What follows belongs to an exercise in optimizing a design on an open flow for small area; a production flow would make more cautious choices. In this exercise RTL edits were held to simulation tests only and were not proved equivalent to the original. Some runs may be left out. An edit can pass the tests and still lose a function that they never use. Power and IR drop assume default switching activity.

**flow/design.v**
```verilog
module converter (
    input wire [15:0] fixed_in,     
    output reg [15:0] float_out     
);
    reg sign;                       
    reg [4:0] exponent;             
    reg [10:0] mantissa;            
    reg [15:0] magnitude;           
    reg [4:0] leading_one;          
    always @(*) begin
        sign = fixed_in[15];                        
        magnitude = sign ? (~fixed_in + 1) : fixed_in;  
        casez (magnitude)
            16'b1???????????????: leading_one = 5'd15;
            16'b01??????????????: leading_one = 5'd14;
            16'b001?????????????: leading_one = 5'd13;
            16'b0001????????????: leading_one = 5'd12;
            16'b00001???????????: leading_one = 5'd11;
            16'b000001??????????: leading_one = 5'd10;
            16'b0000001?????????: leading_one = 5'd9;
            16'b00000001????????: leading_one = 5'd8;
            16'b000000001???????: leading_one = 5'd7;
            16'b0000000001??????: leading_one = 5'd6;
            16'b00000000001?????: leading_one = 5'd5;
            16'b000000000001????: leading_one = 5'd4;
            16'b0000000000001???: leading_one = 5'd3;
            16'b00000000000001??: leading_one = 5'd2;
            16'b000000000000001?: leading_one = 5'd1;
            16'b0000000000000001: leading_one = 5'd0;
            default: leading_one = 5'd0;
        endcase
        if (magnitude == 16'b0) begin
            exponent = 5'd0;     
            mantissa = 10'd0;
        end else begin
            exponent = 5'd15 + leading_one;  
            mantissa = (magnitude << (15 - leading_one)) >> 5; 
        end
        float_out = {sign, exponent, mantissa[9:0]};
    end
endmodule
`timescale 1ns / 1ps
module fifo #(
    parameter DATA_WIDTH = 8,
    parameter FIFO_DEPTH = 16
) (
    input wire clk,               
    input wire write_reset,      
    input wire write_enable,
    input wire [DATA_WIDTH-1:0] write_data,
    input wire fast_clk,          
    input wire read_reset,
    input wire read_enable,
    output reg [DATA_WIDTH-1:0] read_data,
    output reg empty_flag,
    output reg full_flag
);
    localparam POINTER_WIDTH = $clog2(FIFO_DEPTH);
    reg [DATA_WIDTH-1:0] memory[FIFO_DEPTH-1:0];
    reg [POINTER_WIDTH:0] write_pointer;
    reg [POINTER_WIDTH:0] write_pointer_gray;
    reg [POINTER_WIDTH:0] read_pointer_gray_sync_w;
    reg [POINTER_WIDTH:0] read_pointer;
    reg [POINTER_WIDTH:0] read_pointer_gray;
    reg [POINTER_WIDTH:0] write_pointer_gray_sync_r;
    always @(posedge clk or posedge write_reset) begin
        if (write_reset) begin
            write_pointer <= 0;
            write_pointer_gray <= 0;
        end else if (write_enable && !full_flag) begin
            memory[write_pointer[POINTER_WIDTH-1:0]] <= write_data;
            write_pointer <= write_pointer + 1;
            write_pointer_gray <= (write_pointer + 1) ^ ((write_pointer + 1) >> 1);  
        end
    end
    always @(posedge fast_clk or posedge read_reset) begin
        if (read_reset) begin
            read_pointer <= 0;
            read_pointer_gray <= 0;
        end else if (read_enable && !empty_flag) begin
            read_data <= memory[read_pointer[POINTER_WIDTH-1:0]];
            read_pointer <= read_pointer + 1;
            read_pointer_gray <= (read_pointer + 1) ^ ((read_pointer + 1) >> 1);  
        end
    end
    always @(posedge clk) begin
        read_pointer_gray_sync_w <= read_pointer_gray;  
    end
    always @(posedge fast_clk) begin
        write_pointer_gray_sync_r <= write_pointer_gray;  
    end
    always @(*) begin
        empty_flag = (read_pointer_gray == write_pointer_gray_sync_r);
        full_flag = (write_pointer_gray == {~read_pointer_gray_sync_w[POINTER_WIDTH:POINTER_WIDTH-1], read_pointer_gray_sync_w[POINTER_WIDTH-2:0]});
    end
endmodule
module imem (
    input wire clk,                        
    input wire rst,                        
    input wire shift_enable,               
    input wire [15:0] new_value,           
    output reg [1023:0] data_out           
);
    reg [15:0] memory [0:63];
    integer i;
    always @(posedge clk or posedge rst) begin
        if (rst) begin
            for (i = 0; i < 64; i = i + 1) begin
                memory[i] <= 16'b0;
            end
        end else if (shift_enable) begin
            for (i = 63; i > 0; i = i - 1) begin
                memory[i] <= memory[i-1];
            end
            memory[0] <= new_value;
        end
    end
    always @(posedge clk or posedge rst) begin
        if (rst) begin
            data_out <= 1024'b0;
        end else begin
            for (i = 0; i < 64; i = i + 1) begin
                data_out[(i*16) +: 16] <= memory[i];
            end
        end
    end
endmodule
module multiplier (
	input wire [15:0] a,
	input wire [15:0] b,
	output reg [31:0] product
);
	always @(*) begin
    	product = a * b;   
	end
endmodule
module alu_mac (
	input wire clk,
	input wire reset,
	input wire [1023:0] d,    	 
	input wire [1023:0] cmem, 	 
	output reg [31:0] out,    	 
	output reg done           	 
);
	reg [5:0] tap_index;      	 
	reg [31:0] sum;           	 
	wire [31:0] product;      	 
	wire [15:0] d_element;    	 
	wire [15:0] cmem_element; 	 
	assign d_element = d[(tap_index * 16) +: 16];
	assign cmem_element = cmem[(tap_index * 16) +: 16];
	multiplier mult_inst (
    	.a(d_element),
    	.b(cmem_element),
    	.product(product)
	);
	always @(posedge clk or posedge reset) begin
    	if (reset) begin
        	sum <= 32'b0;            
        	tap_index <= 6'b0;      
        	out <= 32'b0;           
        	done <= 1'b0;           
    	end else begin
        	if (tap_index < 63) begin
            	sum <= sum + product;   
            	tap_index <= tap_index + 1;  
            	done <= 1'b0;          
        	end else begin
            	sum <= sum + product;   
            	out <= sum;             
            	tap_index <= 6'b0;      
            	sum <= 32'b0;           
            	done <= 1'b1;           
        	end
    	end
	end
endmodule
module control (
    input wire clk,                  
    input wire fast_clk,             
    input wire reset,                
    input wire fifo_full,            
    input wire fifo_empty,           
    input wire mac_done,             
    output reg write_enable,         
    output reg read_enable,          
    output reg shift_enable,         
    output reg start_mac,            
    output reg done                  
);
    reg reset_sync1_clk, reset_sync2_clk;
    always @(posedge clk) begin
        reset_sync1_clk <= reset;
        reset_sync2_clk <= reset_sync1_clk;
    end
    wire synced_reset_clk = reset_sync2_clk;
    reg reset_sync1_fast, reset_sync2_fast;
    always @(posedge fast_clk) begin
        reset_sync1_fast <= reset;
        reset_sync2_fast <= reset_sync1_fast;
    end
    wire synced_reset_fast = reset_sync2_fast;
    typedef enum logic [1:0] {
        WRITE_IDLE,    
        FIFO_WRITE     
    } write_state_t;
    write_state_t write_state, next_write_state;
    typedef enum logic [2:0] {
        READ_IDLE,     
        FIFO_READ,     
        IMEM_SHIFT,    
        START_MAC,     
        WAIT_DONE      
    } read_state_t;
    read_state_t read_state, next_read_state;
    always @(posedge clk or posedge synced_reset_clk) begin
        if (synced_reset_clk) begin
            write_state <= WRITE_IDLE;
        end else begin
            write_state <= next_write_state;
        end
    end
    always @(*) begin
        case (write_state)
            WRITE_IDLE: begin
                if (!fifo_full)
                    next_write_state = FIFO_WRITE;  
                else
                    next_write_state = WRITE_IDLE;
            end
            FIFO_WRITE: begin
                if (fifo_full)
                    next_write_state = WRITE_IDLE;  
                else
                    next_write_state = FIFO_WRITE;
            end
            default: next_write_state = WRITE_IDLE;
        endcase
    end
    always @(posedge clk or posedge synced_reset_clk) begin
        if (synced_reset_clk) begin
            write_enable <= 1'b0;
        end else begin
            write_enable <= (write_state == FIFO_WRITE);
        end
    end
    always @(posedge fast_clk or posedge synced_reset_fast) begin
        if (synced_reset_fast) begin
            read_state <= READ_IDLE;
        end else begin
            read_state <= next_read_state;
        end
    end
    always @(*) begin
        case (read_state)
            READ_IDLE: begin
                if (!fifo_empty)
                    next_read_state = FIFO_READ;  
                else
                    next_read_state = READ_IDLE;
            end
            FIFO_READ: begin
                next_read_state = IMEM_SHIFT;     
            end
            IMEM_SHIFT: begin
                next_read_state = START_MAC;      
            end
            START_MAC: begin
                next_read_state = WAIT_DONE;      
            end
            WAIT_DONE: begin
                if (mac_done)
                    next_read_state = READ_IDLE;  
                else
                    next_read_state = WAIT_DONE;
            end
            default: next_read_state = READ_IDLE;
        endcase
    end
    always @(posedge fast_clk or posedge synced_reset_fast) begin
        if (synced_reset_fast) begin
            read_enable <= 1'b0;
            shift_enable <= 1'b0;
            start_mac <= 1'b0;
            done <= 1'b0;
        end else begin
            read_enable <= (read_state == FIFO_READ);
            shift_enable <= (read_state == IMEM_SHIFT);
            start_mac <= (read_state == START_MAC);
            done <= (read_state == WAIT_DONE && mac_done);
        end
    end
endmodule
module datapath (
    input wire clk,                   
    input wire fast_clk,              
    input wire reset,                 
    input wire write_enable,          
    input wire read_enable,           
    input wire shift_enable,          
    input wire cen,                   
    input wire wen,                   
    input wire [5:0] addr,            
    input wire [15:0] input_data,     
    input wire [1023:0] cmem_data_in,  
    output wire [31:0] result,        
    output wire fifo_empty,           
    output wire fifo_full,            
    output wire done                  
);
    wire [15:0] fifo_out;             
    wire [15:0] float_data;           
    wire [1023:0] imem_data;          
    wire [1023:0] cmem_flat_data;     
    wire [31:0] alu_out;              
    wire mac_done;                    
    fifo #(
        .DATA_WIDTH(16),
        .FIFO_DEPTH(64)
    ) fifo_inst (
        .clk(clk),
        .write_reset(reset),
        .write_enable(write_enable),
        .write_data(input_data),
        .fast_clk(fast_clk),
        .read_reset(reset),
        .read_enable(read_enable),
        .read_data(fifo_out),
        .empty_flag(fifo_empty),
        .full_flag(fifo_full)
    );
    converter converter_inst (
        .fixed_in(fifo_out),        
        .float_out(float_data)      
    );
    imem imem_inst (
        .clk(clk),
        .rst(reset),
        .shift_enable(shift_enable),
        .new_value(float_data),     
        .data_out(imem_data)
    );
    assign cmem_flat_data = cmem_data_in;
    alu_mac alu_mac_inst (
        .clk(fast_clk),
        .reset(reset),
        .d(imem_data),               
        .cmem(cmem_flat_data),       
        .out(alu_out),
        .done(mac_done)
    );
    assign result = alu_out;
    assign done = mac_done;
endmodule
module top_module (
    input wire clk,                 
    input wire reset,               
    input wire [15:0] input_data,   
    input wire [1023:0] cmem_data_in,  
    output wire [31:0] result,      
    output wire done                
);
    wire write_enable;      
    wire read_enable;       
    wire shift_enable;      
    wire fifo_empty;        
    wire fifo_full;         
    wire mac_done;          
    control control_inst (
        .clk(clk),
        .fast_clk(clk),
        .reset(reset),
        .fifo_full(fifo_full),
        .fifo_empty(fifo_empty),
        .mac_done(mac_done),
        .write_enable(write_enable),
        .read_enable(read_enable),
        .shift_enable(shift_enable),
        .done(done)
    );
    datapath datapath_inst (
        .clk(clk),
        .fast_clk(clk),
        .reset(reset),
        .write_enable(write_enable),
        .read_enable(read_enable),
        .shift_enable(shift_enable),
        .input_data(input_data),
        .cmem_data_in(cmem_data_in),
        .result(result),
        .fifo_empty(fifo_empty),
        .fifo_full(fifo_full),
        .done(mac_done)
    );
endmodule
```
**flow/constraint.sdc**
```tcl
create_clock -name core_clock -period 12.0 [get_ports {clk}]
set_input_delay 2.4000 -clock core_clock [delete_from_list [all_inputs] [get_ports {clk}]]
set_output_delay 2.4000 -clock core_clock [all_outputs]
set_load 0.01 [all_outputs]
```
**flow/config.mk**
```make
export PLATFORM = sky130hd
export DESIGN_NAME = top_module
export DESIGN_NICKNAME = top_module
export VERILOG_FILES = /design/flow/design.v
export SDC_FILE = /design/flow/constraint.sdc
export NUM_CORES = 4
export LEC_CHECK = 0
export CAP_MARGIN = 20
export CORE_MARGIN = 2
export CORE_UTILIZATION = 40
export PLACE_DENSITY = 0.6
export SLEW_MARGIN = 20
```
**flow/run.sh**
```bash
#!/bin/bash
# synth_recipe.tcl (not shown) runs the flow's synth.tcl, then flattens the netlist and writes it again
# the make line also repeats each setting of config.mk as NAME=value (left out here)
make -C /OpenROAD-flow-scripts/flow DESIGN_CONFIG=/design/flow/config.mk WORK_HOME=/design/flow/orfs CLKGATE_MAP_FILE= SYNTH_SCRIPT=/design/flow/synth_recipe.tcl finish
```
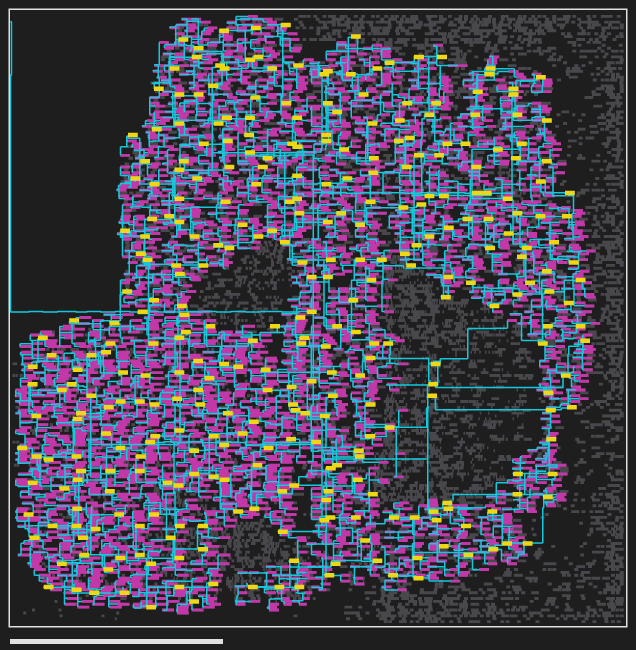
**Above:** run 1 (clock network drawn from the DEF).
The bar under the picture is 200 um long.
- magenta: flip-flops (count 3,211)
- yellow: cells driving clock nets (count 338)
- cyan: clock wires (length 37.1 mm)
- flops lie: spread over the die
- routed clock nets: 339

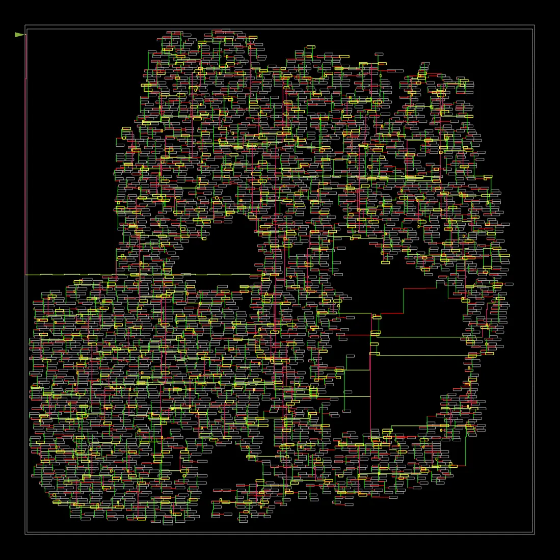
**Above:** run 1 (the clock network).
Clk power: 0.0104 W
Clock Latency Late Sink: 0.95 ns
Seq cells: 3,211

==> impl_metrics.tcl, run 1 <==
set metrics [dict create \
    outcome "no timing/DRC/antenna violations" \
    critPathKind "in -> reg" \
    antenna_cells 218 \
    drive_gt1_share_pct 27.19 \
    hold_buffers 0 \
    grt_pass1_vias 80760 \
    timing.rr.start "datapath_inst.alu_mac_inst.tap_index[1]" \
    layoutNonFillerInstCount 13920 \
    regArea_sq_um 85500 \
    synth_area_sq_um 132000 \
    endpoint "datapath_inst.alu_mac_inst.sum[29]" \
    layout.nets 10470 \
    wl_per_cell_um 34.21 \
    ant_nets 0 \
    start_util_pct 40.26 \
    core_area_sq_um 327900 \
    drt_iter0_drc 8910 \
    cts-buffers-inserted 338 \
    startpoint_type "primary input" \
    syn-num-nets 9232 \
    fill_cells 27550 \
    post-cts-setup-buffers 0 \
    critPathBufInv 6 \
    cts_tree "yes" \
    overflow 0 \
    design.die.area_sq_um 334700 \
    drc_errors 0 \
    routed_via_density 5.698 \
    ys_ff_latch 3211 \
    min_period_ns 10.41 \
    worst-path-stages 27 \
    grt_pass1_wl_mm 651.4 \
    drv_cap 0 \
    non_clock_inverter_count 386 \
    synth_cell_types 87 \
    clock_path_buffers 4 \
    worst_pin_slew_ns 1.276 \
    worstSetupStartpoint "cmem_data_in[84]" \
    dp_hpwl_mm 330.9 \
    synthCells 7855 \
    r2r_end "datapath_inst.alu_mac_inst.sum[25]" \
    final_common_cell "dfrtp_1" \
    setup_viol 0 \
    yosys_warnings 8 \
    io_pins 1075 \
    multi_input_area_sq_um 43780 \
    nMultiInputCombCells 3839 \
    r2r_cells 27 \
    final_core_util_pct 49.02 \
    buffers 1317 \
    dr_total_vias 79310 \
    fin_skew_ns 0.1023 \
    dr.pass1.iters 6 \
    cts_root_buf "clkbuf_16" \
    dpl.cell_count 13100 \
    critical_path_arrival_ns 11.13 \
]
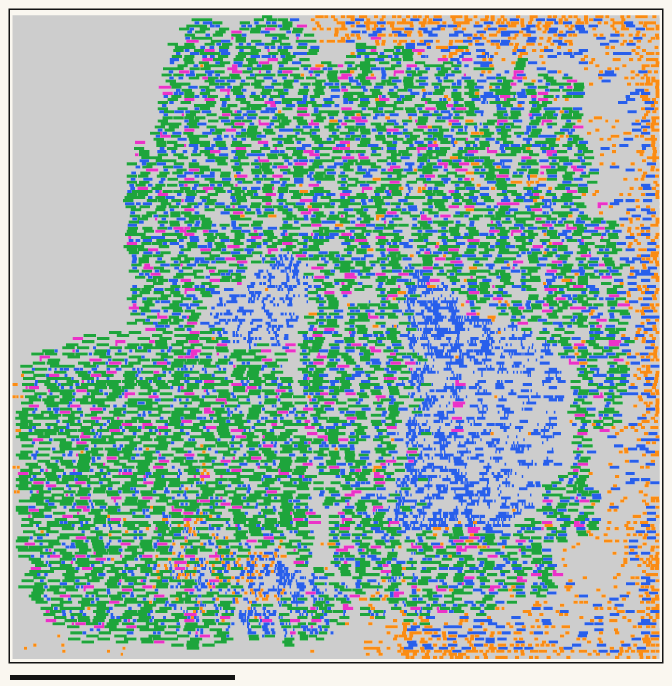
**Above:** run 1 (cell classes on the final placement).
The bar under the picture is 200 um long. Fill, decap, tap and diode cells in gray.
- orange: other buffers and delay cells (cells 1,317; share of their area 8.3%)
- blue: all other logic (cells 4,225; share of their area 29%)
- green: flip-flops (cells 3,211; share of their area 55%)
- magenta: clock drivers and dummy loads (cells 603; share of their area 7.2%)

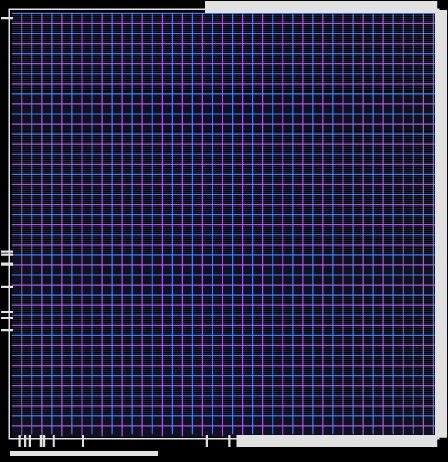
**Above:** run 1 (supply network).
The bar under the picture is 200 um long. Pins as bars on the die edge.
- purple: VSS
- blue: VDD
- met4 straps: 42
- rows: 210
- signal pins: 1,075

## run 1: power by group
| part | switching (W) | internal (W) |
|---|---|---|
| sequential | 0.0000345 | 0.0114 |
| combinational | 0.000709 | 0.000526 |
| clock | 0.00437 | 0.00603 |
| total | 0.00512 | 0.0179 |
## run 1: sequential cells by signal (all words and copies together), names as in the netlist, 3 cells and up
name                                               count
control_inst.read_state                                3
datapath_inst.alu_mac_inst.out                        32
datapath_inst.alu_mac_inst.sum                        32
datapath_inst.alu_mac_inst.tap_index                   6
datapath_inst.fifo_inst.memory                      1024
datapath_inst.fifo_inst.read_data                     16
datapath_inst.fifo_inst.read_pointer                   7
datapath_inst.fifo_inst.read_pointer_gray              7
datapath_inst.fifo_inst.read_pointer_gray_sync_w       7
datapath_inst.fifo_inst.write_pointer                  7
datapath_inst.fifo_inst.write_pointer_gray             7
datapath_inst.fifo_inst.write_pointer_gray_sync_r      7
datapath_inst.imem_inst.data_out                    1024
datapath_inst.imem_inst.memory                      1024
## run 1: per-stage QoR
| step | total power (W) | worst slack [ns] |
|---|---|---|
| after CTS | 0.02321 | 1.692 |
| after detailed placement | 0.01282 | 0.7669 |
| after global routing | 0.02376 | 1.395 |
| after floorplan | 0.01209 | -20.22 |
| final | 0.02303 | 1.588 |
| after global placement | 0.01281 | 0.7249 |
## run 1: synth_stat cells (57+ instances only)
library cell  number  share of area (%)
dfrtp_1         2155                 41
mux2_2          1018                8.7
mux4_2           652                 11
ha_1             110                1.0
a221oi_1         122               0.81
nand2_1          294               0.84
fa_1             225                3.4
o21ai_0           69               0.26
a21oi_1           69               0.26
a22oi_1          257                1.5
buf_1             57               0.16
edfxtp_1        1040                 24
nand4_1           91               0.43
clkbuf_1         324               0.92
inv_1            378                1.1
a22o_1           119               0.79
nor2_1           281               0.80
## run 1: metal layers
layer  share of wire [%]  routed length (um)  global-route usage (%)
met1                  36              171500                   34.13
met4                 6.9               33090                   17.51
met3                 8.6               40760                   6.536
met5               0.097                 463                  0.1276
met2                  48              230400                   45.89
## run 1: cell families (layout without fill, tap and decap cells)
group,after synthesis,count (layout),share of synthesized area [%]
flops,3211,3211,64.74
mux,1704,1704,20.07
simple gates,897,897,3.105
compound gates,816,816,4.698
buf+inv,805,2306,2.351
fa+ha+maj,335,335,4.454
xor+xnor,87,87,0.5771
other cells,0,218,0
## Run 2: files that changed since run 1, shown whole
==> flow/design.v <==
module converter (
    input wire [15:0] fixed_in,
    output reg [13:0] code_out
);
    reg sign;
    reg [15:0] magnitude;
    reg [2:0] cls;
    reg [9:0] x;
    always @(*) begin
        sign = fixed_in[15];
        magnitude = sign ? (~fixed_in + 16'd1) : fixed_in;
        casez (magnitude[15:10])
            6'b1?????: begin cls = 3'd6; x = magnitude[14:5]; end
            6'b01????: begin cls = 3'd5; x = magnitude[13:4]; end
            6'b001???: begin cls = 3'd4; x = magnitude[12:3]; end
            6'b0001??: begin cls = 3'd3; x = magnitude[11:2]; end
            6'b00001?: begin cls = 3'd2; x = magnitude[10:1]; end
            6'b000001: begin cls = 3'd1; x = magnitude[9:0]; end
            default:   begin cls = 3'd0; x = magnitude[9:0]; end
        endcase
        code_out = {sign, cls, x};
    end
endmodule
module code_to_fp16 (
    input wire [13:0] code,
    output reg [15:0] fp16
);
    reg [2:0] cls;
    reg [9:0] x;
    reg [4:0] exponent;
    reg [9:0] mantissa;
    always @(*) begin
        cls = code[12:10];
        x = code[9:0];
        if (cls != 3'd0) begin
            exponent = 5'd24 + {2'd0, cls};
            mantissa = x;
        end else begin
            casez (x)
                10'b1?????????: begin exponent = 5'd24; mantissa = {x[8:0], 1'b0}; end
                10'b01????????: begin exponent = 5'd23; mantissa = {x[7:0], 2'b0}; end
                10'b001???????: begin exponent = 5'd22; mantissa = {x[6:0], 3'b0}; end
                10'b0001??????: begin exponent = 5'd21; mantissa = {x[5:0], 4'b0}; end
                10'b00001?????: begin exponent = 5'd20; mantissa = {x[4:0], 5'b0}; end
                10'b000001????: begin exponent = 5'd19; mantissa = {x[3:0], 6'b0}; end
                10'b0000001???: begin exponent = 5'd18; mantissa = {x[2:0], 7'b0}; end
                10'b00000001??: begin exponent = 5'd17; mantissa = {x[1:0], 8'b0}; end
                10'b000000001?: begin exponent = 5'd16; mantissa = {x[0], 9'b0}; end
                10'b0000000001: begin exponent = 5'd15; mantissa = 10'd0; end
                default:        begin exponent = 5'd0;  mantissa = 10'd0; end
            endcase
        end
        fp16 = {code[13], exponent, mantissa};
    end
endmodule
module fifo (
    input wire clk,
    input wire reset,
    input wire write_enable,
    input wire [13:0] write_data,
    input wire read_enable,
    output reg [13:0] read_data,
    output wire empty_flag,
    output wire full_flag
);
    reg [13:0] memory [0:63];
    reg [6:0] write_pointer, read_pointer;
    reg wrap_w, wrap_r;
    reg [6:0] write_pointer_sync, read_pointer_sync;
    wire [6:0] write_code = write_pointer | {7{wrap_w}};
    wire [6:0] read_code  = read_pointer  | {7{wrap_r}};
    assign empty_flag = (read_code == write_pointer_sync);
    assign full_flag  = (write_code == (read_pointer_sync ^ 7'h40));
    wire do_write = write_enable && !full_flag;
    wire do_read  = read_enable && !empty_flag;
    always @(posedge clk or posedge reset) begin
        if (reset) begin
            write_pointer <= 7'd0;
            wrap_w <= 1'b0;
        end else if (do_write) begin
            write_pointer <= write_pointer + 7'd1;
            wrap_w <= (write_pointer == 7'd127);
        end
    end
    always @(posedge clk) begin
        if (do_write)
            memory[write_pointer[5:0]] <= write_data;
    end
    always @(posedge clk or posedge reset) begin
        if (reset) begin
            read_pointer <= 7'd0;
            wrap_r <= 1'b0;
        end else if (do_read) begin
            read_pointer <= read_pointer + 7'd1;
            wrap_r <= (read_pointer == 7'd127);
        end
    end
    always @(posedge clk) begin
        if (!reset && do_read)
            read_data <= memory[read_pointer[5:0]];
    end
    always @(posedge clk) begin
        write_pointer_sync <= write_code;
        read_pointer_sync <= read_code;
    end
endmodule
module imem (
    input wire clk,
    input wire rst,
    input wire shift_enable,
    input wire [13:0] new_value,
    input wire [5:0] tap,
    output wire [13:0] tap_code
);
    reg [13:0] memory [0:62];
    reg shift_d;
    reg [5:0] valid_count;
    integer i;
    always @(posedge clk or posedge rst) begin
        if (rst) begin
            shift_d <= 1'b0;
            valid_count <= 6'd0;
        end else begin
            shift_d <= shift_enable;
            if (shift_d && valid_count != 6'd63)
                valid_count <= valid_count + 6'd1;
        end
    end
    always @(posedge clk) begin
        if (shift_d) begin
            for (i = 62; i > 0; i = i - 1)
                memory[i] <= memory[i-1];
            memory[0] <= new_value;
        end
    end
    wire [13:0] word = (tap == 6'd63) ? 14'd0 : memory[tap];
    assign tap_code = (tap < valid_count) ? word : 14'd0;
endmodule
module alu_mac (
    input wire clk,
    input wire reset,
    input wire [15:0] d_element,
    input wire [1023:0] cmem,
    output reg [5:0] tap_index,
    output reg [31:0] out,
    output reg done
);
    reg [31:0] sum;
    wire [15:0] cmem_element = (tap_index == 6'd63) ? 16'd0 : cmem[(tap_index * 16) +: 16];
    wire [31:0] product = d_element * cmem_element;
    always @(posedge clk or posedge reset) begin
        if (reset) begin
            tap_index <= 6'd0;
            out <= 32'd0;
            done <= 1'b0;
        end else begin
            tap_index <= tap_index + 6'd1;
            done <= (tap_index == 6'd63);
            if (tap_index == 6'd63)
                out <= sum;
        end
    end
    always @(posedge clk) begin
        sum <= ((tap_index == 6'd0) ? 32'd0 : sum) + product;
    end
endmodule
module control (
    input wire clk,
    input wire reset,
    input wire fifo_full,
    input wire fifo_empty,
    input wire mac_done,
    output reg write_enable,
    output reg read_enable,
    output reg shift_enable,
    output reg done
);
    reg reset_sync1, reset_sync2;
    always @(posedge clk) begin
        reset_sync1 <= reset;
        reset_sync2 <= reset_sync1;
    end
    localparam [2:0] READ_IDLE  = 3'd0,
                     FIFO_READ  = 3'd1,
                     IMEM_SHIFT = 3'd2,
                     START_MAC  = 3'd3,
                     WAIT_DONE  = 3'd4;
    reg write_state;
    reg [2:0] read_state;
    reg [2:0] next_read_state;
    always @(*) begin
        case (read_state)
            READ_IDLE:  next_read_state = fifo_empty ? READ_IDLE : FIFO_READ;
            FIFO_READ:  next_read_state = IMEM_SHIFT;
            IMEM_SHIFT: next_read_state = START_MAC;
            START_MAC:  next_read_state = WAIT_DONE;
            WAIT_DONE:  next_read_state = mac_done ? READ_IDLE : WAIT_DONE;
            default:    next_read_state = READ_IDLE;
        endcase
    end
    always @(posedge clk or posedge reset_sync2) begin
        if (reset_sync2) begin
            write_state <= 1'b0;
            write_enable <= 1'b0;
            read_state <= READ_IDLE;
            read_enable <= 1'b0;
            shift_enable <= 1'b0;
            done <= 1'b0;
        end else begin
            write_state <= !fifo_full;
            write_enable <= write_state;
            read_state <= next_read_state;
            read_enable <= (read_state == FIFO_READ);
            shift_enable <= (read_state == IMEM_SHIFT);
            done <= (read_state == WAIT_DONE) && mac_done;
        end
    end
endmodule
module datapath (
    input wire clk,
    input wire reset,
    input wire write_enable,
    input wire read_enable,
    input wire shift_enable,
    input wire [15:0] input_data,
    input wire [1023:0] cmem_data_in,
    output wire [31:0] result,
    output wire fifo_empty,
    output wire fifo_full,
    output wire done
);
    wire [13:0] in_code;
    wire [13:0] fifo_out;
    wire [13:0] tap_code;
    wire [15:0] tap_value;
    wire [5:0]  tap;
    converter converter_inst (
        .fixed_in(input_data),
        .code_out(in_code)
    );
    fifo fifo_inst (
        .clk(clk),
        .reset(reset),
        .write_enable(write_enable),
        .write_data(in_code),
        .read_enable(read_enable),
        .read_data(fifo_out),
        .empty_flag(fifo_empty),
        .full_flag(fifo_full)
    );
    imem imem_inst (
        .clk(clk),
        .rst(reset),
        .shift_enable(shift_enable),
        .new_value(fifo_out),
        .tap(tap),
        .tap_code(tap_code)
    );
    code_to_fp16 decode_inst (
        .code(tap_code),
        .fp16(tap_value)
    );
    alu_mac alu_mac_inst (
        .clk(clk),
        .reset(reset),
        .d_element(tap_value),
        .cmem(cmem_data_in),
        .tap_index(tap),
        .out(result),
        .done(done)
    );
endmodule
module top_module (
    input wire clk,                 
    input wire reset,               
    input wire [15:0] input_data,   
    input wire [1023:0] cmem_data_in,  
    output wire [31:0] result,      
    output wire done                
);
    wire write_enable;
    wire read_enable;
    wire shift_enable;
    wire fifo_empty;
    wire fifo_full;
    wire mac_done;
    control control_inst (
        .clk(clk),
        .reset(reset),
        .fifo_full(fifo_full),
        .fifo_empty(fifo_empty),
        .mac_done(mac_done),
        .write_enable(write_enable),
        .read_enable(read_enable),
        .shift_enable(shift_enable),
        .done(done)
    );
    datapath datapath_inst (
        .clk(clk),
        .reset(reset),
        .write_enable(write_enable),
        .read_enable(read_enable),
        .shift_enable(shift_enable),
        .input_data(input_data),
        .cmem_data_in(cmem_data_in),
        .result(result),
        .fifo_empty(fifo_empty),
        .fifo_full(fifo_full),
        .done(mac_done)
    );
endmodule
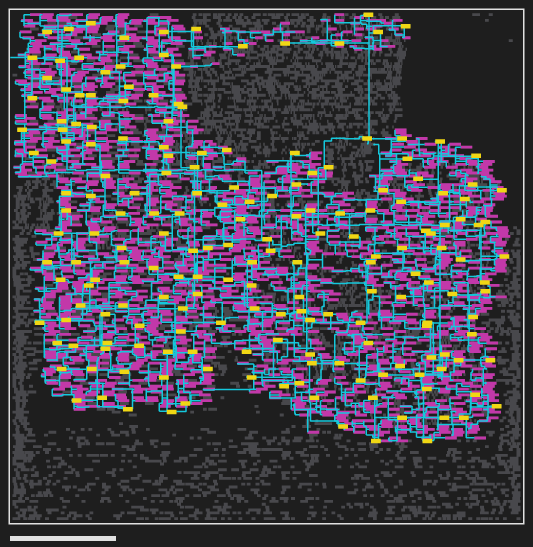
**Above:** run 2 (clock network drawn from the DEF).
The bar under the picture is 100 um long.
Clk power: 0.00612 W
clock power share: 42.5%
Clock Latency Late Sink: 0.86 ns

==> run 2 against run 1 <==
  * Wire length decreased by 19%
  * Via count decreased by 22%
  * Setup slack got worse by 0.84 ns
  * Largest cell class unchanged
  * Utilization increased by 0.69 points
  * Combinational power decreased by 26%
  * Highest routed layer unchanged
  * Non-clock buffer count decreased by 11
  * Flip-flop and latch count decreased by 1301
  * Still clean
  * First-iteration DRC count increased by 1.5%
  * Cell area decreased by 29%
  * Largest power group unchanged
  * Fmax decreased by 7.4%
  * Global-route usage increased by 4.3 points
  * Count of clock-buffer cells in the layout decreased by 228
==> impl_metrics.tcl, run 2 <==
set metrics [dict create \
    met3_usage_pct 8.157 \
    layout.nets 8205 \
    met3RoutedLength_mm 39.79 \
    top_layer_used "met5" \
    tns_ns 0 \
    cts_tree "yes" \
    clock_sinks 1910 \
    syn-num-nets 7077 \
    pg_comb_w 0.000915 \
    timing.rr.start "datapath_inst.alu_mac_inst.tap_index[1]" \
    ys_ff_latch 1910 \
    clock_path_buffers 3 \
    largest_register "datapath_inst.fifo_inst.memory" \
    worst-path-max-fanout 11 \
    dr.pass1.iters 6 \
    fill_cells 19390 \
    grt_pass1_wl_mm 520.4 \
    maxPowerGroup "registers" \
    top_usage_layer "met2" \
    synth_area_leader_cell "edfxtp_1" \
    startpoint_type "flip-flop" \
    pwr-share-comb_pct 6.4 \
    drv_cap 0 \
    start_util_pct 40.20 \
    critPathKind "reg -> reg" \
    largest_register_ffs 896 \
    met1Wirelength_mm 153.0 \
    dp_hpwl_mm 291.7 \
    grt_pass1_vias 61080 \
    setup_viol 0 \
    critical_path_arrival_ns 11.93 \
    fin_skew_ns 0.06010 \
    final_cell_mix "edfxtp_1, clkdlybuf4s50_1, mux4_2" \
    critPathBufInv 6 \
    syn_to_final_growth_pct 23.64 \
    worstSetupStartpoint "datapath_inst.alu_mac_inst.tap_index[1]" \
    min_period_ns 11.25 \
    pg_seq_w 0.00737 \
    core_area_sq_um 229700 \
    outcome "no timing/DRC/antenna violations" \
    cts_root_buf "clkbuf_16" \
    worst_pin_slew_ns 1.304 \
    post_cts_resized 0 \
    final_common_cell "edfxtp_1" \
    dr_total_vias 62190 \
    yosys_warnings 7 \
    overflow 0 \
    grt_use_met2_pct 48.63 \
    post-cts-setup-buffers 0 \
    max_slew_margin_pct 13.08 \
    p_sw_w 0.003174 \
    yosysTopAreaCellShare_pct 58.27 \
    wl_per_cell_um 37.85 \
    portBuffers 1074 \
    p_seq_share_pct 51.2 \
    wirelength_mm 386.2 \
    yosysMostFrequentCell "edfxtp_1" \
    hold_buffers 0 \
    wl_met2_mm 172.1 \
    cts-buffers-inserted 191 \
    yosys-top-cells-count "edfxtp_1, mux4_2, nand3_1, inv_1, nand2_1" \
    drt_iter0_drc 9043 \
    routed_via_density 6.096 \
    intPower_w 0.01123 \
    final_core_util_pct 49.71 \
    synth_area_sq_um 92340 \
    synth_cell_types 113 \
    grt_use_met1_pct 44.44 \
    ant_nets 0 \
    drc_errors 0 \
    drive_gt1_share_pct 18.30 \
    swShare_pct 22.03 \
    synth.top_cells.by_area "edfxtp_1, mux4_2, fa_1, dfrtp_1, nand3_1" \
    synthCells 5698 \
]
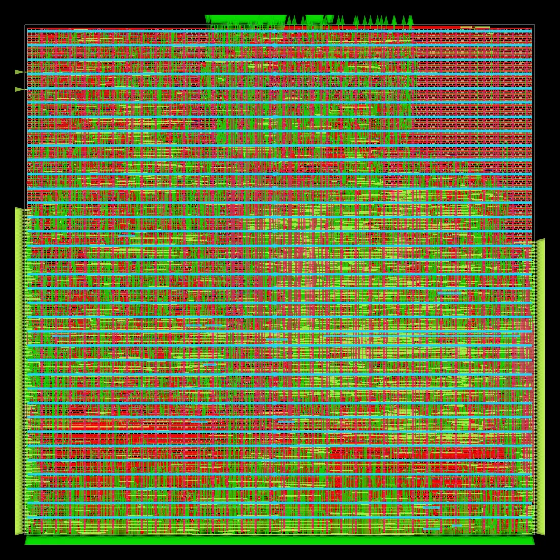
**Above:** run 2 (full-chip view from the flow's report step).
die area: 234,700 sq um
I/O pin total: 1,075
design area: 114,200 sq um
Non-Filler Instances: 10,200
Die Wd: 484.5 um

## run 2: cell types whose count changed after synthesis, moves of 136 or more
| cell | previous run | this run |
|---|---|---|
| mux2_2 | 1018 | 6 |
| clkbuf_1 | 324 | 162 |
| and3_1 | 5 | 141 |
| nand3_1 | 53 | 334 |
| edfxtp_1 | 1040 | 1792 |
| a22oi_1 | 257 | 111 |
| dfrtp_1 | 2155 | 70 |
## run 2: layout make-up
class,instances,area [sq um],area share (%)
sequential,1910,56560,49.54
multi-input combinational,3086,33030,28.93
timing repair buffer,1306,12680,11.10
clock buffer,237,5084,4.452
tap,3026,3786,3.316
clock inverter,118,1316,1.153
inverter,331,1244,1.089
antenna,189,473.0,0.4142
## run 2: cells by family after synthesis
logic type / Yosys count / share of synthesized area, %
xor gates and xnor gates: 80 / 0.7588
DFF: 1910 / 61.21
buffers and inverters: 702 / 3.294
AOI/OAI and AO/OA: 573 / 4.694
muxes: 638 / 15.27
adders and majority gates: 337 / 6.395
and+or+nand+nor: 1458 / 8.374
## run 2: worst register-to-register path: cells and delay by family, from the launching register on
| family | cells | cell delay, ns |
|---|---|---|
| AOI/OAI and AO/OA | 9 | 3.41 |
| DFF | 1 | 0.51 |
| muxes | 1 | 0.23 |
| and+or+nand+nor | 8 | 2.34 |
| adders and majority gates | 8 | 4.25 |
| buffers and inverters | 6 | 0.35 |
## run 2: path summary, 6_finish.rpt
| kind | end | slack, ns | cells after the start |
|---|---|---|---|
| min in group core_clock | control_inst.reset_sync2 | 0.33 | 0 |
| max in group asynchronous | datapath_inst.fifo_inst.read_pointer[1] | 8.76 | 3 |
| worst max register to register | datapath_inst.alu_mac_inst.sum[31] | 0.75 | 32 |
| worst min register to register | control_inst.write_state | 0.14 | 1 |
| worst max-delay path | datapath_inst.alu_mac_inst.sum[31] | 0.75 | 32 |
| worst min-delay path | control_inst.write_state | 0.14 | 1 |
## run 2: through the flow
stage	total power (W)	cell area [sq um]	hold slack (ns)	setup slack [ns]	std cells
6_report	0.01441	114200	0.1352	0.7517	10200
3_3_place_gp	0.008390	107300	0.1361	0.7548	9657
4_1_cts	0.01446	113700	0.1486	0.9899	10010
5_1_grt	0.01475	114100	0.1705	0.3038	10170
3_5_place_dp	0.008412	107300	0.1407	0.6974	9657
2_1_floorplan	0.007749	92340	0.09783	0.2690	5698
## Run 3: what changed since run 2
--- a/flow/design.v
+++ b/flow/design.v
@@ -113,27 +113,46 @@
     output wire [13:0] tap_code
 );
-    reg [13:0] memory [0:62];
+    reg [13:0] ring [0:63];
     reg shift_d;
     reg [5:0] valid_count;
+    reg pend0, pend1;
+    reg [13:0] pend_value0, pend_value1;
     integer i;
+    wire use0 = pend0 && (tap == 6'd0);
+    wire use1 = pend1 && (tap == 6'd1);
+    wire [13:0] head = use0 ? pend_value0 : (use1 ? pend_value1 : ring[0]);
     always @(posedge clk or posedge rst) begin
         if (rst) begin
             shift_d <= 1'b0;
             valid_count <= 6'd0;
+            pend0 <= 1'b0;
+            pend1 <= 1'b0;
         end else begin
             shift_d <= shift_enable;
-            if (shift_d && valid_count != 6'd63)
-                valid_count <= valid_count + 6'd1;
+            if (shift_d) begin
+                if (valid_count != 6'd63)
+                    valid_count <= valid_count + 6'd1;
+                pend0 <= 1'b1;
+                pend1 <= pend0;
+            end else begin
+                if (use0) pend0 <= 1'b0;
+                if (use1) pend1 <= 1'b0;
+            end
         end
     end
     always @(posedge clk) begin
         if (shift_d) begin
-            for (i = 62; i > 0; i = i - 1)
-                memory[i] <= memory[i-1];
-            memory[0] <= new_value;
+            pend_value0 <= new_value;
+            pend_value1 <= pend_value0;
         end
     end
-    wire [13:0] word = (tap == 6'd63) ? 14'd0 : memory[tap];
-    assign tap_code = (tap < valid_count) ? word : 14'd0;
+    always @(posedge clk) begin
+        if (!shift_d) begin
+            for (i = 0; i < 63; i = i + 1)
+                ring[i] <= ring[i+1];
+            ring[63] <= head;
+        end
+    end
+    assign tap_code = (tap < valid_count) ? head : 14'd0;
 endmodule
 module alu_mac (
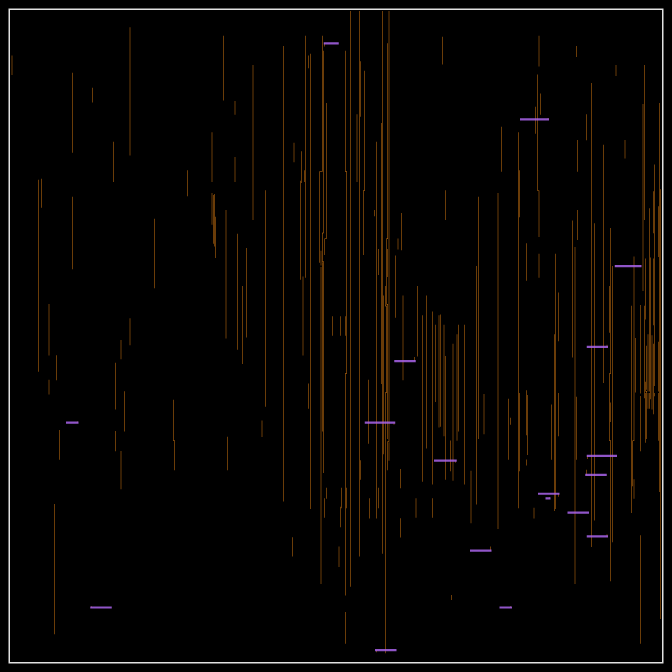
**Above:** run 3 (metal layers overlaid).
Only two layers are drawn.
- orange: met4 (wire length 14,500 um)
- purple: met5 (wire length 242 um)

==> run 3 against run 2 <==
  * Total power fell by 1.7%
  * Sequential share of layout area rose by 4.6 points
  * Via count fell by 22%
  * Worst hold slack improved by 0.030 ns
  * Combinational power fell by 7.2%
  * Highest routed layer unchanged
  * Synthesized area fell by 6.9%
  * Non-clock buffer count fell by 98
  * Flip-flop and latch count rose by 44
  * Die area fell by 6.8%
  * Sequential power rose by 2%
  * Fmax rose by 6.5%
  * Still clean on timing, DRC and antenna
  * Cell area fell by 6.4%
==> impl_metrics.tcl, run 3 <==
set metrics [dict create \
    outcome "no timing/DRC/antenna violations" \
    final_common_cell "edfxtp_1" \
    num_rows 170 \
    dpl-instance-area_sq_um 100600 \
    cts_root_buf "clkbuf_16" \
    timing.rr.start "datapath_inst.alu_mac_inst.tap_index[1]" \
    wl_per_cell_um 34.81 \
    hold_buffers 0 \
    synth_area_sq_um 86010 \
    synthCells 4575 \
    layout.nets 7114 \
    insertion_delay_ns 0.80 \
    worst-path-stages 26 \
    critPathKind "reg -> reg" \
    fin_area_sq_um 106900 \
    drv_cap 0 \
    min_period_ns 10.56 \
    worst_pin_slew_ns 1.238 \
    core_area_sq_um 214200 \
    max_stage_delay_ns 0.82 \
    p_leak_nw 35.26 \
    post-cts-setup-buffers 0 \
    hold_ws_ns 0.1650 \
    drv_slew 0 \
    die_x_um 467.7 \
    routed_via_density 5.504 \
    rsz0062_at_grt "false" \
    yosysTopAreaCellShare_pct 64.03 \
    gp_congestion 0.9833 \
    ys_ff_latch 1954 \
    hold_class "reg -> async" \
    cts_tree "yes" \
    worstSetupStartpoint "datapath_inst.alu_mac_inst.tap_index[1]" \
    finalCritPeriodShare_pct 88.00 \
    synthArstFlopShare_pct 3.685 \
    reg2reg_slack_ns 1.44 \
    dp_hpwl_mm 235.2 \
    syn_to_final_growth_pct 24.26 \
    io_pins 1075 \
    startpoint_type "flip-flop" \
    cts-buffers-inserted 181 \
    die-height_um 467.7 \
    wirelength_mm 306.0 \
    start_util_pct 40.16 \
    layoutNonFillerInstCount 8791 \
    critPathBufInv 6 \
    path_clk_slew_ns 0.06 \
    synth.avg_cell_area_sq_um 18.80 \
    post_cts_resized 0 \
    r2r_end "datapath_inst.alu_mac_inst.sum[30]" \
    dr_total_vias 48380 \
    synth_cell_types 80 \
    peakVddDrop_uv 159.0 \
    max_slew_margin_pct 16.83 \
    synth.top_cells.by_area "edfxtp_1, mux4_2, fa_1, dfrtp_1, inv_1" \
    final_cell_mix "edfxtp_1, clkdlybuf4s50_1, mux4_2" \
    syn-num-nets 5953 \
    design.die.area_sq_um 218800 \
    clock_path_buffers 3 \
    crit_path_top_delay_cell "buf_4" \
    grt_pass1_vias 48090 \
    r2r_cells 26 \
    dpl.cell_count 8389 \
    endpoint "datapath_inst.alu_mac_inst.sum[30]" \
    overflow 0 \
    yosys-top-cells-count "edfxtp_1, mux4_2, inv_1, fa_1, nand2_1" \
    fill_cells 17720 \
    fin_skew_ns 0.02351 \
    ant_nets 0 \
    setup_viol 0 \
    drc_errors 0 \
    synth_area_leader_cell "edfxtp_1" \
    portBuffers 1074 \
    worst-path-max-fanout 91 \
    finalHoldViolCount 0 \
    grt_max_degree 193 \
    tns_ns 0 \
    synth_edf_count 1834 \
    antenna_found_initial 121 \
    dr.pass1.iters 6 \
    drt_iter0_drc 4977 \
    required_ns 12.71 \
    yosys_warnings 7 \
    drive_gt1_share_pct 19.14 \
    grt_pass1_wl_mm 410.6 \
    yosysMostFrequentCell "edfxtp_1" \
    fmax_ghz 0.09470 \
    critical_path_arrival_ns 11.27 \
]
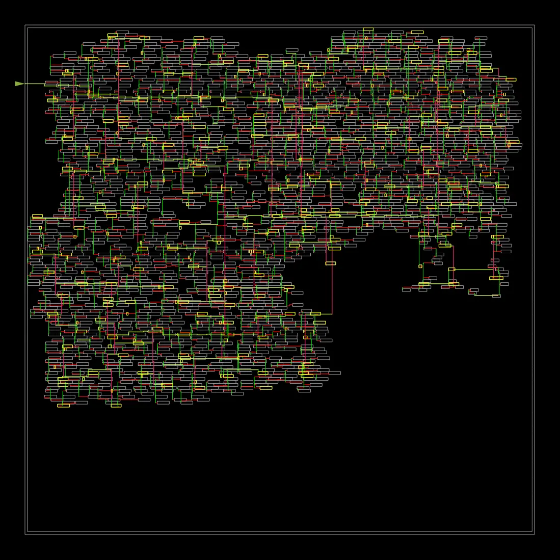
**Above:** run 3 (the clock network).
CTS Sinks: 1,954
Clk power: 0.00579 W
clock buf count: 227

[run 3: cell types whose count changed after synthesis, moves of 31 or more]
cell | before | now
buf_2 | 103 | 48
and3_1 | 141 | 14
nand3_1 | 334 | 44
nand4_1 | 107 | 8
inv_1 | 329 | 372
a22oi_1 | 111 | 2
edfxtp_1 | 1792 | 1834
clkbuf_1 | 162 | 124
mux2_2 | 6 | 37
nand2_1 | 308 | 211
[run 3: power breakdown]
group | total (W) | switching, W | internal, W
clock | 0.00579 | 0.00250 | 0.00329
sequential | 0.00752 | 0.00000185 | 0.00752
combinational | 0.000849 | 0.000433 | 0.000416
[run 3: through the flow]
stage	total power (W)	util [%]	worst slack [ns]
3_5_place_dp	0.008513	46.99	0.6052
4_1_cts	0.01430	49.78	1.281
2_1_floorplan	0.007893	-	-2.993
6_report	0.01417	49.90	1.440
3_3_place_gp	0.008493	46.98	0.7090
5_1_grt	0.01459	49.87	0.9030
[run 3: final cells by class]
cell class | count | area [sq um] | area share (%)
sequential | 1954 | 57870 | 54.14
tap | 2838 | 3551 | 3.322
multi-input combinational | 2015 | 25980 | 24.30
clock inverter | 108 | 1172 | 1.097
timing repair buffer | 1208 | 11920 | 11.15
antenna | 65 | 162.7 | 0.1522
inverter | 376 | 1416 | 1.325
clock buffer | 227 | 4816 | 4.506
[run 3: cells by family after synthesis]
| group | count (synthesis) | share of synthesized area (%) |
|---|---|---|
| xor+xnor | 71 | 0.7230 |
| flops | 1954 | 67.24 |
| mux | 653 | 16.32 |
| compound gates | 290 | 2.304 |
| buf+inv | 606 | 2.812 |
| simple gates | 665 | 3.747 |
| fa+ha+maj | 336 | 6.851 |
[run 3: per-layer routing]
layer	GRT usage (%)	wire length [um]	vias up
li1	-	-	20240
met1	37.97	127400	25590
met4	12.12	14460	36
met2	42.72	140600	2070
met3	6.574	23250	448
met5	0	241	-
## Run 4: what changed since run 3
--- a/flow/design.v
+++ b/flow/design.v
@@ -72,4 +72,20 @@
     assign empty_flag = (read_code == write_pointer_sync);
     assign full_flag  = (write_code == (read_pointer_sync ^ 7'h40));
+    reg [7:0] sel_lo, sel_hi;
+    reg [13:0] read_word, group_word;
+    integer g, k;
+    always @(*) begin
+        for (k = 0; k < 8; k = k + 1) begin
+            sel_lo[k] = (read_pointer[2:0] == k);
+            sel_hi[k] = (read_pointer[5:3] == k);
+        end
+        read_word = 14'd0;
+        for (g = 0; g < 8; g = g + 1) begin
+            group_word = 14'd0;
+            for (k = 0; k < 8; k = k + 1)
+                group_word = group_word | ({14{sel_lo[k]}} & memory[g*8+k]);
+            read_word = read_word | ({14{sel_hi[g]}} & group_word);
+        end
+    end
     wire do_write = write_enable && !full_flag;
     wire do_read  = read_enable && !empty_flag;
@@ -98,5 +114,5 @@
     always @(posedge clk) begin
         if (!reset && do_read)
-            read_data <= memory[read_pointer[5:0]];
+            read_data <= read_word;
     end
     always @(posedge clk) begin
@@ -166,5 +182,21 @@
 );
     reg [31:0] sum;
-    wire [15:0] cmem_element = (tap_index == 6'd63) ? 16'd0 : cmem[(tap_index * 16) +: 16];
+    reg [7:0] sel_lo, sel_hi;
+    reg [15:0] cmem_element, group_word;
+    integer g, k;
+    always @(*) begin
+        for (k = 0; k < 8; k = k + 1) begin
+            sel_lo[k] = (tap_index[2:0] == k);
+            sel_hi[k] = (tap_index[5:3] == k);
+        end
+        cmem_element = 16'd0;
+        for (g = 0; g < 8; g = g + 1) begin
+            group_word = 16'd0;
+            for (k = 0; k < 8; k = k + 1)
+                if (g*8+k != 63)
+                    group_word = group_word | ({16{sel_lo[k]}} & cmem[(g*8+k)*16 +: 16]);
+            cmem_element = cmem_element | ({16{sel_hi[g]}} & group_word);
+        end
+    end
     wire [31:0] product = d_element * cmem_element;
     always @(posedge clk or posedge reset) begin
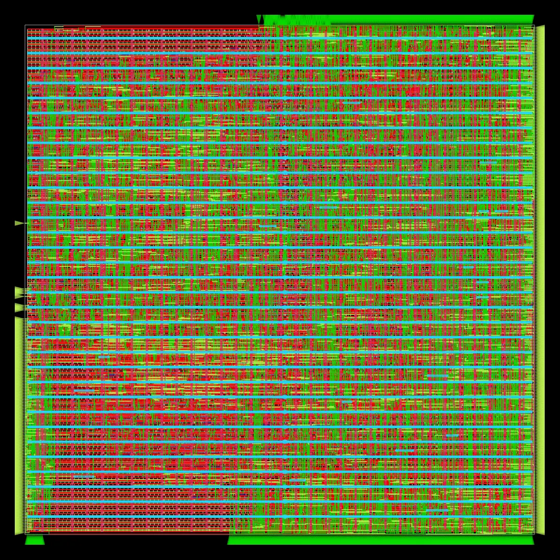
**Above:** run 4 (full-chip view from the flow's report step).
design area: 105,400 sq um
# rows: 168

==> run 4 against run 3 <==
  * Still clean on timing, DRC and antenna
  * Non-clock buffer count is 25 higher
  * Utilization is 0.36 points higher
  * Cell area is 1.3% lower
  * Setup slack better by 0.25 ns
  * Global-route usage is 2.2 points higher
  * Critical path type unchanged
  * Largest cell class unchanged
==> impl_metrics.tcl, run 4 <==
set metrics [dict create \
    cts_tree "yes" \
    drv_cap 0 \
    drv_slew 0 \
    yosys-top-cells-count "edfxtp_1, mux2_2, nand2_1, a222oi_1, inv_1" \
    grt_pass1_wl_mm 446.8 \
    clock_path_buffers 3 \
    r2r_end "datapath_inst.alu_mac_inst.sum[30]" \
    crit_path_top_delay_cell "nand3_1" \
    critical_path_arrival_ns 11.01 \
    max_stage_delay_ns 0.62 \
    yosysTopAreaCellShare_pct 65.20 \
    overflow 0 \
    regArea_sq_um 57840 \
    final_cell_mix "edfxtp_1, clkdlybuf4s50_1, mux2_2" \
    cts-buffers-inserted 191 \
    required_ns 12.70 \
    peakVddDrop_uv 149.5 \
    outcome "no timing/DRC/antenna violations" \
    clock_sinks 1954 \
    dr.pass1.iters 10 \
    r2r_cells 28 \
    fmax_ghz 0.09698 \
    reg2reg_slack_ns 1.69 \
    grt_pass1_vias 54430 \
    p_leak_nw 33.90 \
    drive_gt1_share_pct 14.64 \
    min_period_ns 10.31 \
    setup_viol 0 \
    fill_cells 17850 \
    hold_buffers 0 \
    layout.nets 7868 \
    path_clk_slew_ns 0.06 \
    startpoint_type "flip-flop" \
    finalCritPeriodShare_pct 85.93 \
    synth.avg_cell_area_sq_um 15.68 \
    grt_max_degree 217 \
    wirelength_mm 330.4 \
    multi_input_area_sq_um 24690 \
    die_x_um 463.5 \
    hold_ws_ns 0.1462 \
    synthCells 5386 \
]
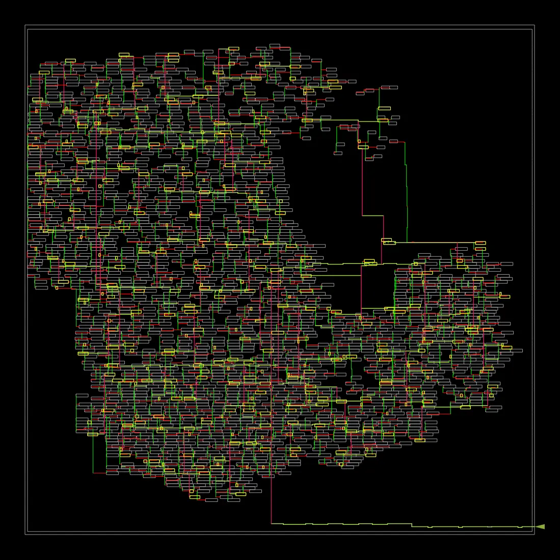
**Above:** run 4 (the clock network).
Max Clock Skew: 0.05764 ns
clock buf count: 242
Clk power: 0.00594 W

## run 4: worst max path at each step
stage | slack [ns] | endpoint | from
6_report | 1.69 | datapath_inst.alu_mac_inst.sum[30] | datapath_inst.alu_mac_inst.tap_index[0]
5_1_grt | 1.20 | datapath_inst.alu_mac_inst.sum[30] | datapath_inst.alu_mac_inst.tap_index[0]
4_1_cts | 1.80 | datapath_inst.alu_mac_inst.sum[28] | datapath_inst.alu_mac_inst.tap_index[0]
3_5_place_dp | 1.03 | datapath_inst.alu_mac_inst.sum[28] | cmem_data_in[712]
3_3_place_gp | 1.07 | datapath_inst.alu_mac_inst.sum[28] | cmem_data_in[760]
2_1_floorplan | -4.13 | datapath_inst.imem_inst.valid_count[5] | datapath_inst.imem_inst.shift_d
## run 4: cell families after synthesis
kind of cell,after synthesis,synth area share (%)
flops,1954,68.47
compound gates,1175,10.87
simple gates,870,4.968
buf+inv,602,2.915
mux,377,4.998
fa+ha+maj,344,7.095
xor+xnor,64,0.6814
## run 4: worst max-delay path: cells and delay by family, from the launching register on
kind	cells	cell delay, ns
xor+xnor	1	0.15
buf+inv	4	0.61
simple gates	6	2.21
flops	1	0.44
compound gates	9	2.91
fa+ha+maj	8	3.81
## run 4: layout make-up
cell class / count / area share (%)
sequential: 1954 / 54.86
multi-input combinational: 2830 / 23.42
timing repair buffer: 1233 / 11.40
clock buffer: 242 / 4.882
tap: 2805 / 3.329
clock inverter: 113 / 1.044
inverter: 272 / 0.9766
antenna: 37 / 0.08781
## run 4: through the flow
stage / setup WS, ns / std cells
floorplan: -4.126 / 5386
global placement: 1.067 / 9093
detailed placement: 1.029 / 9093
CTS: 1.798 / 9448
global route: 1.202 / 9459
finish: 1.689 / 9486
## run 4: where the power goes
group | switching, W | internal (W)
clock | 0.00262 | 0.00332
sequential | 0.00000206 | 0.00754
combinational | 0.000429 | 0.000372
total | 0.00305 | 0.0112
## run 4: routing by layer
| layer | up-vias | wire [um] | global-route usage [%] |
|---|---|---|---|
| met5 | - | 219 | 0 |
| li1 | 23500 | - | - |
| met4 | 36 | 14880 | 12.18 |
| met3 | 497 | 26450 | 6.061 |
| met1 | 28810 | 131000 | 39.28 |
| met2 | 2832 | 157900 | 49.02 |
## Run 5: what changed since run 4
==> flow/flow/run.sh (new file) <==
#!/bin/bash
# Layout: the standard flow, with single-drive buffers on the ports and
# clock tree synthesis without dummy loads.
set -euo pipefail
export BUFFER_PORTS_ARGS="-buffer_cell sky130_fd_sc_hd__buf_1"
export CTS_ARGS="-sink_clustering_enable -repair_clock_nets -dont_use_dummy_load"
bash standard.sh > standard.log 2>&1
==> flow/standard.sh (new file) <==
#!/bin/bash
# synth_recipe.tcl (not shown) runs the flow's synth.tcl, then flattens the netlist and writes it again
# the make line also repeats each setting of config.mk as NAME=value (left out here)
make -C /OpenROAD-flow-scripts/flow DESIGN_CONFIG=/design/flow/config.mk WORK_HOME=/design/flow/orfs CLKGATE_MAP_FILE= SYNTH_SCRIPT=/design/flow/synth_recipe.tcl "${@:-finish}"
removed: flow/run.sh
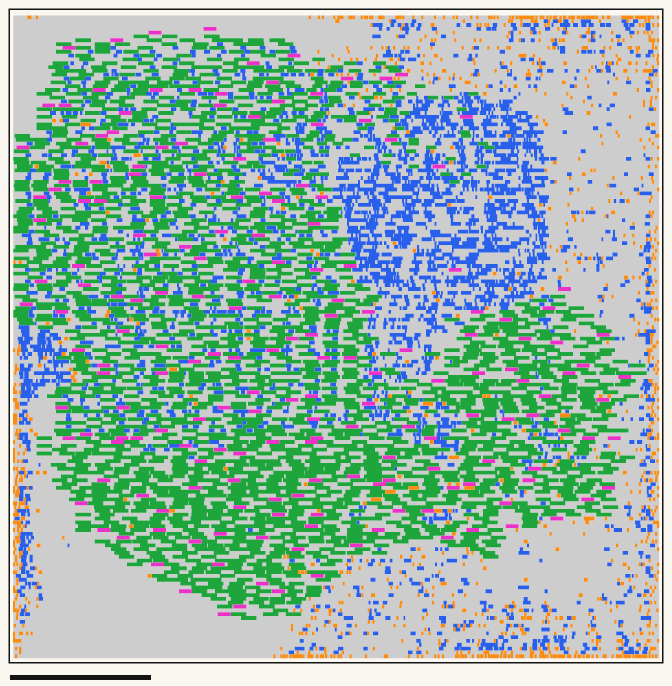
**Above:** run 5 (cell classes on the final placement).
The bar under the picture is 100 um long. Fill, decap, tap and diode cells in gray.
- orange: other buffers and delay cells (cells 1,247; share of their area 5.9%)
- blue: all other logic (cells 3,102; share of their area 27%)
- green: flip-flops (cells 1,954; share of their area 62%)
- magenta: cells driving clock nets (cells 190; share of their area 5.1%)

==> run 5 against run 4 <==
  * Utilization down 3.8 points
  * Critical path depth unchanged
  * Flip-flop and latch count did not move
  * Critical endpoint unchanged
  * Largest cell class unchanged
==> impl_metrics.tcl, run 5 <==
set metrics [dict create \
    outcome "no timing/DRC/antenna violations" \
    gp_congestion 0.9690 \
    drv_cap 0 \
    top_usage_layer "met2" \
    grt_use_met2_pct 47.25 \
    synthCells 5386 \
    synth_area_leader_cell "edfxtp_1" \
    layout.nets 7881 \
    fin_area_sq_um 97430 \
    synth.avg_cell_area_sq_um 15.68 \
    ant_nets 0 \
    peakVddDrop_uv 144.1 \
    synth_edf_count 1834 \
    reg2reg_slack_ns 1.59 \
    final_core_util_pct 46.45 \
    setup_viol 0 \
    cts-buffers-inserted 190 \
    required_ns 12.63 \
    rsz0062_at_grt "false" \
    dr.pass1.iters 10 \
    insertion_delay_ns 0.83 \
    num_rows 168 \
    max_slew_margin_pct 15.26 \
    post_cts_resized 0 \
    htreeDepth 4 \
    synthArstFlopShare_pct 3.685 \
    io_pins 1075 \
    synthFlopType "edfxtp_1" \
    worst-path-max-fanout 51 \
    antenna_found_initial 103 \
    post-cts-setup-buffers 0 \
    crit_path_top_delay_cell "ha_4" \
    core_area_sq_um 209800 \
    grt_pass1_vias 54470 \
    r2r_end "datapath_inst.alu_mac_inst.sum[30]" \
    cts_tree "yes" \
    routed_via_density 5.951 \
    final_common_cell "edfxtp_1" \
    syn_to_final_growth_pct 15.35 \
    multi_input_area_sq_um 24690 \
    portBuffers 1058 \
    dr_total_vias 55560 \
    synth_area_sq_um 84470 \
    min_period_ns 10.41 \
    die_x_um 463.5 \
    dp_hpwl_mm 243.8 \
    finalHoldViolCount 0 \
    max_stage_delay_ns 0.68 \
    yosysTopAreaCellShare_pct 65.20 \
    drv_slew 0 \
    critical_path_arrival_ns 11.04 \
    met3_usage_pct 6.079 \
    grt_max_degree 198 \
    regArea_sq_um 57840 \
    power.density_nw_per_um2 135.4 \
    cp_common_cell "fa_1" \
    grt_use_met1_pct 39.23 \
    hold_class "reg -> async" \
    start_util_pct 40.26 \
    fill_cells 18660 \
    die-height_um 463.5 \
    drt_iter0_drc 8294 \
    fin_skew_ns 0.09305 \
    drc_errors 0 \
    path_clk_slew_ns 0.06 \
    synth.top_cells.by_area "edfxtp_1, fa_1, mux2_2, a222oi_1, dfrtp_1" \
    synth_cell_types 87 \
    r2r_cells 28 \
    yosysMostFrequentCell "edfxtp_1" \
    dpl-instance-area_sq_um 92570 \
    startpoint_type "flip-flop" \
    hold_buffers 0 \
    finalCritPeriodShare_pct 86.73 \
    clock_path_buffers 3 \
    worstSetupEndpointType "flip-flop" \
    hold_ws_ns 0.1366 \
    yosys-top-cells-count "edfxtp_1, mux2_2, nand2_1, a222oi_1, inv_1" \
    critPathKind "reg -> reg" \
    yosysSeqAreaShare_pct 68.47 \
    p_leak_nw 30.38 \
    fmax_ghz 0.09608 \
    drive_gt1_share_pct 13.78 \
    design.die.area_sq_um 214900 \
    yosys_warnings 7 \
    syn-num-nets 6772 \
    worst_pin_slew_ns 1.264 \
    overflow 0 \
    clock_sinks 1954 \
    ys_ff_latch 1954 \
    final_cell_mix "edfxtp_1, buf_1, mux2_2" \
    cts_root_buf "clkbuf_16" \
    grt_pass1_wl_mm 446.1 \
    timing.rr.start "datapath_inst.alu_mac_inst.tap_index[0]" \
]
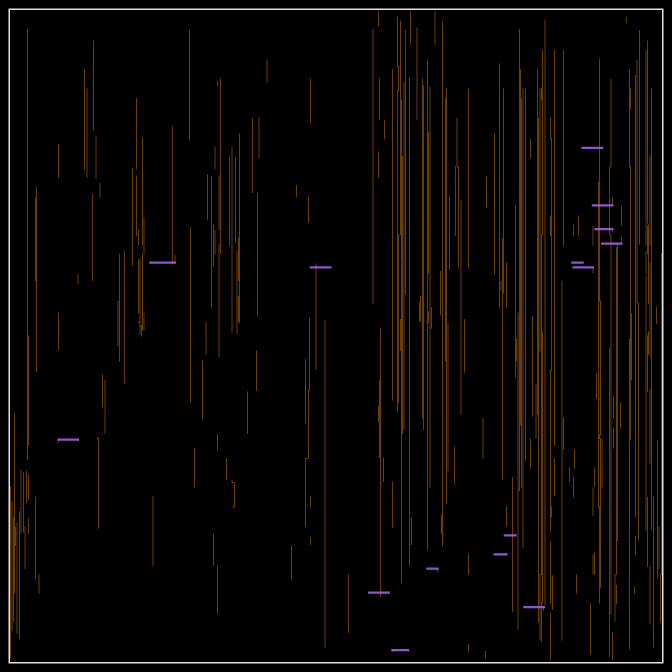
**Above:** run 5 (metal layers overlaid).
Only two layers are drawn.
GR Util All Layers: 30.11%
Routed WL per cell: 35.51 um
Detailed Route WL: 331.5 mm

-- run 5: kinds of logic after synthesis --
logic type,Yosys count,share of synthesized area [%]
adder cells (fa/ha/maj),344,7.095
AND/OR/NAND/NOR,870,4.968
AO/OA/AOI/OAI,1175,10.87
multiplexers,377,4.998
buffers and inverters,602,2.915
flip-flops,1954,68.47
XOR/XNOR,64,0.6814
-- run 5: area by class of cell --
class	instances	share of cell area (%)
sequential	1954	59.37
multi-input combinational	2830	25.35
timing repair buffer	1247	5.648
clock buffer	190	4.880
tap	2805	3.602
inverter	272	1.057
antenna	39	0.1002
-- run 5: stage by stage --
stage | worst slack, ns | TNS (ns) | power [W] | instances
after floorplan | -4.126 | -2552.18 | 0.007872 | 5386
after global placement | 0.9497 | 0 | 0.008260 | 9104
after detailed placement | 0.8789 | 0 | 0.008278 | 9107
after CTS | 1.692 | 0 | 0.01329 | 9297
after global routing | 1.178 | 0 | 0.01357 | 9313
final | 1.592 | 0 | 0.01320 | 9337
-- run 5: power breakdown --
group / switching, W / internal [W] / leakage, nW
Combinational: 0.000443 / 0.000156 / 11.2
Sequential: 0.00000178 / 0.00754 / 16.9
Clock: 0.00230 / 0.00276 / 2.34
-- run 5: per-layer routing --
metal | wire [um] | part of all wire [%]
met2 | 152000 | 46
met4 | 21580 | 6.5
met3 | 27260 | 8.2
met5 | 181 | 0.055
met1 | 130500 | 39
-- run 5: worst max path at each step --
stage,slack [ns],endpoint,start,cells after the start
after global routing,1.18,datapath_inst.alu_mac_inst.sum[30],datapath_inst.alu_mac_inst.tap_index[0],29
after global placement,0.95,datapath_inst.alu_mac_inst.sum[30],cmem_data_in[369],22
after CTS,1.69,datapath_inst.alu_mac_inst.sum[31],cmem_data_in[369],23
after detailed placement,0.88,datapath_inst.alu_mac_inst.sum[31],cmem_data_in[369],23
final,1.59,datapath_inst.alu_mac_inst.sum[30],datapath_inst.alu_mac_inst.tap_index[0],28
after floorplan,-4.13,datapath_inst.imem_inst.valid_count[5],datapath_inst.imem_inst.shift_d,5
-- run 5: critical path, delay by kind of cell, from the launching register on --
| kind | cells | cell delay (ns) |
|---|---|---|
| fa+ha+maj | 8 | 4.06 |
| compound gates | 9 | 3.07 |
| simple gates | 6 | 1.89 |
| buf+inv | 4 | 0.61 |
| flops | 1 | 0.46 |
| xor+xnor | 1 | 0.16 |
## Run 6: what changed since run 5
--- a/flow/design.v
+++ b/flow/design.v
@@ -129,6 +129,8 @@
     output wire [13:0] tap_code
 );
-    reg [13:0] ring [0:63];
+    reg [13:0] ring [0:64];
+    reg [13:0] prev_word;
     reg shift_d;
+    reg shifted;
     reg [5:0] valid_count;
     reg pend0, pend1;
@@ -137,8 +139,10 @@
     wire use0 = pend0 && (tap == 6'd0);
     wire use1 = pend1 && (tap == 6'd1);
-    wire [13:0] head = use0 ? pend_value0 : (use1 ? pend_value1 : ring[0]);
+    wire [13:0] fill = use0 ? pend_value0 : (use1 ? pend_value1 : ring[0]);
+    wire [13:0] head = (use0 || use1) ? fill : (shifted ? prev_word : ring[0]);
     always @(posedge clk or posedge rst) begin
         if (rst) begin
             shift_d <= 1'b0;
+            shifted <= 1'b0;
             valid_count <= 6'd0;
             pend0 <= 1'b0;
@@ -151,7 +155,9 @@
                 pend0 <= 1'b1;
                 pend1 <= pend0;
+                shifted <= 1'b1;
             end else begin
                 if (use0) pend0 <= 1'b0;
                 if (use1) pend1 <= 1'b0;
+                if (tap == 6'd63) shifted <= 1'b0;
             end
         end
@@ -164,9 +170,8 @@
     end
     always @(posedge clk) begin
-        if (!shift_d) begin
-            for (i = 0; i < 63; i = i + 1)
-                ring[i] <= ring[i+1];
-            ring[63] <= head;
-        end
+        for (i = 0; i < 64; i = i + 1)
+            ring[i] <= ring[i+1];
+        ring[64] <= fill;
+        prev_word <= ring[0];
     end
     assign tap_code = (tap < valid_count) ? head : 14'd0;
==> flow/run.sh (new file) <==
#!/bin/bash
# synth_recipe.tcl (not shown) runs the flow's synth.tcl, then flattens the netlist and writes it again
# the make line also repeats each setting of config.mk as NAME=value (left out here)
make -C /OpenROAD-flow-scripts/flow DESIGN_CONFIG=/design/flow/config.mk WORK_HOME=/design/flow/orfs CLKGATE_MAP_FILE= SYNTH_SCRIPT=/design/flow/synth_recipe.tcl finish
removed: flow/flow/run.sh
removed: flow/standard.sh
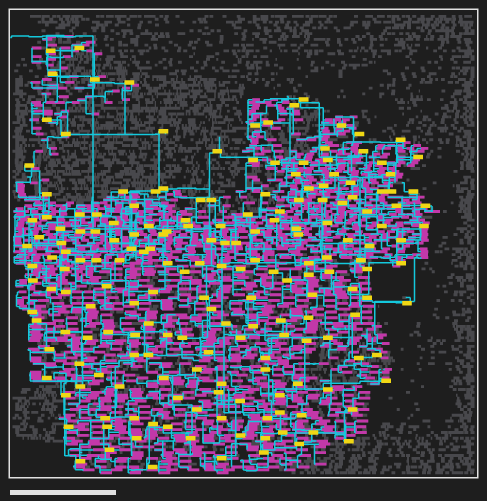
**Above:** run 6 (clock network drawn from the DEF).
The bar under the picture is 100 um long.
- magenta: flip-flops (count 1,983)
- yellow: cells driving clock nets (count 189)
- cyan: clock wires (length 20.8 mm)
- routed clock nets: 190
Max Clock Skew: 0.07339 ns
Clk power: 0.00599 W
clock power share: 42.7%

==> run 6 against run 5 <==
  * Fmax decreased by 4.3%
  * Count of clock-buffer cells in the layout grew 61
  * Register-to-register slack lost 0.34 ns
  * Largest cell class unchanged
  * Largest power group unchanged
==> impl_metrics.tcl, run 6 <==
set metrics [dict create \
    drv_slew 0 \
    dr_total_vias 53820 \
    yosysMostFrequentCell "dfxtp_1" \
    insertion_delay_ns 0.85 \
    grt_pass1_vias 52280 \
    reg2reg_slack_ns 1.25 \
    dpl.cell_count 8962 \
    seq_cells 1983 \
    dr.pass1.iters 10 \
    outcome "no timing/DRC/antenna violations" \
    intPower_w 0.01096 \
    grt_max_degree 117 \
    top_layer_used "met5" \
    fin_area_sq_um 98030 \
    ant_nets 0 \
    startpoint_type "primary input" \
    hold_ws_ns 0.1378 \
    cts-buffers-inserted 189 \
    num_rows 160 \
    critPathKind "in -> reg" \
    clock_area_share_pct 6.535 \
    swShare_pct 21.79 \
    critical_path_arrival_ns 11.58 \
    syn_to_final_growth_pct 27.39 \
    antenna_cells 39 \
    cts_tree "yes" \
    design.die.area_sq_um 195900 \
    nMultiInputCombCells 2864 \
    critPathBufInv 5 \
    p_leak_nw 36.57 \
    nonClkBufAreaFrac_pct 12.49 \
    required_ns 12.71 \
    n_clock_buffer 251 \
    die-height_um 442.6 \
    ys_ff_latch 1983 \
    io_pins 1075 \
    gp_congestion 0.9691 \
    worst_pin_slew_ns 1.246 \
    grt_pass1_wl_mm 427.6 \
    yosysSeqAreaShare_pct 64.26 \
    hold_buffers 0 \
    min_period_ns 10.87 \
    cts_root_buf "clkbuf_16" \
    yosys_warnings 7 \
    met3_usage_pct 7.869 \
    top_usage_layer "met2" \
    hold_class "reg -> async" \
    max_stage_delay_ns 0.73 \
    synth_cell_types 89 \
    setup_slack_ns 1.127 \
    n_tap_cell 2511 \
    dp_hpwl_mm 235.9 \
    wl_per_cell_um 33.78 \
    preCtsSetupSlack_ns 0.4649 \
    path_clk_slew_ns 0.07 \
    portBuffers 1058 \
    power_w 0.01401 \
    layout.nets 8028 \
    power.density_nw_per_um2 142.9 \
    crit_path_top_delay_cell "or3_1" \
    final_cell_mix "clkdlybuf4s50_1, dfxtp_1, edfxtp_1" \
    syn-num-nets 6918 \
    r2r_end "datapath_inst.alu_mac_inst.sum[31]" \
    tns_ns 0 \
    p_seq_share_pct 51.5 \
    core_area_sq_um 190600 \
    synth_area_sq_um 76950 \
]
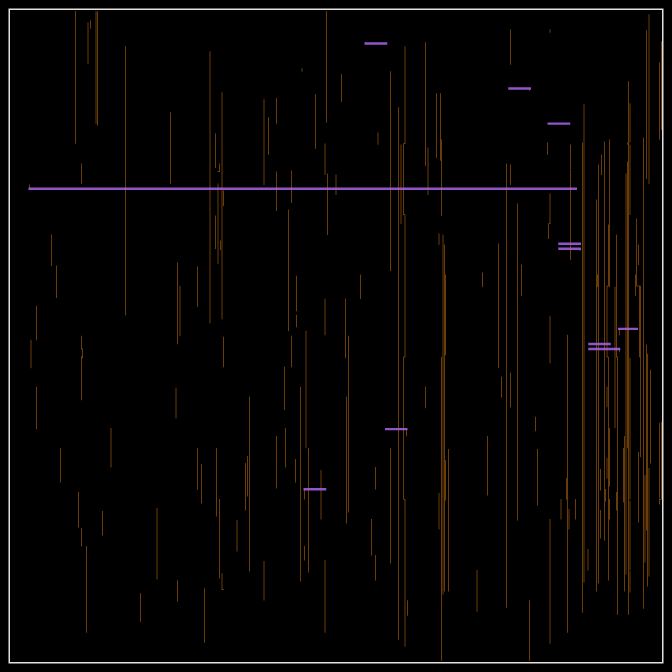
**Above:** run 6 (metal layers overlaid).
Only two layers are drawn.
- purple: met5 (wire length 513 um)
- orange: met4 (wire length 12,000 um)

run 6: cell count changes after synthesis, moves of 29 or more:
| cell | previous run | this run |
|---|---|---|
| clkbuf_1 | 170 | 257 |
| mux2i_1 | 19 | 67 |
| and2_1 | 65 | 36 |
| edfxtp_1 | 1834 | 938 |
| a21oi_1 | 175 | 135 |
| buf_2 | 105 | 24 |
| nand2_1 | 340 | 220 |
| inv_1 | 261 | 336 |
| nor2_1 | 171 | 206 |
| dfxtp_1 | 48 | 972 |
run 6: how the worst max path moves through the flow:
stage               slack [ns]                            endpoint              start  cells past startpoint
global placement          0.48  datapath_inst.alu_mac_inst.sum[31]  cmem_data_in[647]                     26
CTS                       1.30  datapath_inst.alu_mac_inst.sum[31]  cmem_data_in[641]                     26
global route              0.82  datapath_inst.alu_mac_inst.sum[31]  cmem_data_in[641]                     26
floorplan                 2.46  datapath_inst.alu_mac_inst.sum[31]  cmem_data_in[966]                     25
detailed placement        0.46  datapath_inst.alu_mac_inst.sum[31]  cmem_data_in[641]                     26
finish                    1.13  datapath_inst.alu_mac_inst.sum[31]  cmem_data_in[641]                     26
run 6: worst reg2reg max path, stage by stage (launching register included):
cell and delay (ns):
dfrtp_1 0.46, inv_1 0.22, ha_4 0.39, and3b_1 0.60, nand2_1 0.68, a31oi_1 0.95, nand4_1 0.43, nor3_1 0.54
a22o_1 0.62, nand2_1 0.17, fa_1 0.55, fa_1 0.53, fa_1 0.52, inv_1 0.06, fa_1 0.48, fa_1 0.49
inv_1 0.05, fa_1 0.49, inv_1 0.05, ha_1 0.31, nand2_1 0.06, o21ai_0 0.45, a221oi_1 0.17, and2_0 0.32
o311a_1 0.43, or4_1 0.53, o211ai_1 0.09
run 6: logic make-up (layout without fill, tap and decap cells):
group,after synthesis,count (layout),share of synthesized area (%)
flops,1983,1983,64.26
compound gates,1199,1199,12.41
simple gates,831,831,5.284
buf+inv,685,1954,3.400
mux,427,427,6.140
fa+ha+maj,344,344,7.788
xor+xnor,63,63,0.7171
other cells,0,39,0
run 6: power by group through the flow:
stage | Clock (W) | Sequential (W) | Combinational [W]
after detailed placement | 0 | 0.00736 | 0.000803
after floorplan | 0 | 0.00737 | 0.000172
after global routing | 0.00636 | 0.00721 | 0.000841
final | 0.00599 | 0.00721 | 0.000813
after global placement | 0 | 0.00736 | 0.000787
after CTS | 0.00609 | 0.00721 | 0.000806
## Run 7: what changed since run 6
==> flow/flow/run.sh (new file) <==
#!/bin/bash
# Layout: the standard flow, with single-drive buffers on the ports and
# clock tree synthesis with clkbuf_8 buffers and without dummy loads.
set -euo pipefail
export BUFFER_PORTS_ARGS="-buffer_cell sky130_fd_sc_hd__buf_1"
export CTS_ARGS="-sink_clustering_enable -repair_clock_nets -dont_use_dummy_load -buf_list sky130_fd_sc_hd__clkbuf_8"
bash standard.sh > standard.log 2>&1
==> flow/standard.sh (new file) <==
#!/bin/bash
# synth_recipe.tcl (not shown) runs the flow's synth.tcl, then flattens the netlist and writes it again
# the make line also repeats each setting of config.mk as NAME=value (left out here)
make -C /OpenROAD-flow-scripts/flow DESIGN_CONFIG=/design/flow/config.mk WORK_HOME=/design/flow/orfs CLKGATE_MAP_FILE= SYNTH_SCRIPT=/design/flow/synth_recipe.tcl "${@:-finish}"
removed: flow/run.sh
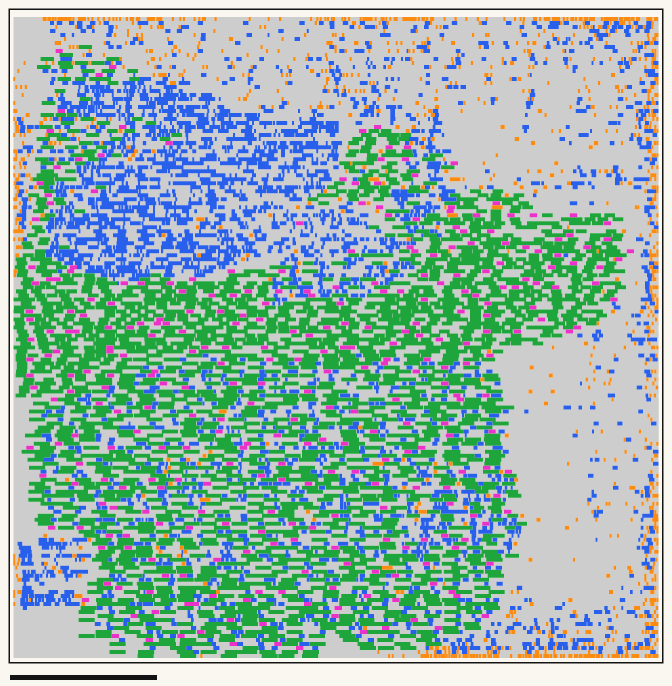
**Above:** run 7 (cell classes on the final placement).
The bar under the picture is 100 um long. Fill, decap, tap and diode cells in gray.
design area: 89,190 sq um
final core utilization: 46.80%
fraction of area in registers: 55.45%
core area: 190,600 sq um

==> run 7 against run 6 <==
  * Count of clock-buffer cells in the layout grew 70
  * Die area unchanged
  * Via count rose by 1.2%
  * Fmax is 3.2% higher
==> impl_metrics.tcl, run 7 <==
set metrics [dict create \
    final_cell_mix "buf_1, dfxtp_1, edfxtp_1" \
    min_period_ns 10.53 \
    gp_congestion 0.9905 \
    portBuffers 1058 \
    io_pins 1075 \
    layout.nets 8133 \
    swShare_pct 21.83 \
    num_rows 160 \
    yosysSeqAreaShare_pct 64.26 \
    reg2reg_slack_ns 1.72 \
    drt_iter0_drc 7958 \
    syn-num-nets 6918 \
    insertion_delay_ns 1.02 \
    hold_ws_ns 0.1562 \
    synth_cell_types 89 \
    outcome "no timing/DRC/antenna violations" \
    grt_max_degree 116 \
    critical_path_arrival_ns 11.45 \
    wl_met2_mm 138.6 \
    met3_usage_pct 7.918 \
    max_stage_delay_ns 1.16 \
    grt_use_met2_pct 47.26 \
    pg_seq_w 0.00722 \
    met1Wirelength_mm 134.3 \
    required_ns 12.92 \
    die_x_um 442.6 \
    yosysTopAreaCellShare_pct 36.60 \
    synth_area_sq_um 76950 \
    r2r_end "datapath_inst.alu_mac_inst.sum[31]" \
    final_common_cell "buf_1" \
    clkPwrFrac_pct 37.1 \
    worst_pin_slew_ns 1.351 \
    critPathKind "in -> reg" \
    intPower_w 0.009729 \
    p_seq_share_pct 58.0 \
    timing.rr.start "datapath_inst.alu_mac_inst.tap_index[0]" \
    ant_nets 0 \
    grt_pass1_vias 52970 \
    p_clk_w 0.00462 \
    drc_errors 0 \
    max_slew_margin_pct 9.939 \
    critPathBufInv 4 \
    syn_to_final_growth_pct 15.91 \
    hold_buffers 0 \
    grt.total_usage_pct 31.71 \
    cts_tree "yes" \
    dr_total_vias 54470 \
    die-height_um 442.6 \
    routed_via_density 5.868 \
    wl_per_cell_um 34.27 \
    p_leak_nw 32.78 \
    design.die.area_sq_um 195900 \
    drive_gt1_share_pct 15.52 \
    dr.pass1.iters 14 \
    fin_skew_ns 0.1429 \
    drv_slew 0 \
    fmax_ghz 0.09493 \
    power.density_nw_per_um2 139.5 \
    dp_hpwl_mm 235.7 \
    top_usage_layer "met2" \
    path_clk_slew_ns 0.05 \
    ys_ff_latch 1983 \
    pg_comb_w 0.000603 \
    antenna_found_initial 72 \
    yosys_warnings 7 \
    grt_pass1_wl_mm 431.1 \
    startpoint_type "primary input" \
    cts-buffers-inserted 321 \
    overflow 0 \
    multi_input_area_sq_um 25420 \
    worst-path-max-fanout 12 \
    tns_ns 0 \
    maxPowerGroup "registers" \
    met3RoutedLength_mm 30.17 \
    crit_path_top_delay_cell "a222oi_1" \
    top_layer_used "met5" \
    yosysMostFrequentCell "dfxtp_1" \
    cts_root_buf "clkbuf_8" \
    hold_class "reg -> async" \
    synth.avg_cell_area_sq_um 13.91 \
]
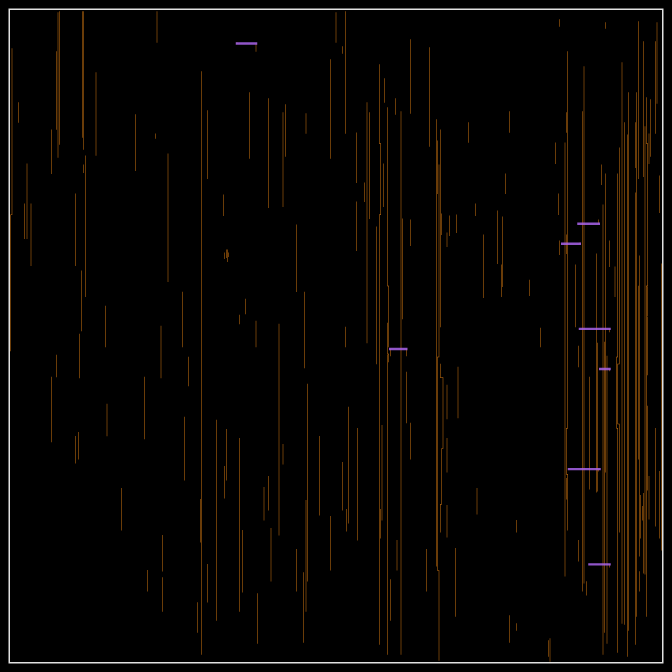
**Above:** run 7 (metal layers overlaid).
Only two layers are drawn.
- orange: met4 (wire length 14,900 um)
- purple: met5 (wire length 111 um)

## run 7: cell types whose count changed in the layout (fill, tap and decap cells not counted), sizes merged, moves of 12 or more
cell           previous run  this run
clkinv                   71         3
diode                    39        26
clkbuf                  251       322
clkdlybuf4s50          1057         0
buf                     209      1238
inv                     347       335
## run 7: how the worst max path moves through the flow
stage	cells past startpoint	from	endpoint
floorplan	25	cmem_data_in[966]	datapath_inst.alu_mac_inst.sum[31]
global placement	26	cmem_data_in[705]	datapath_inst.alu_mac_inst.sum[31]
CTS	27	datapath_inst.alu_mac_inst.tap_index[0]	datapath_inst.alu_mac_inst.sum[31]
detailed placement	24	cmem_data_in[98]	datapath_inst.alu_mac_inst.sum[31]
finish	24	cmem_data_in[98]	datapath_inst.alu_mac_inst.sum[31]
global route	28	datapath_inst.alu_mac_inst.tap_index[0]	datapath_inst.alu_mac_inst.sum[30]
## run 7: logic make-up after synthesis
group,share of synthesized area [%]
compound gates,12.41
xor+xnor,0.7171
fa+ha+maj,7.788
buf+inv,3.400
flops,64.26
mux,6.140
simple gates,5.284
## run 7: stage by stage
stage / setup WS (ns) / util (%) / power [W] / std cells
2_1_floorplan: 2.462 / - / 0.007543 / 5532
3_3_place_gp: 1.069 / 44.44 / 0.007933 / 8934
3_5_place_dp: 0.9742 / 44.44 / 0.007948 / 8935
4_1_cts: 1.877 / 46.76 / 0.01254 / 9256
5_1_grt: 1.291 / 46.78 / 0.01286 / 9268
6_report: 1.466 / 46.80 / 0.01245 / 9282
## run 7: layout make-up
class,count,area share [%]
multi-input combinational,2864,28.50
antenna,26,0.07295
inverter,338,1.429
clock buffer,321,4.953
tap,2511,3.522
timing repair buffer,1239,6.073
sequential,1983,55.45
## run 7: worst register-to-register path, stage by stage, from the launching register on
cell,delay [ns]
dfrtp_1,0.46
inv_1,0.22
ha_4,0.49
and3b_1,0.65
nand2_1,0.15
buf_4,0.25
a31o_2,0.36
o41ai_4,0.54
a41o_1,0.66
a22o_1,0.69
nand2_1,0.18
fa_1,0.57
fa_1,0.52
fa_1,0.52
inv_1,0.06
fa_1,0.47
fa_1,0.54
inv_1,0.05
fa_1,0.47
inv_1,0.05
ha_1,0.33
and4_1,0.33
and3_1,0.22
o221ai_1,0.17
and2_0,0.27
o311a_1,0.42
or4_1,0.54
o211ai_1,0.11
--- run 8: outline of the changes from run 7 ---
flow/design.v: 367 -> 1148 lines; modules unchanged: 4
  fifo: edited, 67 -> 69 lines
  imem: edited, 56 -> 55 lines
  alu_mac: edited, 44 -> 50 lines
  mac_tree: new, 771 lines
  datapath: edited, 54 -> 57 lines
==> module imem as of run 8 <==
module imem (
    input wire clk,
    input wire rst,
    input wire shift_enable,
    input wire read_strobe,
    input wire [13:0] new_value,
    input wire [5:0] tap,
    output wire [13:0] tap_code
);
    reg [13:0] ring [0:63];
    reg [13:0] last;
    reg shift_d;
    reg shifted;
    reg [5:0] valid_count;
    reg pend0, pend1;
    reg [13:0] held_value;
    integer i;
    wire use0 = pend0 && (tap == 6'd0);
    wire use1 = pend1 && (tap == 6'd1);
    wire [13:0] fill = use0 ? new_value : (use1 ? held_value : ring[0]);
    wire [13:0] head = (use0 || use1) ? fill : (shifted ? last : ring[0]);
    always @(posedge clk or posedge rst) begin
        if (rst) begin
            shift_d <= 1'b0;
            shifted <= 1'b0;
            valid_count <= 6'd0;
            pend0 <= 1'b0;
            pend1 <= 1'b0;
        end else begin
            shift_d <= shift_enable;
            if (shift_d) begin
                if (valid_count != 6'd63)
                    valid_count <= valid_count + 6'd1;
                pend0 <= 1'b1;
                pend1 <= pend0;
                shifted <= 1'b1;
            end else begin
                if (use0) pend0 <= 1'b0;
                if (use1) pend1 <= 1'b0;
                if (tap == 6'd63) shifted <= 1'b0;
            end
        end
    end
    always @(posedge clk) begin
        if (read_strobe)
            held_value <= new_value;
    end
    always @(posedge clk) begin
        for (i = 0; i < 63; i = i + 1)
            ring[i] <= ring[i+1];
        ring[63] <= last;
        last <= fill;
    end
    assign tap_code = (tap < valid_count) ? head : 14'd0;
endmodule
==> module alu_mac as of run 8 <==
module alu_mac (
    input wire clk,
    input wire reset,
    input wire [15:0] d_element,
    input wire [1023:0] cmem,
    output reg [5:0] tap_index,
    output reg [31:0] out,
    output reg done
);
    reg [31:0] sum;
    reg [7:0] sel_lo, sel_hi;
    reg [15:0] cmem_element, group_word;
    integer g, k;
    always @(*) begin
        for (k = 0; k < 8; k = k + 1) begin
            sel_lo[k] = (tap_index[2:0] == k);
            sel_hi[k] = (tap_index[5:3] == k);
        end
        cmem_element = 16'd0;
        for (g = 0; g < 8; g = g + 1) begin
            group_word = 16'd0;
            for (k = 0; k < 8; k = k + 1)
                if (g*8+k != 63)
                    group_word = group_word | ({16{sel_lo[k]}} & cmem[(g*8+k)*16 +: 16]);
            cmem_element = cmem_element | ({16{sel_hi[g]}} & group_word);
        end
    end
    wire [31:0] next_sum;
    mac_tree mac_tree_inst (
        .d(d_element),
        .c(cmem_element),
        .acc((tap_index == 6'd0) ? 32'd0 : sum),
        .s(next_sum)
    );
    always @(posedge clk or posedge reset) begin
        if (reset) begin
            tap_index <= 6'd0;
            out <= 32'd0;
            done <= 1'b0;
        end else begin
            tap_index <= tap_index + 6'd1;
            done <= (tap_index == 6'd63);
            if (tap_index == 6'd63)
                out <= sum;
        end
    end
    always @(posedge clk) begin
        sum <= next_sum;
    end
endmodule
==> module datapath as of run 8 <==
module datapath (
    input wire clk,
    input wire reset,
    input wire write_enable,
    input wire read_enable,
    input wire shift_enable,
    input wire [15:0] input_data,
    input wire [1023:0] cmem_data_in,
    output wire [31:0] result,
    output wire fifo_empty,
    output wire fifo_full,
    output wire done
);
    wire [13:0] in_code;
    wire [13:0] fifo_out;
    wire [13:0] tap_code;
    wire [15:0] tap_value;
    wire [5:0]  tap;
    wire        read_strobe;
    converter converter_inst (
        .fixed_in(input_data),
        .code_out(in_code)
    );
    fifo fifo_inst (
        .clk(clk),
        .reset(reset),
        .write_enable(write_enable),
        .write_data(in_code),
        .read_enable(read_enable),
        .read_data(fifo_out),
        .read_strobe(read_strobe),
        .empty_flag(fifo_empty),
        .full_flag(fifo_full)
    );
    imem imem_inst (
        .clk(clk),
        .rst(reset),
        .shift_enable(shift_enable),
        .read_strobe(read_strobe),
        .new_value(fifo_out),
        .tap(tap),
        .tap_code(tap_code)
    );
    code_to_fp16 decode_inst (
        .code(tap_code),
        .fp16(tap_value)
    );
    alu_mac alu_mac_inst (
        .clk(clk),
        .reset(reset),
        .d_element(tap_value),
        .cmem(cmem_data_in),
        .tap_index(tap),
        .out(result),
        .done(done)
    );
endmodule
==> module fifo as of run 8 <==
module fifo (
    input wire clk,
    input wire reset,
    input wire write_enable,
    input wire [13:0] write_data,
    input wire read_enable,
    output reg [13:0] read_data,
    output wire read_strobe,
    output wire empty_flag,
    output wire full_flag
);
    reg [13:0] memory [0:63];
    reg [6:0] write_pointer, read_pointer;
    reg wrap_w, wrap_r;
    reg [6:0] write_pointer_sync, read_pointer_sync;
    wire [6:0] write_code = write_pointer | {7{wrap_w}};
    wire [6:0] read_code  = read_pointer  | {7{wrap_r}};
    assign empty_flag = (read_code == write_pointer_sync);
    assign full_flag  = (write_code == (read_pointer_sync ^ 7'h40));
    reg [7:0] sel_lo, sel_hi;
    reg [13:0] read_word, group_word;
    integer g, k;
    always @(*) begin
        for (k = 0; k < 8; k = k + 1) begin
            sel_lo[k] = (read_pointer[2:0] == k);
            sel_hi[k] = (read_pointer[5:3] == k);
        end
        read_word = 14'd0;
        for (g = 0; g < 8; g = g + 1) begin
            group_word = 14'd0;
            for (k = 0; k < 8; k = k + 1)
                group_word = group_word | ({14{sel_lo[k]}} & memory[g*8+k]);
            read_word = read_word | ({14{sel_hi[g]}} & group_word);
        end
    end
    wire do_write = write_enable && !full_flag;
    wire do_read  = read_enable && !empty_flag;
    assign read_strobe = !reset && do_read;
    always @(posedge clk or posedge reset) begin
        if (reset) begin
            write_pointer <= 7'd0;
            wrap_w <= 1'b0;
        end else if (do_write) begin
            write_pointer <= write_pointer + 7'd1;
            wrap_w <= (write_pointer == 7'd127);
        end
    end
    always @(posedge clk) begin
        if (do_write)
            memory[write_pointer[5:0]] <= write_data;
    end
    always @(posedge clk or posedge reset) begin
        if (reset) begin
            read_pointer <= 7'd0;
            wrap_r <= 1'b0;
        end else if (do_read) begin
            read_pointer <= read_pointer + 7'd1;
            wrap_r <= (read_pointer == 7'd127);
        end
    end
    always @(posedge clk) begin
        if (read_strobe)
            read_data <= read_word;
    end
    always @(posedge clk) begin
        write_pointer_sync <= write_code;
        read_pointer_sync <= read_code;
    end
endmodule
==> flow/flow/run.sh (replaced) <==
#!/bin/bash
# Layout: the standard flow, with single-drive buffers on the ports and
# a clock tree of larger sink clusters, without dummy loads.
set -euo pipefail
export BUFFER_PORTS_ARGS="-buffer_cell sky130_fd_sc_hd__buf_1"
export CTS_ARGS="-sink_clustering_enable -repair_clock_nets -dont_use_dummy_load -sink_clustering_size 24 -sink_clustering_max_diameter 110"
bash standard.sh > standard.log 2>&1
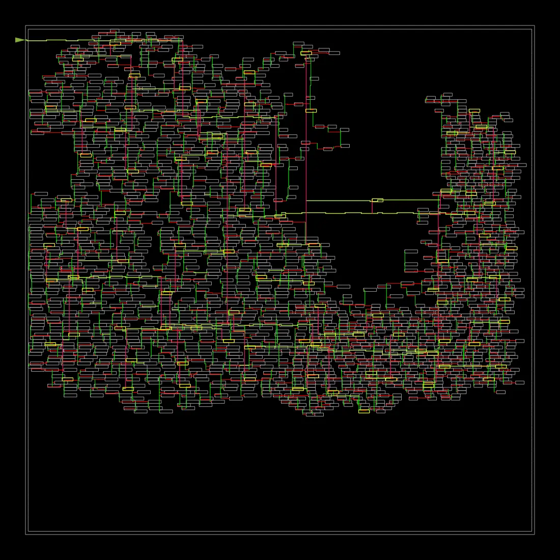
**Above:** run 8 (the clock network).
Clock Latency Late Sink: 0.77 ns
Seq cells: 1,955
clock buf count: 93
Clk power: 0.00332 W

==> run 8 against run 7 <==
  * Still clean
  * Setup slack improved by 0.19 ns
  * Via count fell by 4.0%
  * Flip-flop and latch count fell by 28
  * Global-route usage fell by 2.7 points
  * Synthesized cell count fell by 3.7%
  * Total power fell by 12%
  * Cell count fell by 4.6%
  * Non-clock buffer count rose by 22
  * Sequential power fell by 2%
  * Critical path type unchanged
  * Largest cell class unchanged
==> impl_metrics.tcl, run 8 <==
set metrics [dict create \
    layout.nets 7658 \
    crit_path_top_delay_cell "a222oi_1" \
    drc_errors 0 \
    worstSetupEndpointType "flip-flop" \
    drv_cap 0 \
    routed_via_density 5.902 \
    fmax_ghz 0.09671 \
    synth.avg_cell_area_sq_um 13.81 \
    yosys-top-cells-count "dfxtp_1, edfxtp_1, a222oi_1, nand2_1, nor2_1" \
    antenna_found_initial 74 \
    syn_to_final_growth_pct 13.86 \
    yosysMostFrequentCell "dfxtp_1" \
    dpl.cell_count 8690 \
    r2r_end "datapath_inst.alu_mac_inst.sum[28]" \
    worst-path-max-fanout 10 \
    timing.rr.start "datapath_inst.alu_mac_inst.tap_index[1]" \
    die_x_um 432.9 \
    syn-num-nets 6663 \
    critical_path_arrival_ns 10.96 \
    min_period_ns 10.34 \
    finalCritPeriodShare_pct 86.17 \
    max_slew_margin_pct 24.40 \
    final_cell_mix "buf_1, dfxtp_1, edfxtp_1" \
    synth_cell_types 91 \
    hold_class "reg -> async" \
    fill_cells 16680 \
    num_rows 157 \
    setup_viol 0 \
    hold_buffers 0 \
    required_ns 12.62 \
    portBuffers 1058 \
    yosysTopAreaCellShare_pct 37.71 \
    outcome "no timing/DRC/antenna violations" \
    p_leak_nw 29.99 \
    synthCells 5329 \
    die-height_um 432.9 \
    power_w 0.01098 \
    grt.total_usage_pct 29.00 \
    grt_pass1_wl_mm 382.9 \
    path_clk_slew_ns 0.10 \
    startpoint_type "primary input" \
    design.die.area_sq_um 187400 \
    power.density_nw_per_um2 131.1 \
    cts_tree "yes" \
    drt_iter0_drc 7816 \
    rsz0062_at_grt "false" \
    dr.pass1.iters 14 \
    fin_skew_ns 0.09071 \
    wl_per_cell_um 31.68 \
    tns_ns 0 \
    ant_nets 0 \
    yosys_warnings 7 \
    dp_hpwl_mm 204.5 \
    overflow 0 \
    gp_congestion 0.9707 \
    drv_slew 0 \
    synth_area_sq_um 73580 \
    max_stage_delay_ns 0.73 \
    critPathKind "in -> reg" \
    ys_ff_latch 1955 \
    drive_gt1_share_pct 7.956 \
    dr_total_vias 52270 \
    cts_root_buf "clkbuf_16" \
    grt_max_degree 103 \
    core_area_sq_um 182900 \
    yosysSeqAreaShare_pct 66.25 \
    synth.top_cells.by_area "edfxtp_1, dfxtp_1, a222oi_1, fa_1, dfrtp_1" \
    reg2reg_slack_ns 1.68 \
    final_common_cell "buf_1" \
    layoutNonFillerInstCount 8856 \
    io_pins 1075 \
    cts-buffers-inserted 93 \
    grt_pass1_vias 49610 \
    worst_pin_slew_ns 1.127 \
    peakVddDrop_uv 126.9 \
]
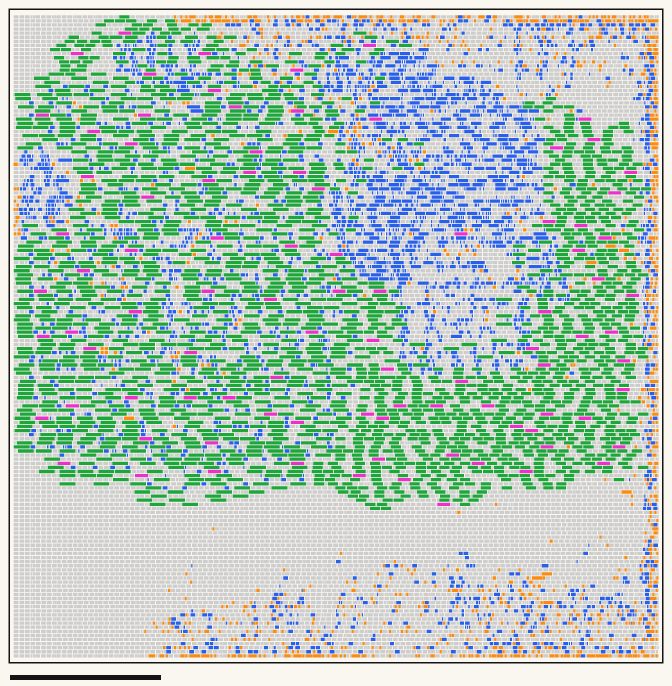
**Above:** run 8 (cell classes on the final placement).
The bar under the picture is 100 um long. Fill, decap, tap and diode cells in gray.
- green: flip-flops (cells 1,955; share of their area 61%)
- magenta: cells driving clock nets (cells 93; share of their area 2.9%)
- orange: other buffers and delay cells (cells 1,261; share of their area 7.0%)
- blue: all other logic (cells 3,013; share of their area 30%)

## run 8: routing by layer
metal | routed length, um | GRT usage [%] | up-vias | share of wire (%)
li1 | - | - | 22360 | -
met1 | 111800 | 38.22 | 26580 | 40
met2 | 127400 | 44.67 | 2883 | 45
met3 | 27790 | 7.884 | 426 | 9.9
met4 | 13280 | 12.89 | 28 | 4.7
met5 | 311 | 0.4944 | - | 0.11
## run 8: stage by stage
stage	hold WS (ns)	utilization (%)	area, sq um	setup WS [ns]
3_5_place_dp	0.1755	44.42	81230	0.9123
2_1_floorplan	0.09783	-	73580	2.419
4_1_cts	0.1686	45.69	83560	1.666
5_1_grt	0.1993	45.78	83730	1.035
3_3_place_gp	0.1736	44.41	81220	0.9377
6_report	0.1640	45.81	83780	1.660
## run 8: critical path: cells and delay by family
kind / cells / cell delay (ns)
adders and majority gates: 7 / 3.55
buffers and inverters: 8 / 1.16
and+or+nand+nor: 9 / 1.67
AOI/OAI and AO/OA: 6 / 2.10
## run 8: cell families after synthesis
group / count (synthesis) / share of synthesized area, %
flops: 1955 / 66.25
compound gates: 1310 / 14.59
simple gates: 1021 / 6.740
buf+inv: 616 / 3.372
fa+ha+maj: 292 / 7.261
mux: 70 / 1.012
xor+xnor: 65 / 0.7737
## run 8: worst max path at each step
stage	startpoint	endpoint	slack (ns)	cells past startpoint
floorplan	cmem_data_in[665]	datapath_inst.alu_mac_inst.sum[31]	2.42	28
finish	cmem_data_in[793]	datapath_inst.alu_mac_inst.sum[28]	1.66	30
CTS	datapath_inst.alu_mac_inst.tap_index[1]	datapath_inst.alu_mac_inst.sum[28]	1.67	31
global route	datapath_inst.alu_mac_inst.tap_index[1]	datapath_inst.alu_mac_inst.sum[28]	1.03	31
global placement	cmem_data_in[793]	datapath_inst.alu_mac_inst.sum[28]	0.94	30
detailed placement	cmem_data_in[793]	datapath_inst.alu_mac_inst.sum[28]	0.91	30
## run 8: where the power goes
group	switching (W)	leakage (nW)	internal [W]	total [W]
combinational	0.000399	11.9	0.000155	0.000554
sequential	0.00000248	16.9	0.00710	0.00711
clock	0.00194	1.15	0.00138	0.00332
## run 8: area by class of cell
type                            instances  area, sq um  area share [%]
Sequential cell                      1955        48760           58.20
Tap cell                             2464         3083           3.680
Clock buffer                           93         2327           2.778
Inverter                              255        964.7           1.151
Multi-Input combinational cell       2758        22860           27.28
Timing Repair Buffer                 1261         5614           6.701
Antenna cell                           70        175.2          0.2091
## Run 9: what changed since run 8
==> flow/flow/run.sh (replaced) <==
#!/bin/bash
# Layout: the standard flow, with single-drive buffers on the ports, a
# clock tree of larger sink clusters without dummy loads, and ABC mapping
# with relaxed delay targets (less area).
set -euo pipefail
rm -rf scripts
cp -r "$FLOW_HOME/scripts" scripts
sed -i 's/^&nf$/\&nf -R 200/; /upsize/d' scripts/abc_speed.script
export SCRIPTS_DIR="$PWD/scripts"
export BUFFER_PORTS_ARGS="-buffer_cell sky130_fd_sc_hd__buf_1"
export CTS_ARGS="-sink_clustering_enable -repair_clock_nets -dont_use_dummy_load -sink_clustering_size 24 -sink_clustering_max_diameter 110"
bash standard.sh > standard.log 2>&1
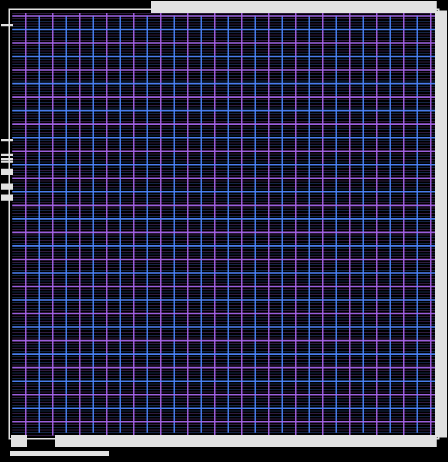
**Above:** run 9 (supply network).
The bar under the picture is 100 um long. Pins as bars on the die edge.
core area: 180,700 sq um
Die Wd: 430.3 um
Die H: 430.3 um
worst vdd ir: 120.1 uV

==> run 9 against run 8 <==
  * Still clean on timing, DRC and antenna
  * Count of clock-buffer cells in the layout increased by 1
  * First-iteration DRC count shrank 3.1%
  * Synthesized area shrank 1.2%
  * Critical path depth grew 6
  * Setup slack got worse by 0.89 ns
  * Critical endpoint is now datapath_inst.alu_mac_inst.sum[29]
  * Largest cell class unchanged
==> impl_metrics.tcl, run 9 <==
set metrics [dict create \
    outcome "no timing/DRC/antenna violations" \
    syn_to_final_growth_pct 14.68 \
    grt.total_usage_pct 31.23 \
    critPathKind "reg -> reg" \
    critical_path_arrival_ns 11.83 \
    met1Wirelength_mm 116.5 \
    dr.pass1.iters 11 \
    fmax_ghz 0.08908 \
    gp_congestion 0.9730 \
    synthCells 5266 \
    num_rows 156 \
    crit_path_top_delay_cell "a31oi_1" \
    synth_cell_types 61 \
    met3RoutedLength_mm 25.29 \
    design.die.area_sq_um 185200 \
    hold_buffers 0 \
    yosys_warnings 7 \
    setup_viol 0 \
    yosysTopAreaCellShare_pct 38.17 \
    synth_area_sq_um 72690 \
    io_pins 1075 \
    wl_met2_mm 136.9 \
    wl_per_cell_um 33.86 \
    insertion_delay_ns 0.78 \
    max_slew_margin_pct 18.76 \
    rsz0062_at_grt "false" \
    tns_ns 0 \
    path_clk_slew_ns 0.09 \
    max_stage_delay_ns 0.86 \
    fin_area_sq_um 83360 \
    overflow 0 \
    min_period_ns 11.23 \
    final_cell_mix "buf_1, dfxtp_1, edfxtp_1" \
    ys_ff_latch 1955 \
    drc_errors 0 \
    cts_tree "yes" \
    cts_root_buf "clkbuf_16" \
    met3_usage_pct 5.941 \
    routed_via_density 5.898 \
    top_layer_used "met5" \
    portBuffers 1058 \
    grt_pass1_wl_mm 400.7 \
    drive_gt1_share_pct 8.505 \
    yosys-top-cells-count "dfxtp_1, edfxtp_1, a222oi_1, nand2_1, nor2_1" \
    ant_nets 0 \
    startpoint_type "flip-flop" \
    drv_slew 0 \
    worst-path-max-fanout 16 \
    dp_hpwl_mm 222.2 \
    grt_pass1_vias 49570 \
    dpl-instance-area_sq_um 80850 \
    fin_skew_ns 0.1198 \
    layout.nets 7662 \
    synth.avg_cell_area_sq_um 13.80 \
    drv_cap 0 \
    antenna_found_initial 84 \
    finalCritPeriodShare_pct 93.55 \
    synth.top_cells.by_area "edfxtp_1, dfxtp_1, a222oi_1, fa_1, dfrtp_1" \
    syn-num-nets 6600 \
    final_common_cell "buf_1" \
    required_ns 12.61 \
    yosysSeqAreaShare_pct 67.06 \
]
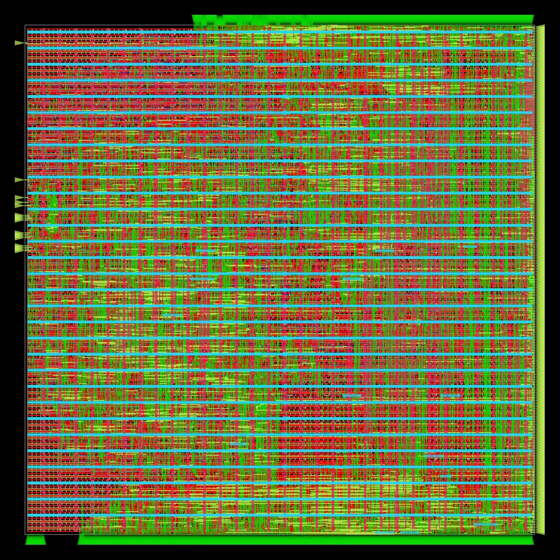
**Above:** run 9 (full-chip view from the flow's report step).
Non-Filler Instances: 8,756
Detailed Route WL: 296.5 mm
final core utilization: 46.12%

-- run 9: worst max-delay path: cells and delay by family (launching register included) --
| family | cells | cell delay, ns |
|---|---|---|
| DFF | 1 | 0.56 |
| adders and majority gates | 7 | 3.43 |
| and+or+nand+nor | 9 | 2.58 |
| AOI/OAI and AO/OA | 12 | 3.72 |
| xor gates and xnor gates | 1 | 0.13 |
| buffers and inverters | 7 | 0.66 |
-- run 9: cell families (layout without fill, tap and decap cells) --
kind of cell / after synthesis / after routing / share of synthesized area (%)
AOI/OAI and AO/OA: 1307 / 1307 / 14.30
xor gates and xnor gates: 75 / 75 / 0.9036
adders and majority gates: 292 / 292 / 7.349
buffers and inverters: 595 / 1655 / 3.074
DFF: 1955 / 1955 / 67.06
muxes: 70 / 70 / 1.045
other: 0 / 60 / 0
and+or+nand+nor: 972 / 972 / 6.265
-- run 9: stage by stage --
step,hold slack [ns],power (W),std cells,setup slack (ns),util (%)
after floorplan,0.09783,0.007445,5266,1.516,-
final,0.1411,0.01102,8756,0.7739,46.12
after global placement,0.1325,0.007827,8601,0.3461,44.73
after global routing,0.1699,0.01134,8739,0.2496,46.10
after detailed placement,0.1407,0.007840,8601,0.3808,44.73
after CTS,0.1475,0.01109,8695,0.8257,46.04
-- run 9: layout make-up --
type                    count  area (sq um)
diodes                     60         150.1
clock buffers              94          2352
fillers                 16480         97380
inverters                 253         958.4
multi-input cells        2716         22180
flip-flops and latches   1955         48760
well taps                2370          2965
repair buffers           1308          6000
-- run 9: where the power goes --
group	internal, W	total, W	switching, W
Sequential	0.00711	0.00711	0.00000254
Clock	0.00140	0.00332	0.00193
Combinational	0.000157	0.000587	0.000429
-- run 9: worst paths after layout --
| path | startpoint | to | slack [ns] | cells after the start |
|---|---|---|---|---|
| worst max-delay path | datapath_inst.alu_mac_inst.tap_index[4] | datapath_inst.alu_mac_inst.sum[29] | 0.77 | 36 |
| worst min-delay path | control_inst.reset_sync2 | control_inst.write_state | 0.14 | 1 |
| worst min register to register | control_inst.reset_sync2 | control_inst.write_state | 0.14 | 1 |
| min in group core_clock | datapath_inst.imem_inst.ring[51][7] | datapath_inst.imem_inst.ring[50][7] | 0.23 | 0 |
| max in group asynchronous | reset | datapath_inst.alu_mac_inst.out[21] | 8.95 | 3 |
| worst max register to register | datapath_inst.alu_mac_inst.tap_index[4] | datapath_inst.alu_mac_inst.sum[29] | 0.77 | 36 |
## Run 10: what changed since run 9
--- a/flow/config.mk
+++ b/flow/config.mk
@@ -6,7 +6,7 @@
 export NUM_CORES = 4
 export LEC_CHECK = 0
-export CAP_MARGIN = 20
+export CAP_MARGIN = 5
 export CORE_MARGIN = 2
 export CORE_UTILIZATION = 40
 export PLACE_DENSITY = 0.6
-export SLEW_MARGIN = 20
+export SLEW_MARGIN = 5
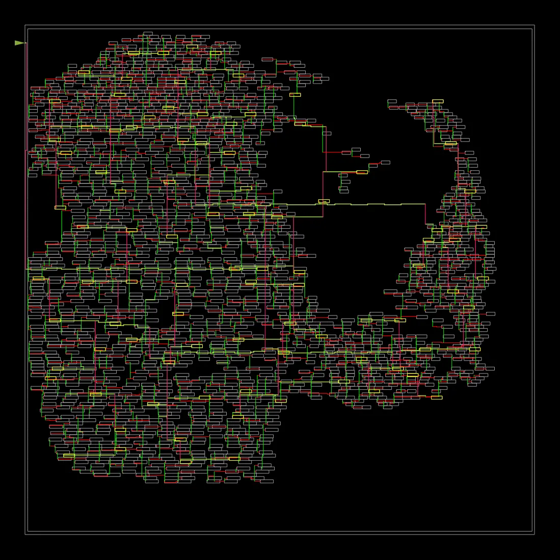
**Above:** run 10 (the clock network).
Max Clock Skew: 0.1130 ns
clock buffer count from CTS: 93
Clock Latency Late Sink: 0.75 ns

==> run 10 against run 9 <==
  * Die area unchanged
  * Count of clock-buffer cells in the layout decreased by 1
  * Wire length about the same
  * Cell count about the same
  * Sequential power about the same
==> impl_metrics.tcl, run 10 <==
set metrics [dict create \
    intPower_w 0.008646 \
    startpoint_type "primary input" \
    antenna_found_initial 81 \
    setup_viol 0 \
    design.die.area_sq_um 185200 \
    ant_nets 0 \
    io_pins 1075 \
    clkPwrFrac_pct 30.0 \
    synth_xor_area_share_pct 0.9036 \
    hold_class "reg -> async" \
    power.density_nw_per_um2 132.0 \
    setup_slack_ns 0.7716 \
    drv_slew 0 \
    yosysTopAreaCellShare_pct 38.17 \
    rsz0062_at_grt "false" \
    power_w 0.01100 \
    yosysSeqAreaShare_pct 67.06 \
    clock_sinks 1955 \
    die-height_um 430.3 \
    timing.rr.start "datapath_inst.alu_mac_inst.tap_index[4]" \
    yosysMostFrequentCell "dfxtp_1" \
    drv_cap 0 \
    required_ns 12.61 \
    portBuffers 1058 \
    path_clk_slew_ns 0.09 \
    max_stage_delay_ns 0.75 \
    cts_tree "yes" \
    dp_hpwl_mm 222.1 \
    syn-num-nets 6600 \
    min_period_ns 11.23 \
    post-cts-setup-buffers 0 \
    drc_errors 0 \
    die_x_um 430.3 \
    gp_congestion 0.9730 \
    r2r_cells 36 \
    synth.avg_cell_area_sq_um 13.80 \
    routed_via_density 5.907 \
    peakVddDrop_uv 133.3 \
    swShare_pct 21.40 \
    max_slew_margin_pct 15.13 \
    wl_per_cell_um 33.88 \
    hold_buffers 0 \
    drt_iter0_drc 7448 \
    synthCells 5266 \
    grt_pass1_wl_mm 401.4 \
    worst-path-max-fanout 4 \
    final_cell_mix "buf_1, dfxtp_1, edfxtp_1" \
    synth_area_sq_um 72690 \
    wirelength_mm 296.7 \
    synth_edf_count 924 \
    p_sw_w 0.002353 \
    synth_mux_area_share_pct 1.045 \
    preCtsSetupSlack_ns 0.3220 \
    critical_path_arrival_ns 11.84 \
    worstSetupEndpointType "flip-flop" \
    grt_pass1_vias 49790 \
    fill_cells 16480 \
    synth_top_family_by_area "compound AO/OA/AOI/OAI gates" \
    r2r_end "datapath_inst.alu_mac_inst.sum[29]" \
    fmax_ghz 0.08906 \
    crit_path_top_delay_cell "or4_1" \
    yosys_warnings 7 \
    synth.top_cells.by_area "edfxtp_1, dfxtp_1, a222oi_1, fa_1, dfrtp_1" \
    syn_to_final_growth_pct 14.64 \
    grt.total_usage_pct 31.23 \
    ys_ff_latch 1955 \
    met3_usage_pct 5.810 \
    p_seq_share_pct 64.6 \
    core_area_sq_um 180700 \
    regArea_sq_um 48760 \
    critPathKind "in -> reg" \
    reg2reg_slack_ns 0.79 \
    overflow 0 \
    outcome "no timing/DRC/antenna violations" \
    yosys-top-cells-count "dfxtp_1, edfxtp_1, a222oi_1, nand2_1, nor2_1" \
    worstSetupStartpoint "cmem_data_in[522]" \
    drive_gt1_share_pct 8.460 \
    finalHoldViolCount 0 \
    final_common_cell "buf_1" \
    synth_cell_types 61 \
    yosys.area_share.adder_pct 7.349 \
    tns_ns 0 \
    hold_ws_ns 0.1316 \
    finalCritPeriodShare_pct 93.57 \
    layout.nets 7660 \
    synth-simple-area-share_pct 6.265 \
    dr.pass1.iters 13 \
    grt_max_degree 133 \
    multi_input_area_sq_um 22180 \
    cts_root_buf "clkbuf_16" \
    synthArstFlopShare_pct 3.734 \
    synth_compound_area_share_pct 14.30 \
    pwr-share-comb_pct 5.3 \
]
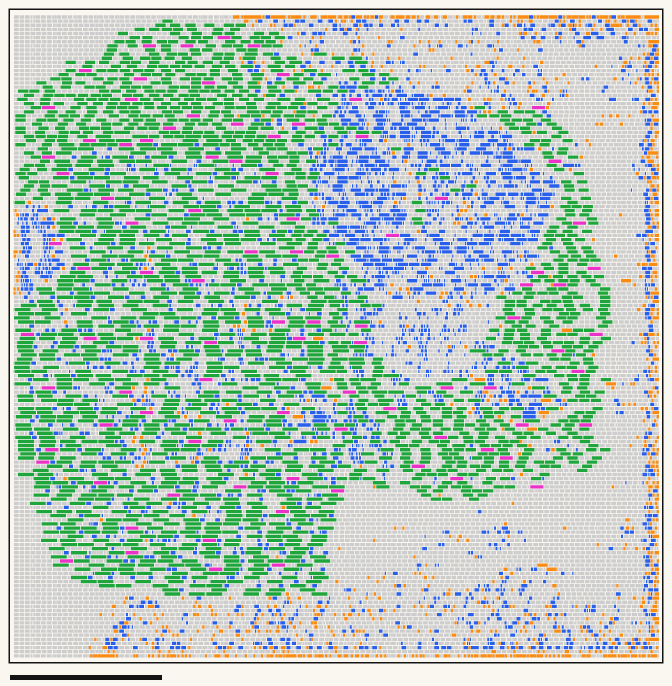
**Above:** run 10 (cell classes on the final placement).
The bar under the picture is 100 um long. Fill, decap, tap and diode cells in gray.
# rows: 156
final core utilization: 46.11%
fraction of area in registers: 58.51%
design area: 83,340 sq um

run 10: cell counts after synthesis:
Identical to the previous run, type by type.
run 10: worst max path at each step:
stage	end	slack, ns	cells after the start
3_5_place_dp	datapath_inst.alu_mac_inst.sum[29]	0.32	34
4_1_cts	datapath_inst.alu_mac_inst.sum[29]	0.85	36
5_1_grt	datapath_inst.alu_mac_inst.sum[29]	0.21	36
6_report	datapath_inst.alu_mac_inst.sum[29]	0.77	34
3_3_place_gp	datapath_inst.alu_mac_inst.sum[29]	0.35	34
2_1_floorplan	datapath_inst.alu_mac_inst.sum[29]	1.52	43
run 10: kinds of logic after synthesis:
group | after synthesis
compound gates | 1307
xor+xnor | 75
fa+ha+maj | 292
buf+inv | 595
flops | 1955
mux | 70
simple gates | 972
run 10: area by class of cell:
| cell class | instances | share of cell area [%] |
|---|---|---|
| multi-input combinational | 2716 | 26.61 |
| sequential | 1955 | 58.51 |
| timing repair buffer | 1307 | 7.190 |
| inverter | 253 | 1.150 |
| tap | 2370 | 3.558 |
| antenna | 64 | 0.1922 |
| clock buffer | 93 | 2.793 |
run 10: power by group through the flow:
stage / registers, W / clock network [W] / logic (W)
3_3_place_gp: 0.00726 / 0 / 0.000565
2_1_floorplan: 0.00728 / 0 / 0.000170
6_report: 0.00711 / 0.00330 / 0.000588
4_1_cts: 0.00711 / 0.00337 / 0.000580
3_5_place_dp: 0.00726 / 0 / 0.000577
5_1_grt: 0.00711 / 0.00360 / 0.000612
run 10: metal layers:
| metal | share of wire (%) | vias up |
|---|---|---|
| met2 | 46 | 2800 |
| met1 | 40 | 26300 |
| met5 | 0.057 | - |
| met3 | 8.1 | 519 |
| li1 | - | 22090 |
| met4 | 6.5 | 24 |
run 10: worst max-delay path: cells and delay by family:
family	cells	cell delay (ns)
adder cells (fa/ha/maj)	7	3.24
AO/OA/AOI/OAI	13	3.43
buffers and inverters	7	0.78
XOR/XNOR	1	0.13
AND/OR/NAND/NOR	6	1.77
run 10: stage by stage:
stage / utilization [%] / cell area, sq um / cells
3_5_place_dp: 44.73 / 80850 / 8601
4_1_cts: 46.02 / 83180 / 8694
5_1_grt: 46.08 / 83280 / 8736
6_report: 46.11 / 83340 / 8758
2_1_floorplan: - / 72690 / 5266
3_3_place_gp: 44.73 / 80850 / 8601
## Run 11: what changed since run 10
--- a/flow/config.mk
+++ b/flow/config.mk
@@ -6,7 +6,7 @@
 export NUM_CORES = 4
 export LEC_CHECK = 0
-export CAP_MARGIN = 5
+export CAP_MARGIN = 20
 export CORE_MARGIN = 2
-export CORE_UTILIZATION = 40
-export PLACE_DENSITY = 0.6
-export SLEW_MARGIN = 5
+export CORE_UTILIZATION = 50
+export PLACE_DENSITY = 0.65
+export SLEW_MARGIN = 20
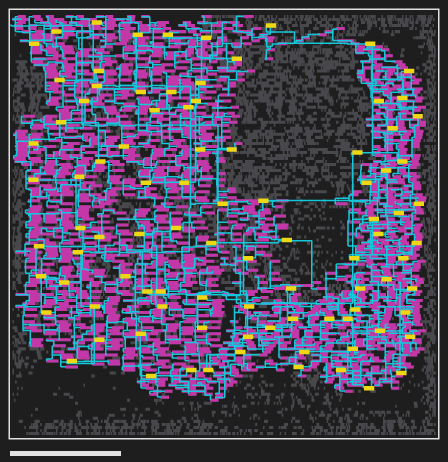
**Above:** run 11 (clock network drawn from the DEF).
The bar under the picture is 100 um long.
clock power share: 30.3%
Clk power: 0.00334 W
Max Clock Skew: 0.05875 ns

==> run 11 against run 10 <==
  * Critical path type is now reg -> reg
  * Highest routed layer unchanged
  * Cell count shrank 5.9%
  * Flip-flop and latch count is the same
  * Critical endpoint unchanged
  * First-iteration DRC count is 8.3% higher
  * Still clean on timing, DRC and antenna
==> impl_metrics.tcl, run 11 <==
set metrics [dict create \
    outcome "no timing/DRC/antenna violations" \
    final_cell_mix "buf_1, dfxtp_1, edfxtp_1" \
    path_clk_slew_ns 0.10 \
    grt_pass1_vias 48980 \
    synthArstFlopShare_pct 3.734 \
    cts_tree "yes" \
    peakVddDrop_uv 114.0 \
    post_cts_resized 0 \
    worstSetupEndpointType "flip-flop" \
    cts-buffers-inserted 93 \
    critical_path_arrival_ns 11.56 \
    start_util_pct 50.48 \
    drv_slew 0 \
    critPathKind "reg -> reg" \
    synth_area_sq_um 72690 \
    post-cts-setup-buffers 0 \
    max_slew_margin_pct 15.46 \
    layout.nets 7637 \
    gp_congestion 0.9854 \
    io_pins 1075 \
    startpoint_type "flip-flop" \
    grt_max_degree 136 \
    overflow 0 \
    tns_ns 0 \
    worst-path-max-fanout 17 \
    dp_hpwl_mm 203.8 \
    synth_area_leader_cell "edfxtp_1" \
    synth_cell_types 61 \
    min_period_ns 10.90 \
    yosysMostFrequentCell "dfxtp_1" \
    fin_area_sq_um 82440 \
    synthCells 5266 \
    finalHoldViolCount 0 \
    crit_path_top_delay_cell "nor3_2" \
    required_ns 12.66 \
    power_w 0.01102 \
    yosys-top-cells-count "dfxtp_1, edfxtp_1, a222oi_1, nand2_1, nor2_1" \
    critPathBufInv 5 \
    fmax_ghz 0.09174 \
    cp_top_family "adder cells" \
    synth.avg_cell_area_sq_um 13.80 \
    num_rows 139 \
    synth_edf_count 924 \
    portBuffers 1058 \
    drv_cap 0 \
    hold_class "reg -> async" \
    design.die.area_sq_um 148500 \
    syn_to_final_growth_pct 13.41 \
    setup_viol 0 \
    ys_ff_latch 1955 \
    drt_iter0_drc 8068 \
    yosys_warnings 7 \
    cts_root_buf "clkbuf_16" \
    power.density_nw_per_um2 133.7 \
    die_x_um 385.3 \
    grt_pass1_wl_mm 377.4 \
    antenna_found_initial 53 \
    insertion_delay_ns 0.76 \
    yosysTopAreaCellShare_pct 38.17 \
    drc_errors 0 \
    rsz0062_at_grt "false" \
    final_common_cell "buf_1" \
    dr.pass1.iters 14 \
    syn-num-nets 6600 \
    routed_via_density 6.294 \
    finalCritPeriodShare_pct 90.84 \
    drive_gt1_share_pct 7.856 \
    hold_buffers 0 \
    synth.top_cells.by_area "edfxtp_1, dfxtp_1, a222oi_1, fa_1, dfrtp_1" \
    ant_nets 0 \
    max_stage_delay_ns 0.82 \
    final_core_util_pct 57.25 \
    synthFlopType "dfxtp_1" \
    dpl-instance-area_sq_um 80010 \
    clock_sinks 1955 \
    yosysSeqAreaShare_pct 67.06 \
    core_area_sq_um 144000 \
    die-height_um 385.3 \
]
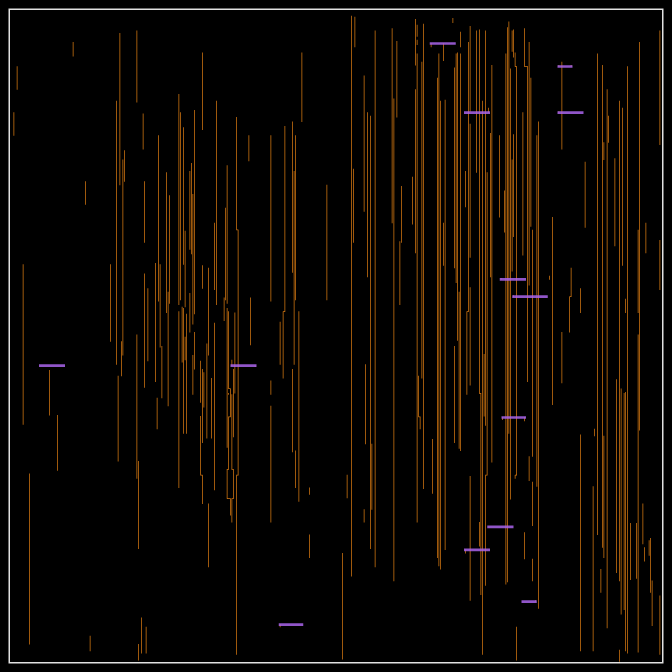
**Above:** run 11 (metal layers overlaid).
Only two layers are drawn.
- purple: met5 (wire length 170 um)
- orange: met4 (wire length 18,500 um)
GR Util All Layers: 36.90%
DR vias: 51,880
Routed WL per cell: 33.95 um
Detailed Route WL: 279.8 mm

run 11: cell counts after synthesis:
No cell type changed its count.
run 11: routing by layer:
metal | track usage, % | wire, um | part of all wire [%] | vias up
li1 | - | - | - | 22030
met1 | 49.11 | 107800 | 39 | 26190
met2 | 54.75 | 122600 | 44 | 3158
met3 | 9.577 | 30650 | 11 | 482
met4 | 21.51 | 18540 | 6.6 | 26
met5 | 0.4224 | 170 | 0.061 | -
run 11: final timing paths:
check	from	endpoint	slack, ns	depth (start not counted)
min	control_inst.reset_sync2	control_inst.read_enable	0.12	1
max reg2reg	datapath_inst.alu_mac_inst.tap_index[3]	datapath_inst.alu_mac_inst.sum[29]	1.10	37
min reg2reg	control_inst.reset_sync2	control_inst.read_enable	0.12	1
max in group asynchronous	reset	datapath_inst.alu_mac_inst.tap_index[2]	9.08	3
min in group core_clock	datapath_inst.imem_inst.ring[51][0]	datapath_inst.imem_inst.ring[50][0]	0.29	0
max	datapath_inst.alu_mac_inst.tap_index[3]	datapath_inst.alu_mac_inst.sum[29]	1.10	37
run 11: report_power, final:
| part | total, W | internal (W) | switching [W] |
|---|---|---|---|
| clock | 0.00334 | 0.00138 | 0.00196 |
| sequential | 0.00711 | 0.00711 | 0.00000244 |
| combinational | 0.000572 | 0.000156 | 0.000416 |
run 11: cells by family (layout without fill, tap and decap cells):
group                    count (synthesis)  count (layout)  synth area share [%]
flip-flops                            1955            1955                 67.06
AO/OA/AOI/OAI                         1307            1307                 14.30
AND/OR/NAND/NOR                        972             972                 6.265
buffers and inverters                  595            1630                 3.074
adder cells (fa/ha/maj)                292             292                 7.349
XOR/XNOR                                75              75                0.9036
multiplexers                            70              70                 1.045
other                                    0              38                     0
run 11: cell type report:
class,instances,area (sq um)
Clock buffer,93,2327
Timing Repair Buffer,1284,5814
Sequential cell,1955,48760
Tap cell,1903,2381
Inverter,253,957.2
Multi-Input combinational cell,2716,22110
Fill cell,11870,61560
Antenna cell,38,95.09
run 11: through the flow:
step	instances	hold WS [ns]	worst slack [ns]
after global routing	8232	0.1491	0.5352
after CTS	8203	0.1166	1.199
final	8242	0.1187	1.100
after floorplan	5266	0.09783	1.516
after global placement	8109	0.1388	0.1232
after detailed placement	8110	0.1333	0.6195

==> layout pictures side by side <==
Full-chip view from the flow's report step.
image #1
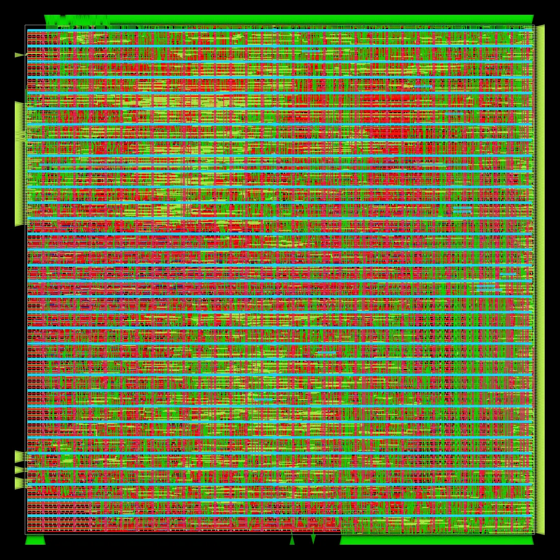
image #2
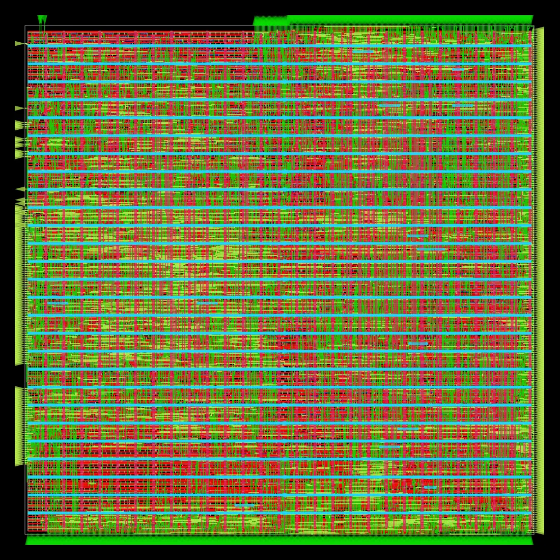
image #3
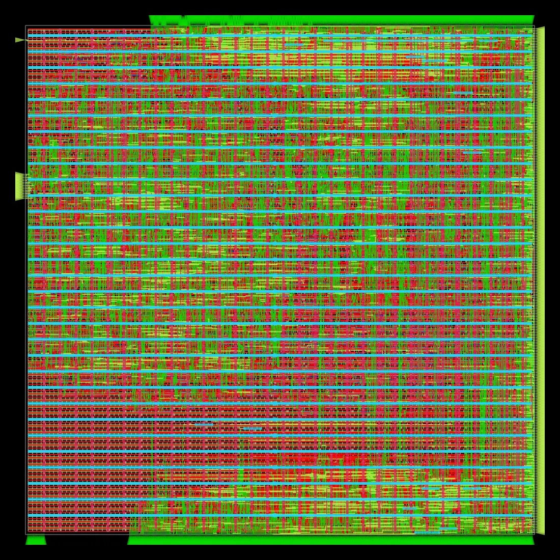
image #4
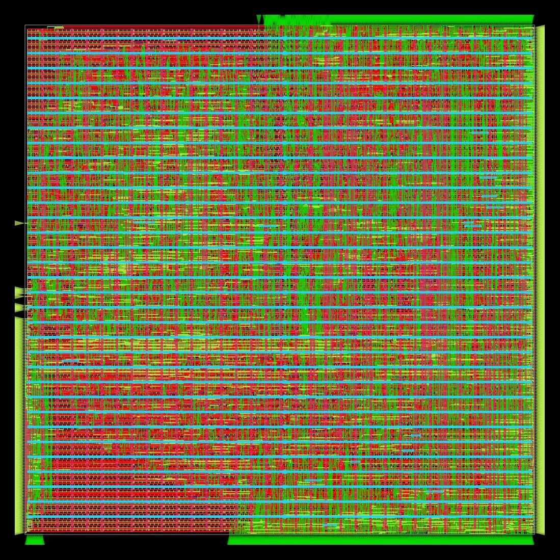
image #5
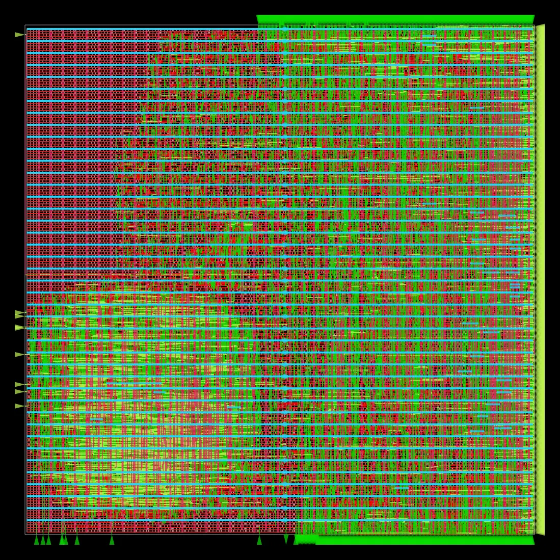
Run 11 is image #2.
Run 8 is image #3.
Run 1 is image #5.
Run 6 is image #1.
Run 5 is image #4.
The one with the most cells is image #5.
The one with the smallest die is image #2.


==> notes/layouts.md <==
Pictures saved along the way, in no particular order.

The clock network.
panel A
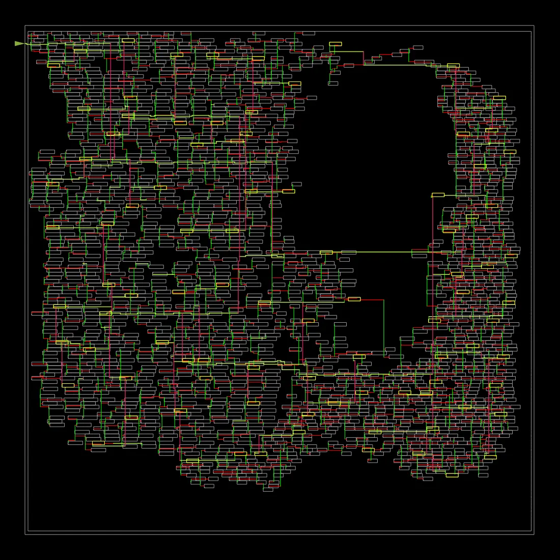
panel B
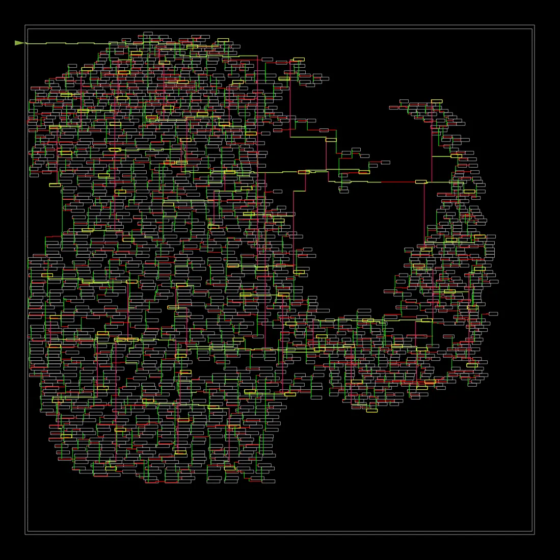
panel C
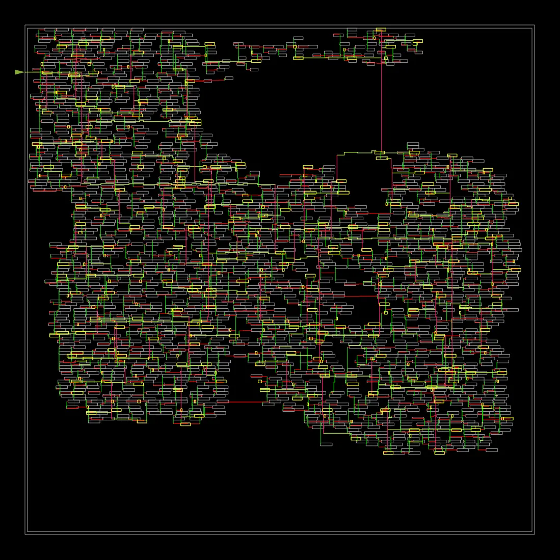
panel D
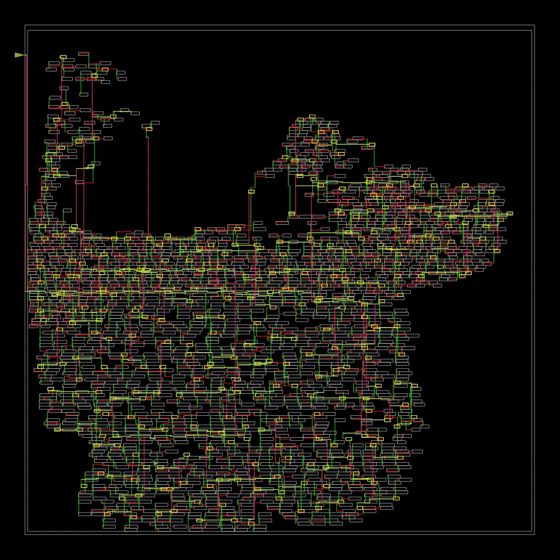
panel E
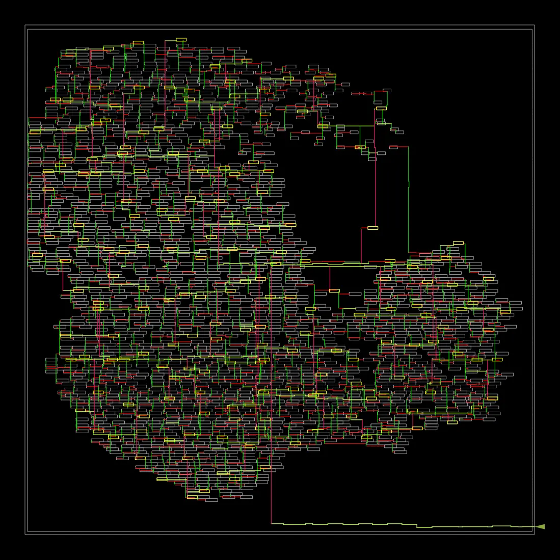
Run 7 is panel D.
Run 2 is panel C.
Run 5 is panel E.
Run 9 is panel B.
Run 11 is panel A.

[port drivers added, routing unchanged]
The flow's constraints put no driver on any port. The routed layouts listed below were extracted and timed again, unchanged, in two steps.
Step 1 (the two cells are an assumption about what drives the block):
set clk [get_ports {clk}]
set_driving_cell -lib_cell sky130_fd_sc_hd__clkbuf_16 $clk
set_driving_cell -lib_cell sky130_fd_sc_hd__buf_2 [delete_from_list [all_inputs] $clk]
Step 2 adds t to the input delays and takes it off the output delays; t is the mean of the earliest and latest rising clock arrival at the registers after step 1. Input paths then give back, and output paths get back, about the clock's delay inside the block.
Slacks: ideal ports / drivers / drivers and shift; pairs: ideal ports / drivers.
| run | shift t [ns] | slack for setup (ns) | latest minus earliest clock arrival (ns) | worst slew at a driven data input, ns |
|---|---|---|---|---|
| run 1 | 0.988 | 1.588 / 1.207 / 0.219 | 0.114 / 0.113 | 0.58 |
| run 2 | 0.923 | 0.752 / 0.752 / 0.519 | 0.060 / 0.060 | 0.38 |
| run 3 | 0.873 | 1.440 / 1.440 / 0.661 | 0.032 / 0.031 | 0.43 |
| run 4 | 0.926 | 1.689 / 1.689 / 0.950 | 0.060 / 0.061 | 0.35 |
| run 5 | 0.908 | 1.592 / 1.592 / 1.021 | 0.106 / 0.106 | 0.38 |
| run 6 | 0.900 | 1.127 / 1.186 / 0.286 | 0.077 / 0.076 | 0.40 |
| run 7 | 1.030 | 1.466 / 1.499 / 0.468 | 0.143 / 0.143 | 0.34 |
| run 8 | 0.803 | 1.660 / 1.683 / 0.900 | 0.092 / 0.092 | 0.42 |
| run 9 | 0.782 | 0.774 / 0.774 / 0.167 | 0.160 / 0.159 | 0.45 |
| run 10 | 0.781 | 0.772 / 0.792 / 0.044 | 0.127 / 0.126 | 0.44 |
| run 11 | 0.810 | 1.100 / 1.100 / 0.475 | 0.071 / 0.070 | 0.38 |
After both steps every run listed still meets setup and hold. For run 1, which loses most, drivers alone change the setup slack by -0.381 ns; drivers and shift together by -1.369 ns.
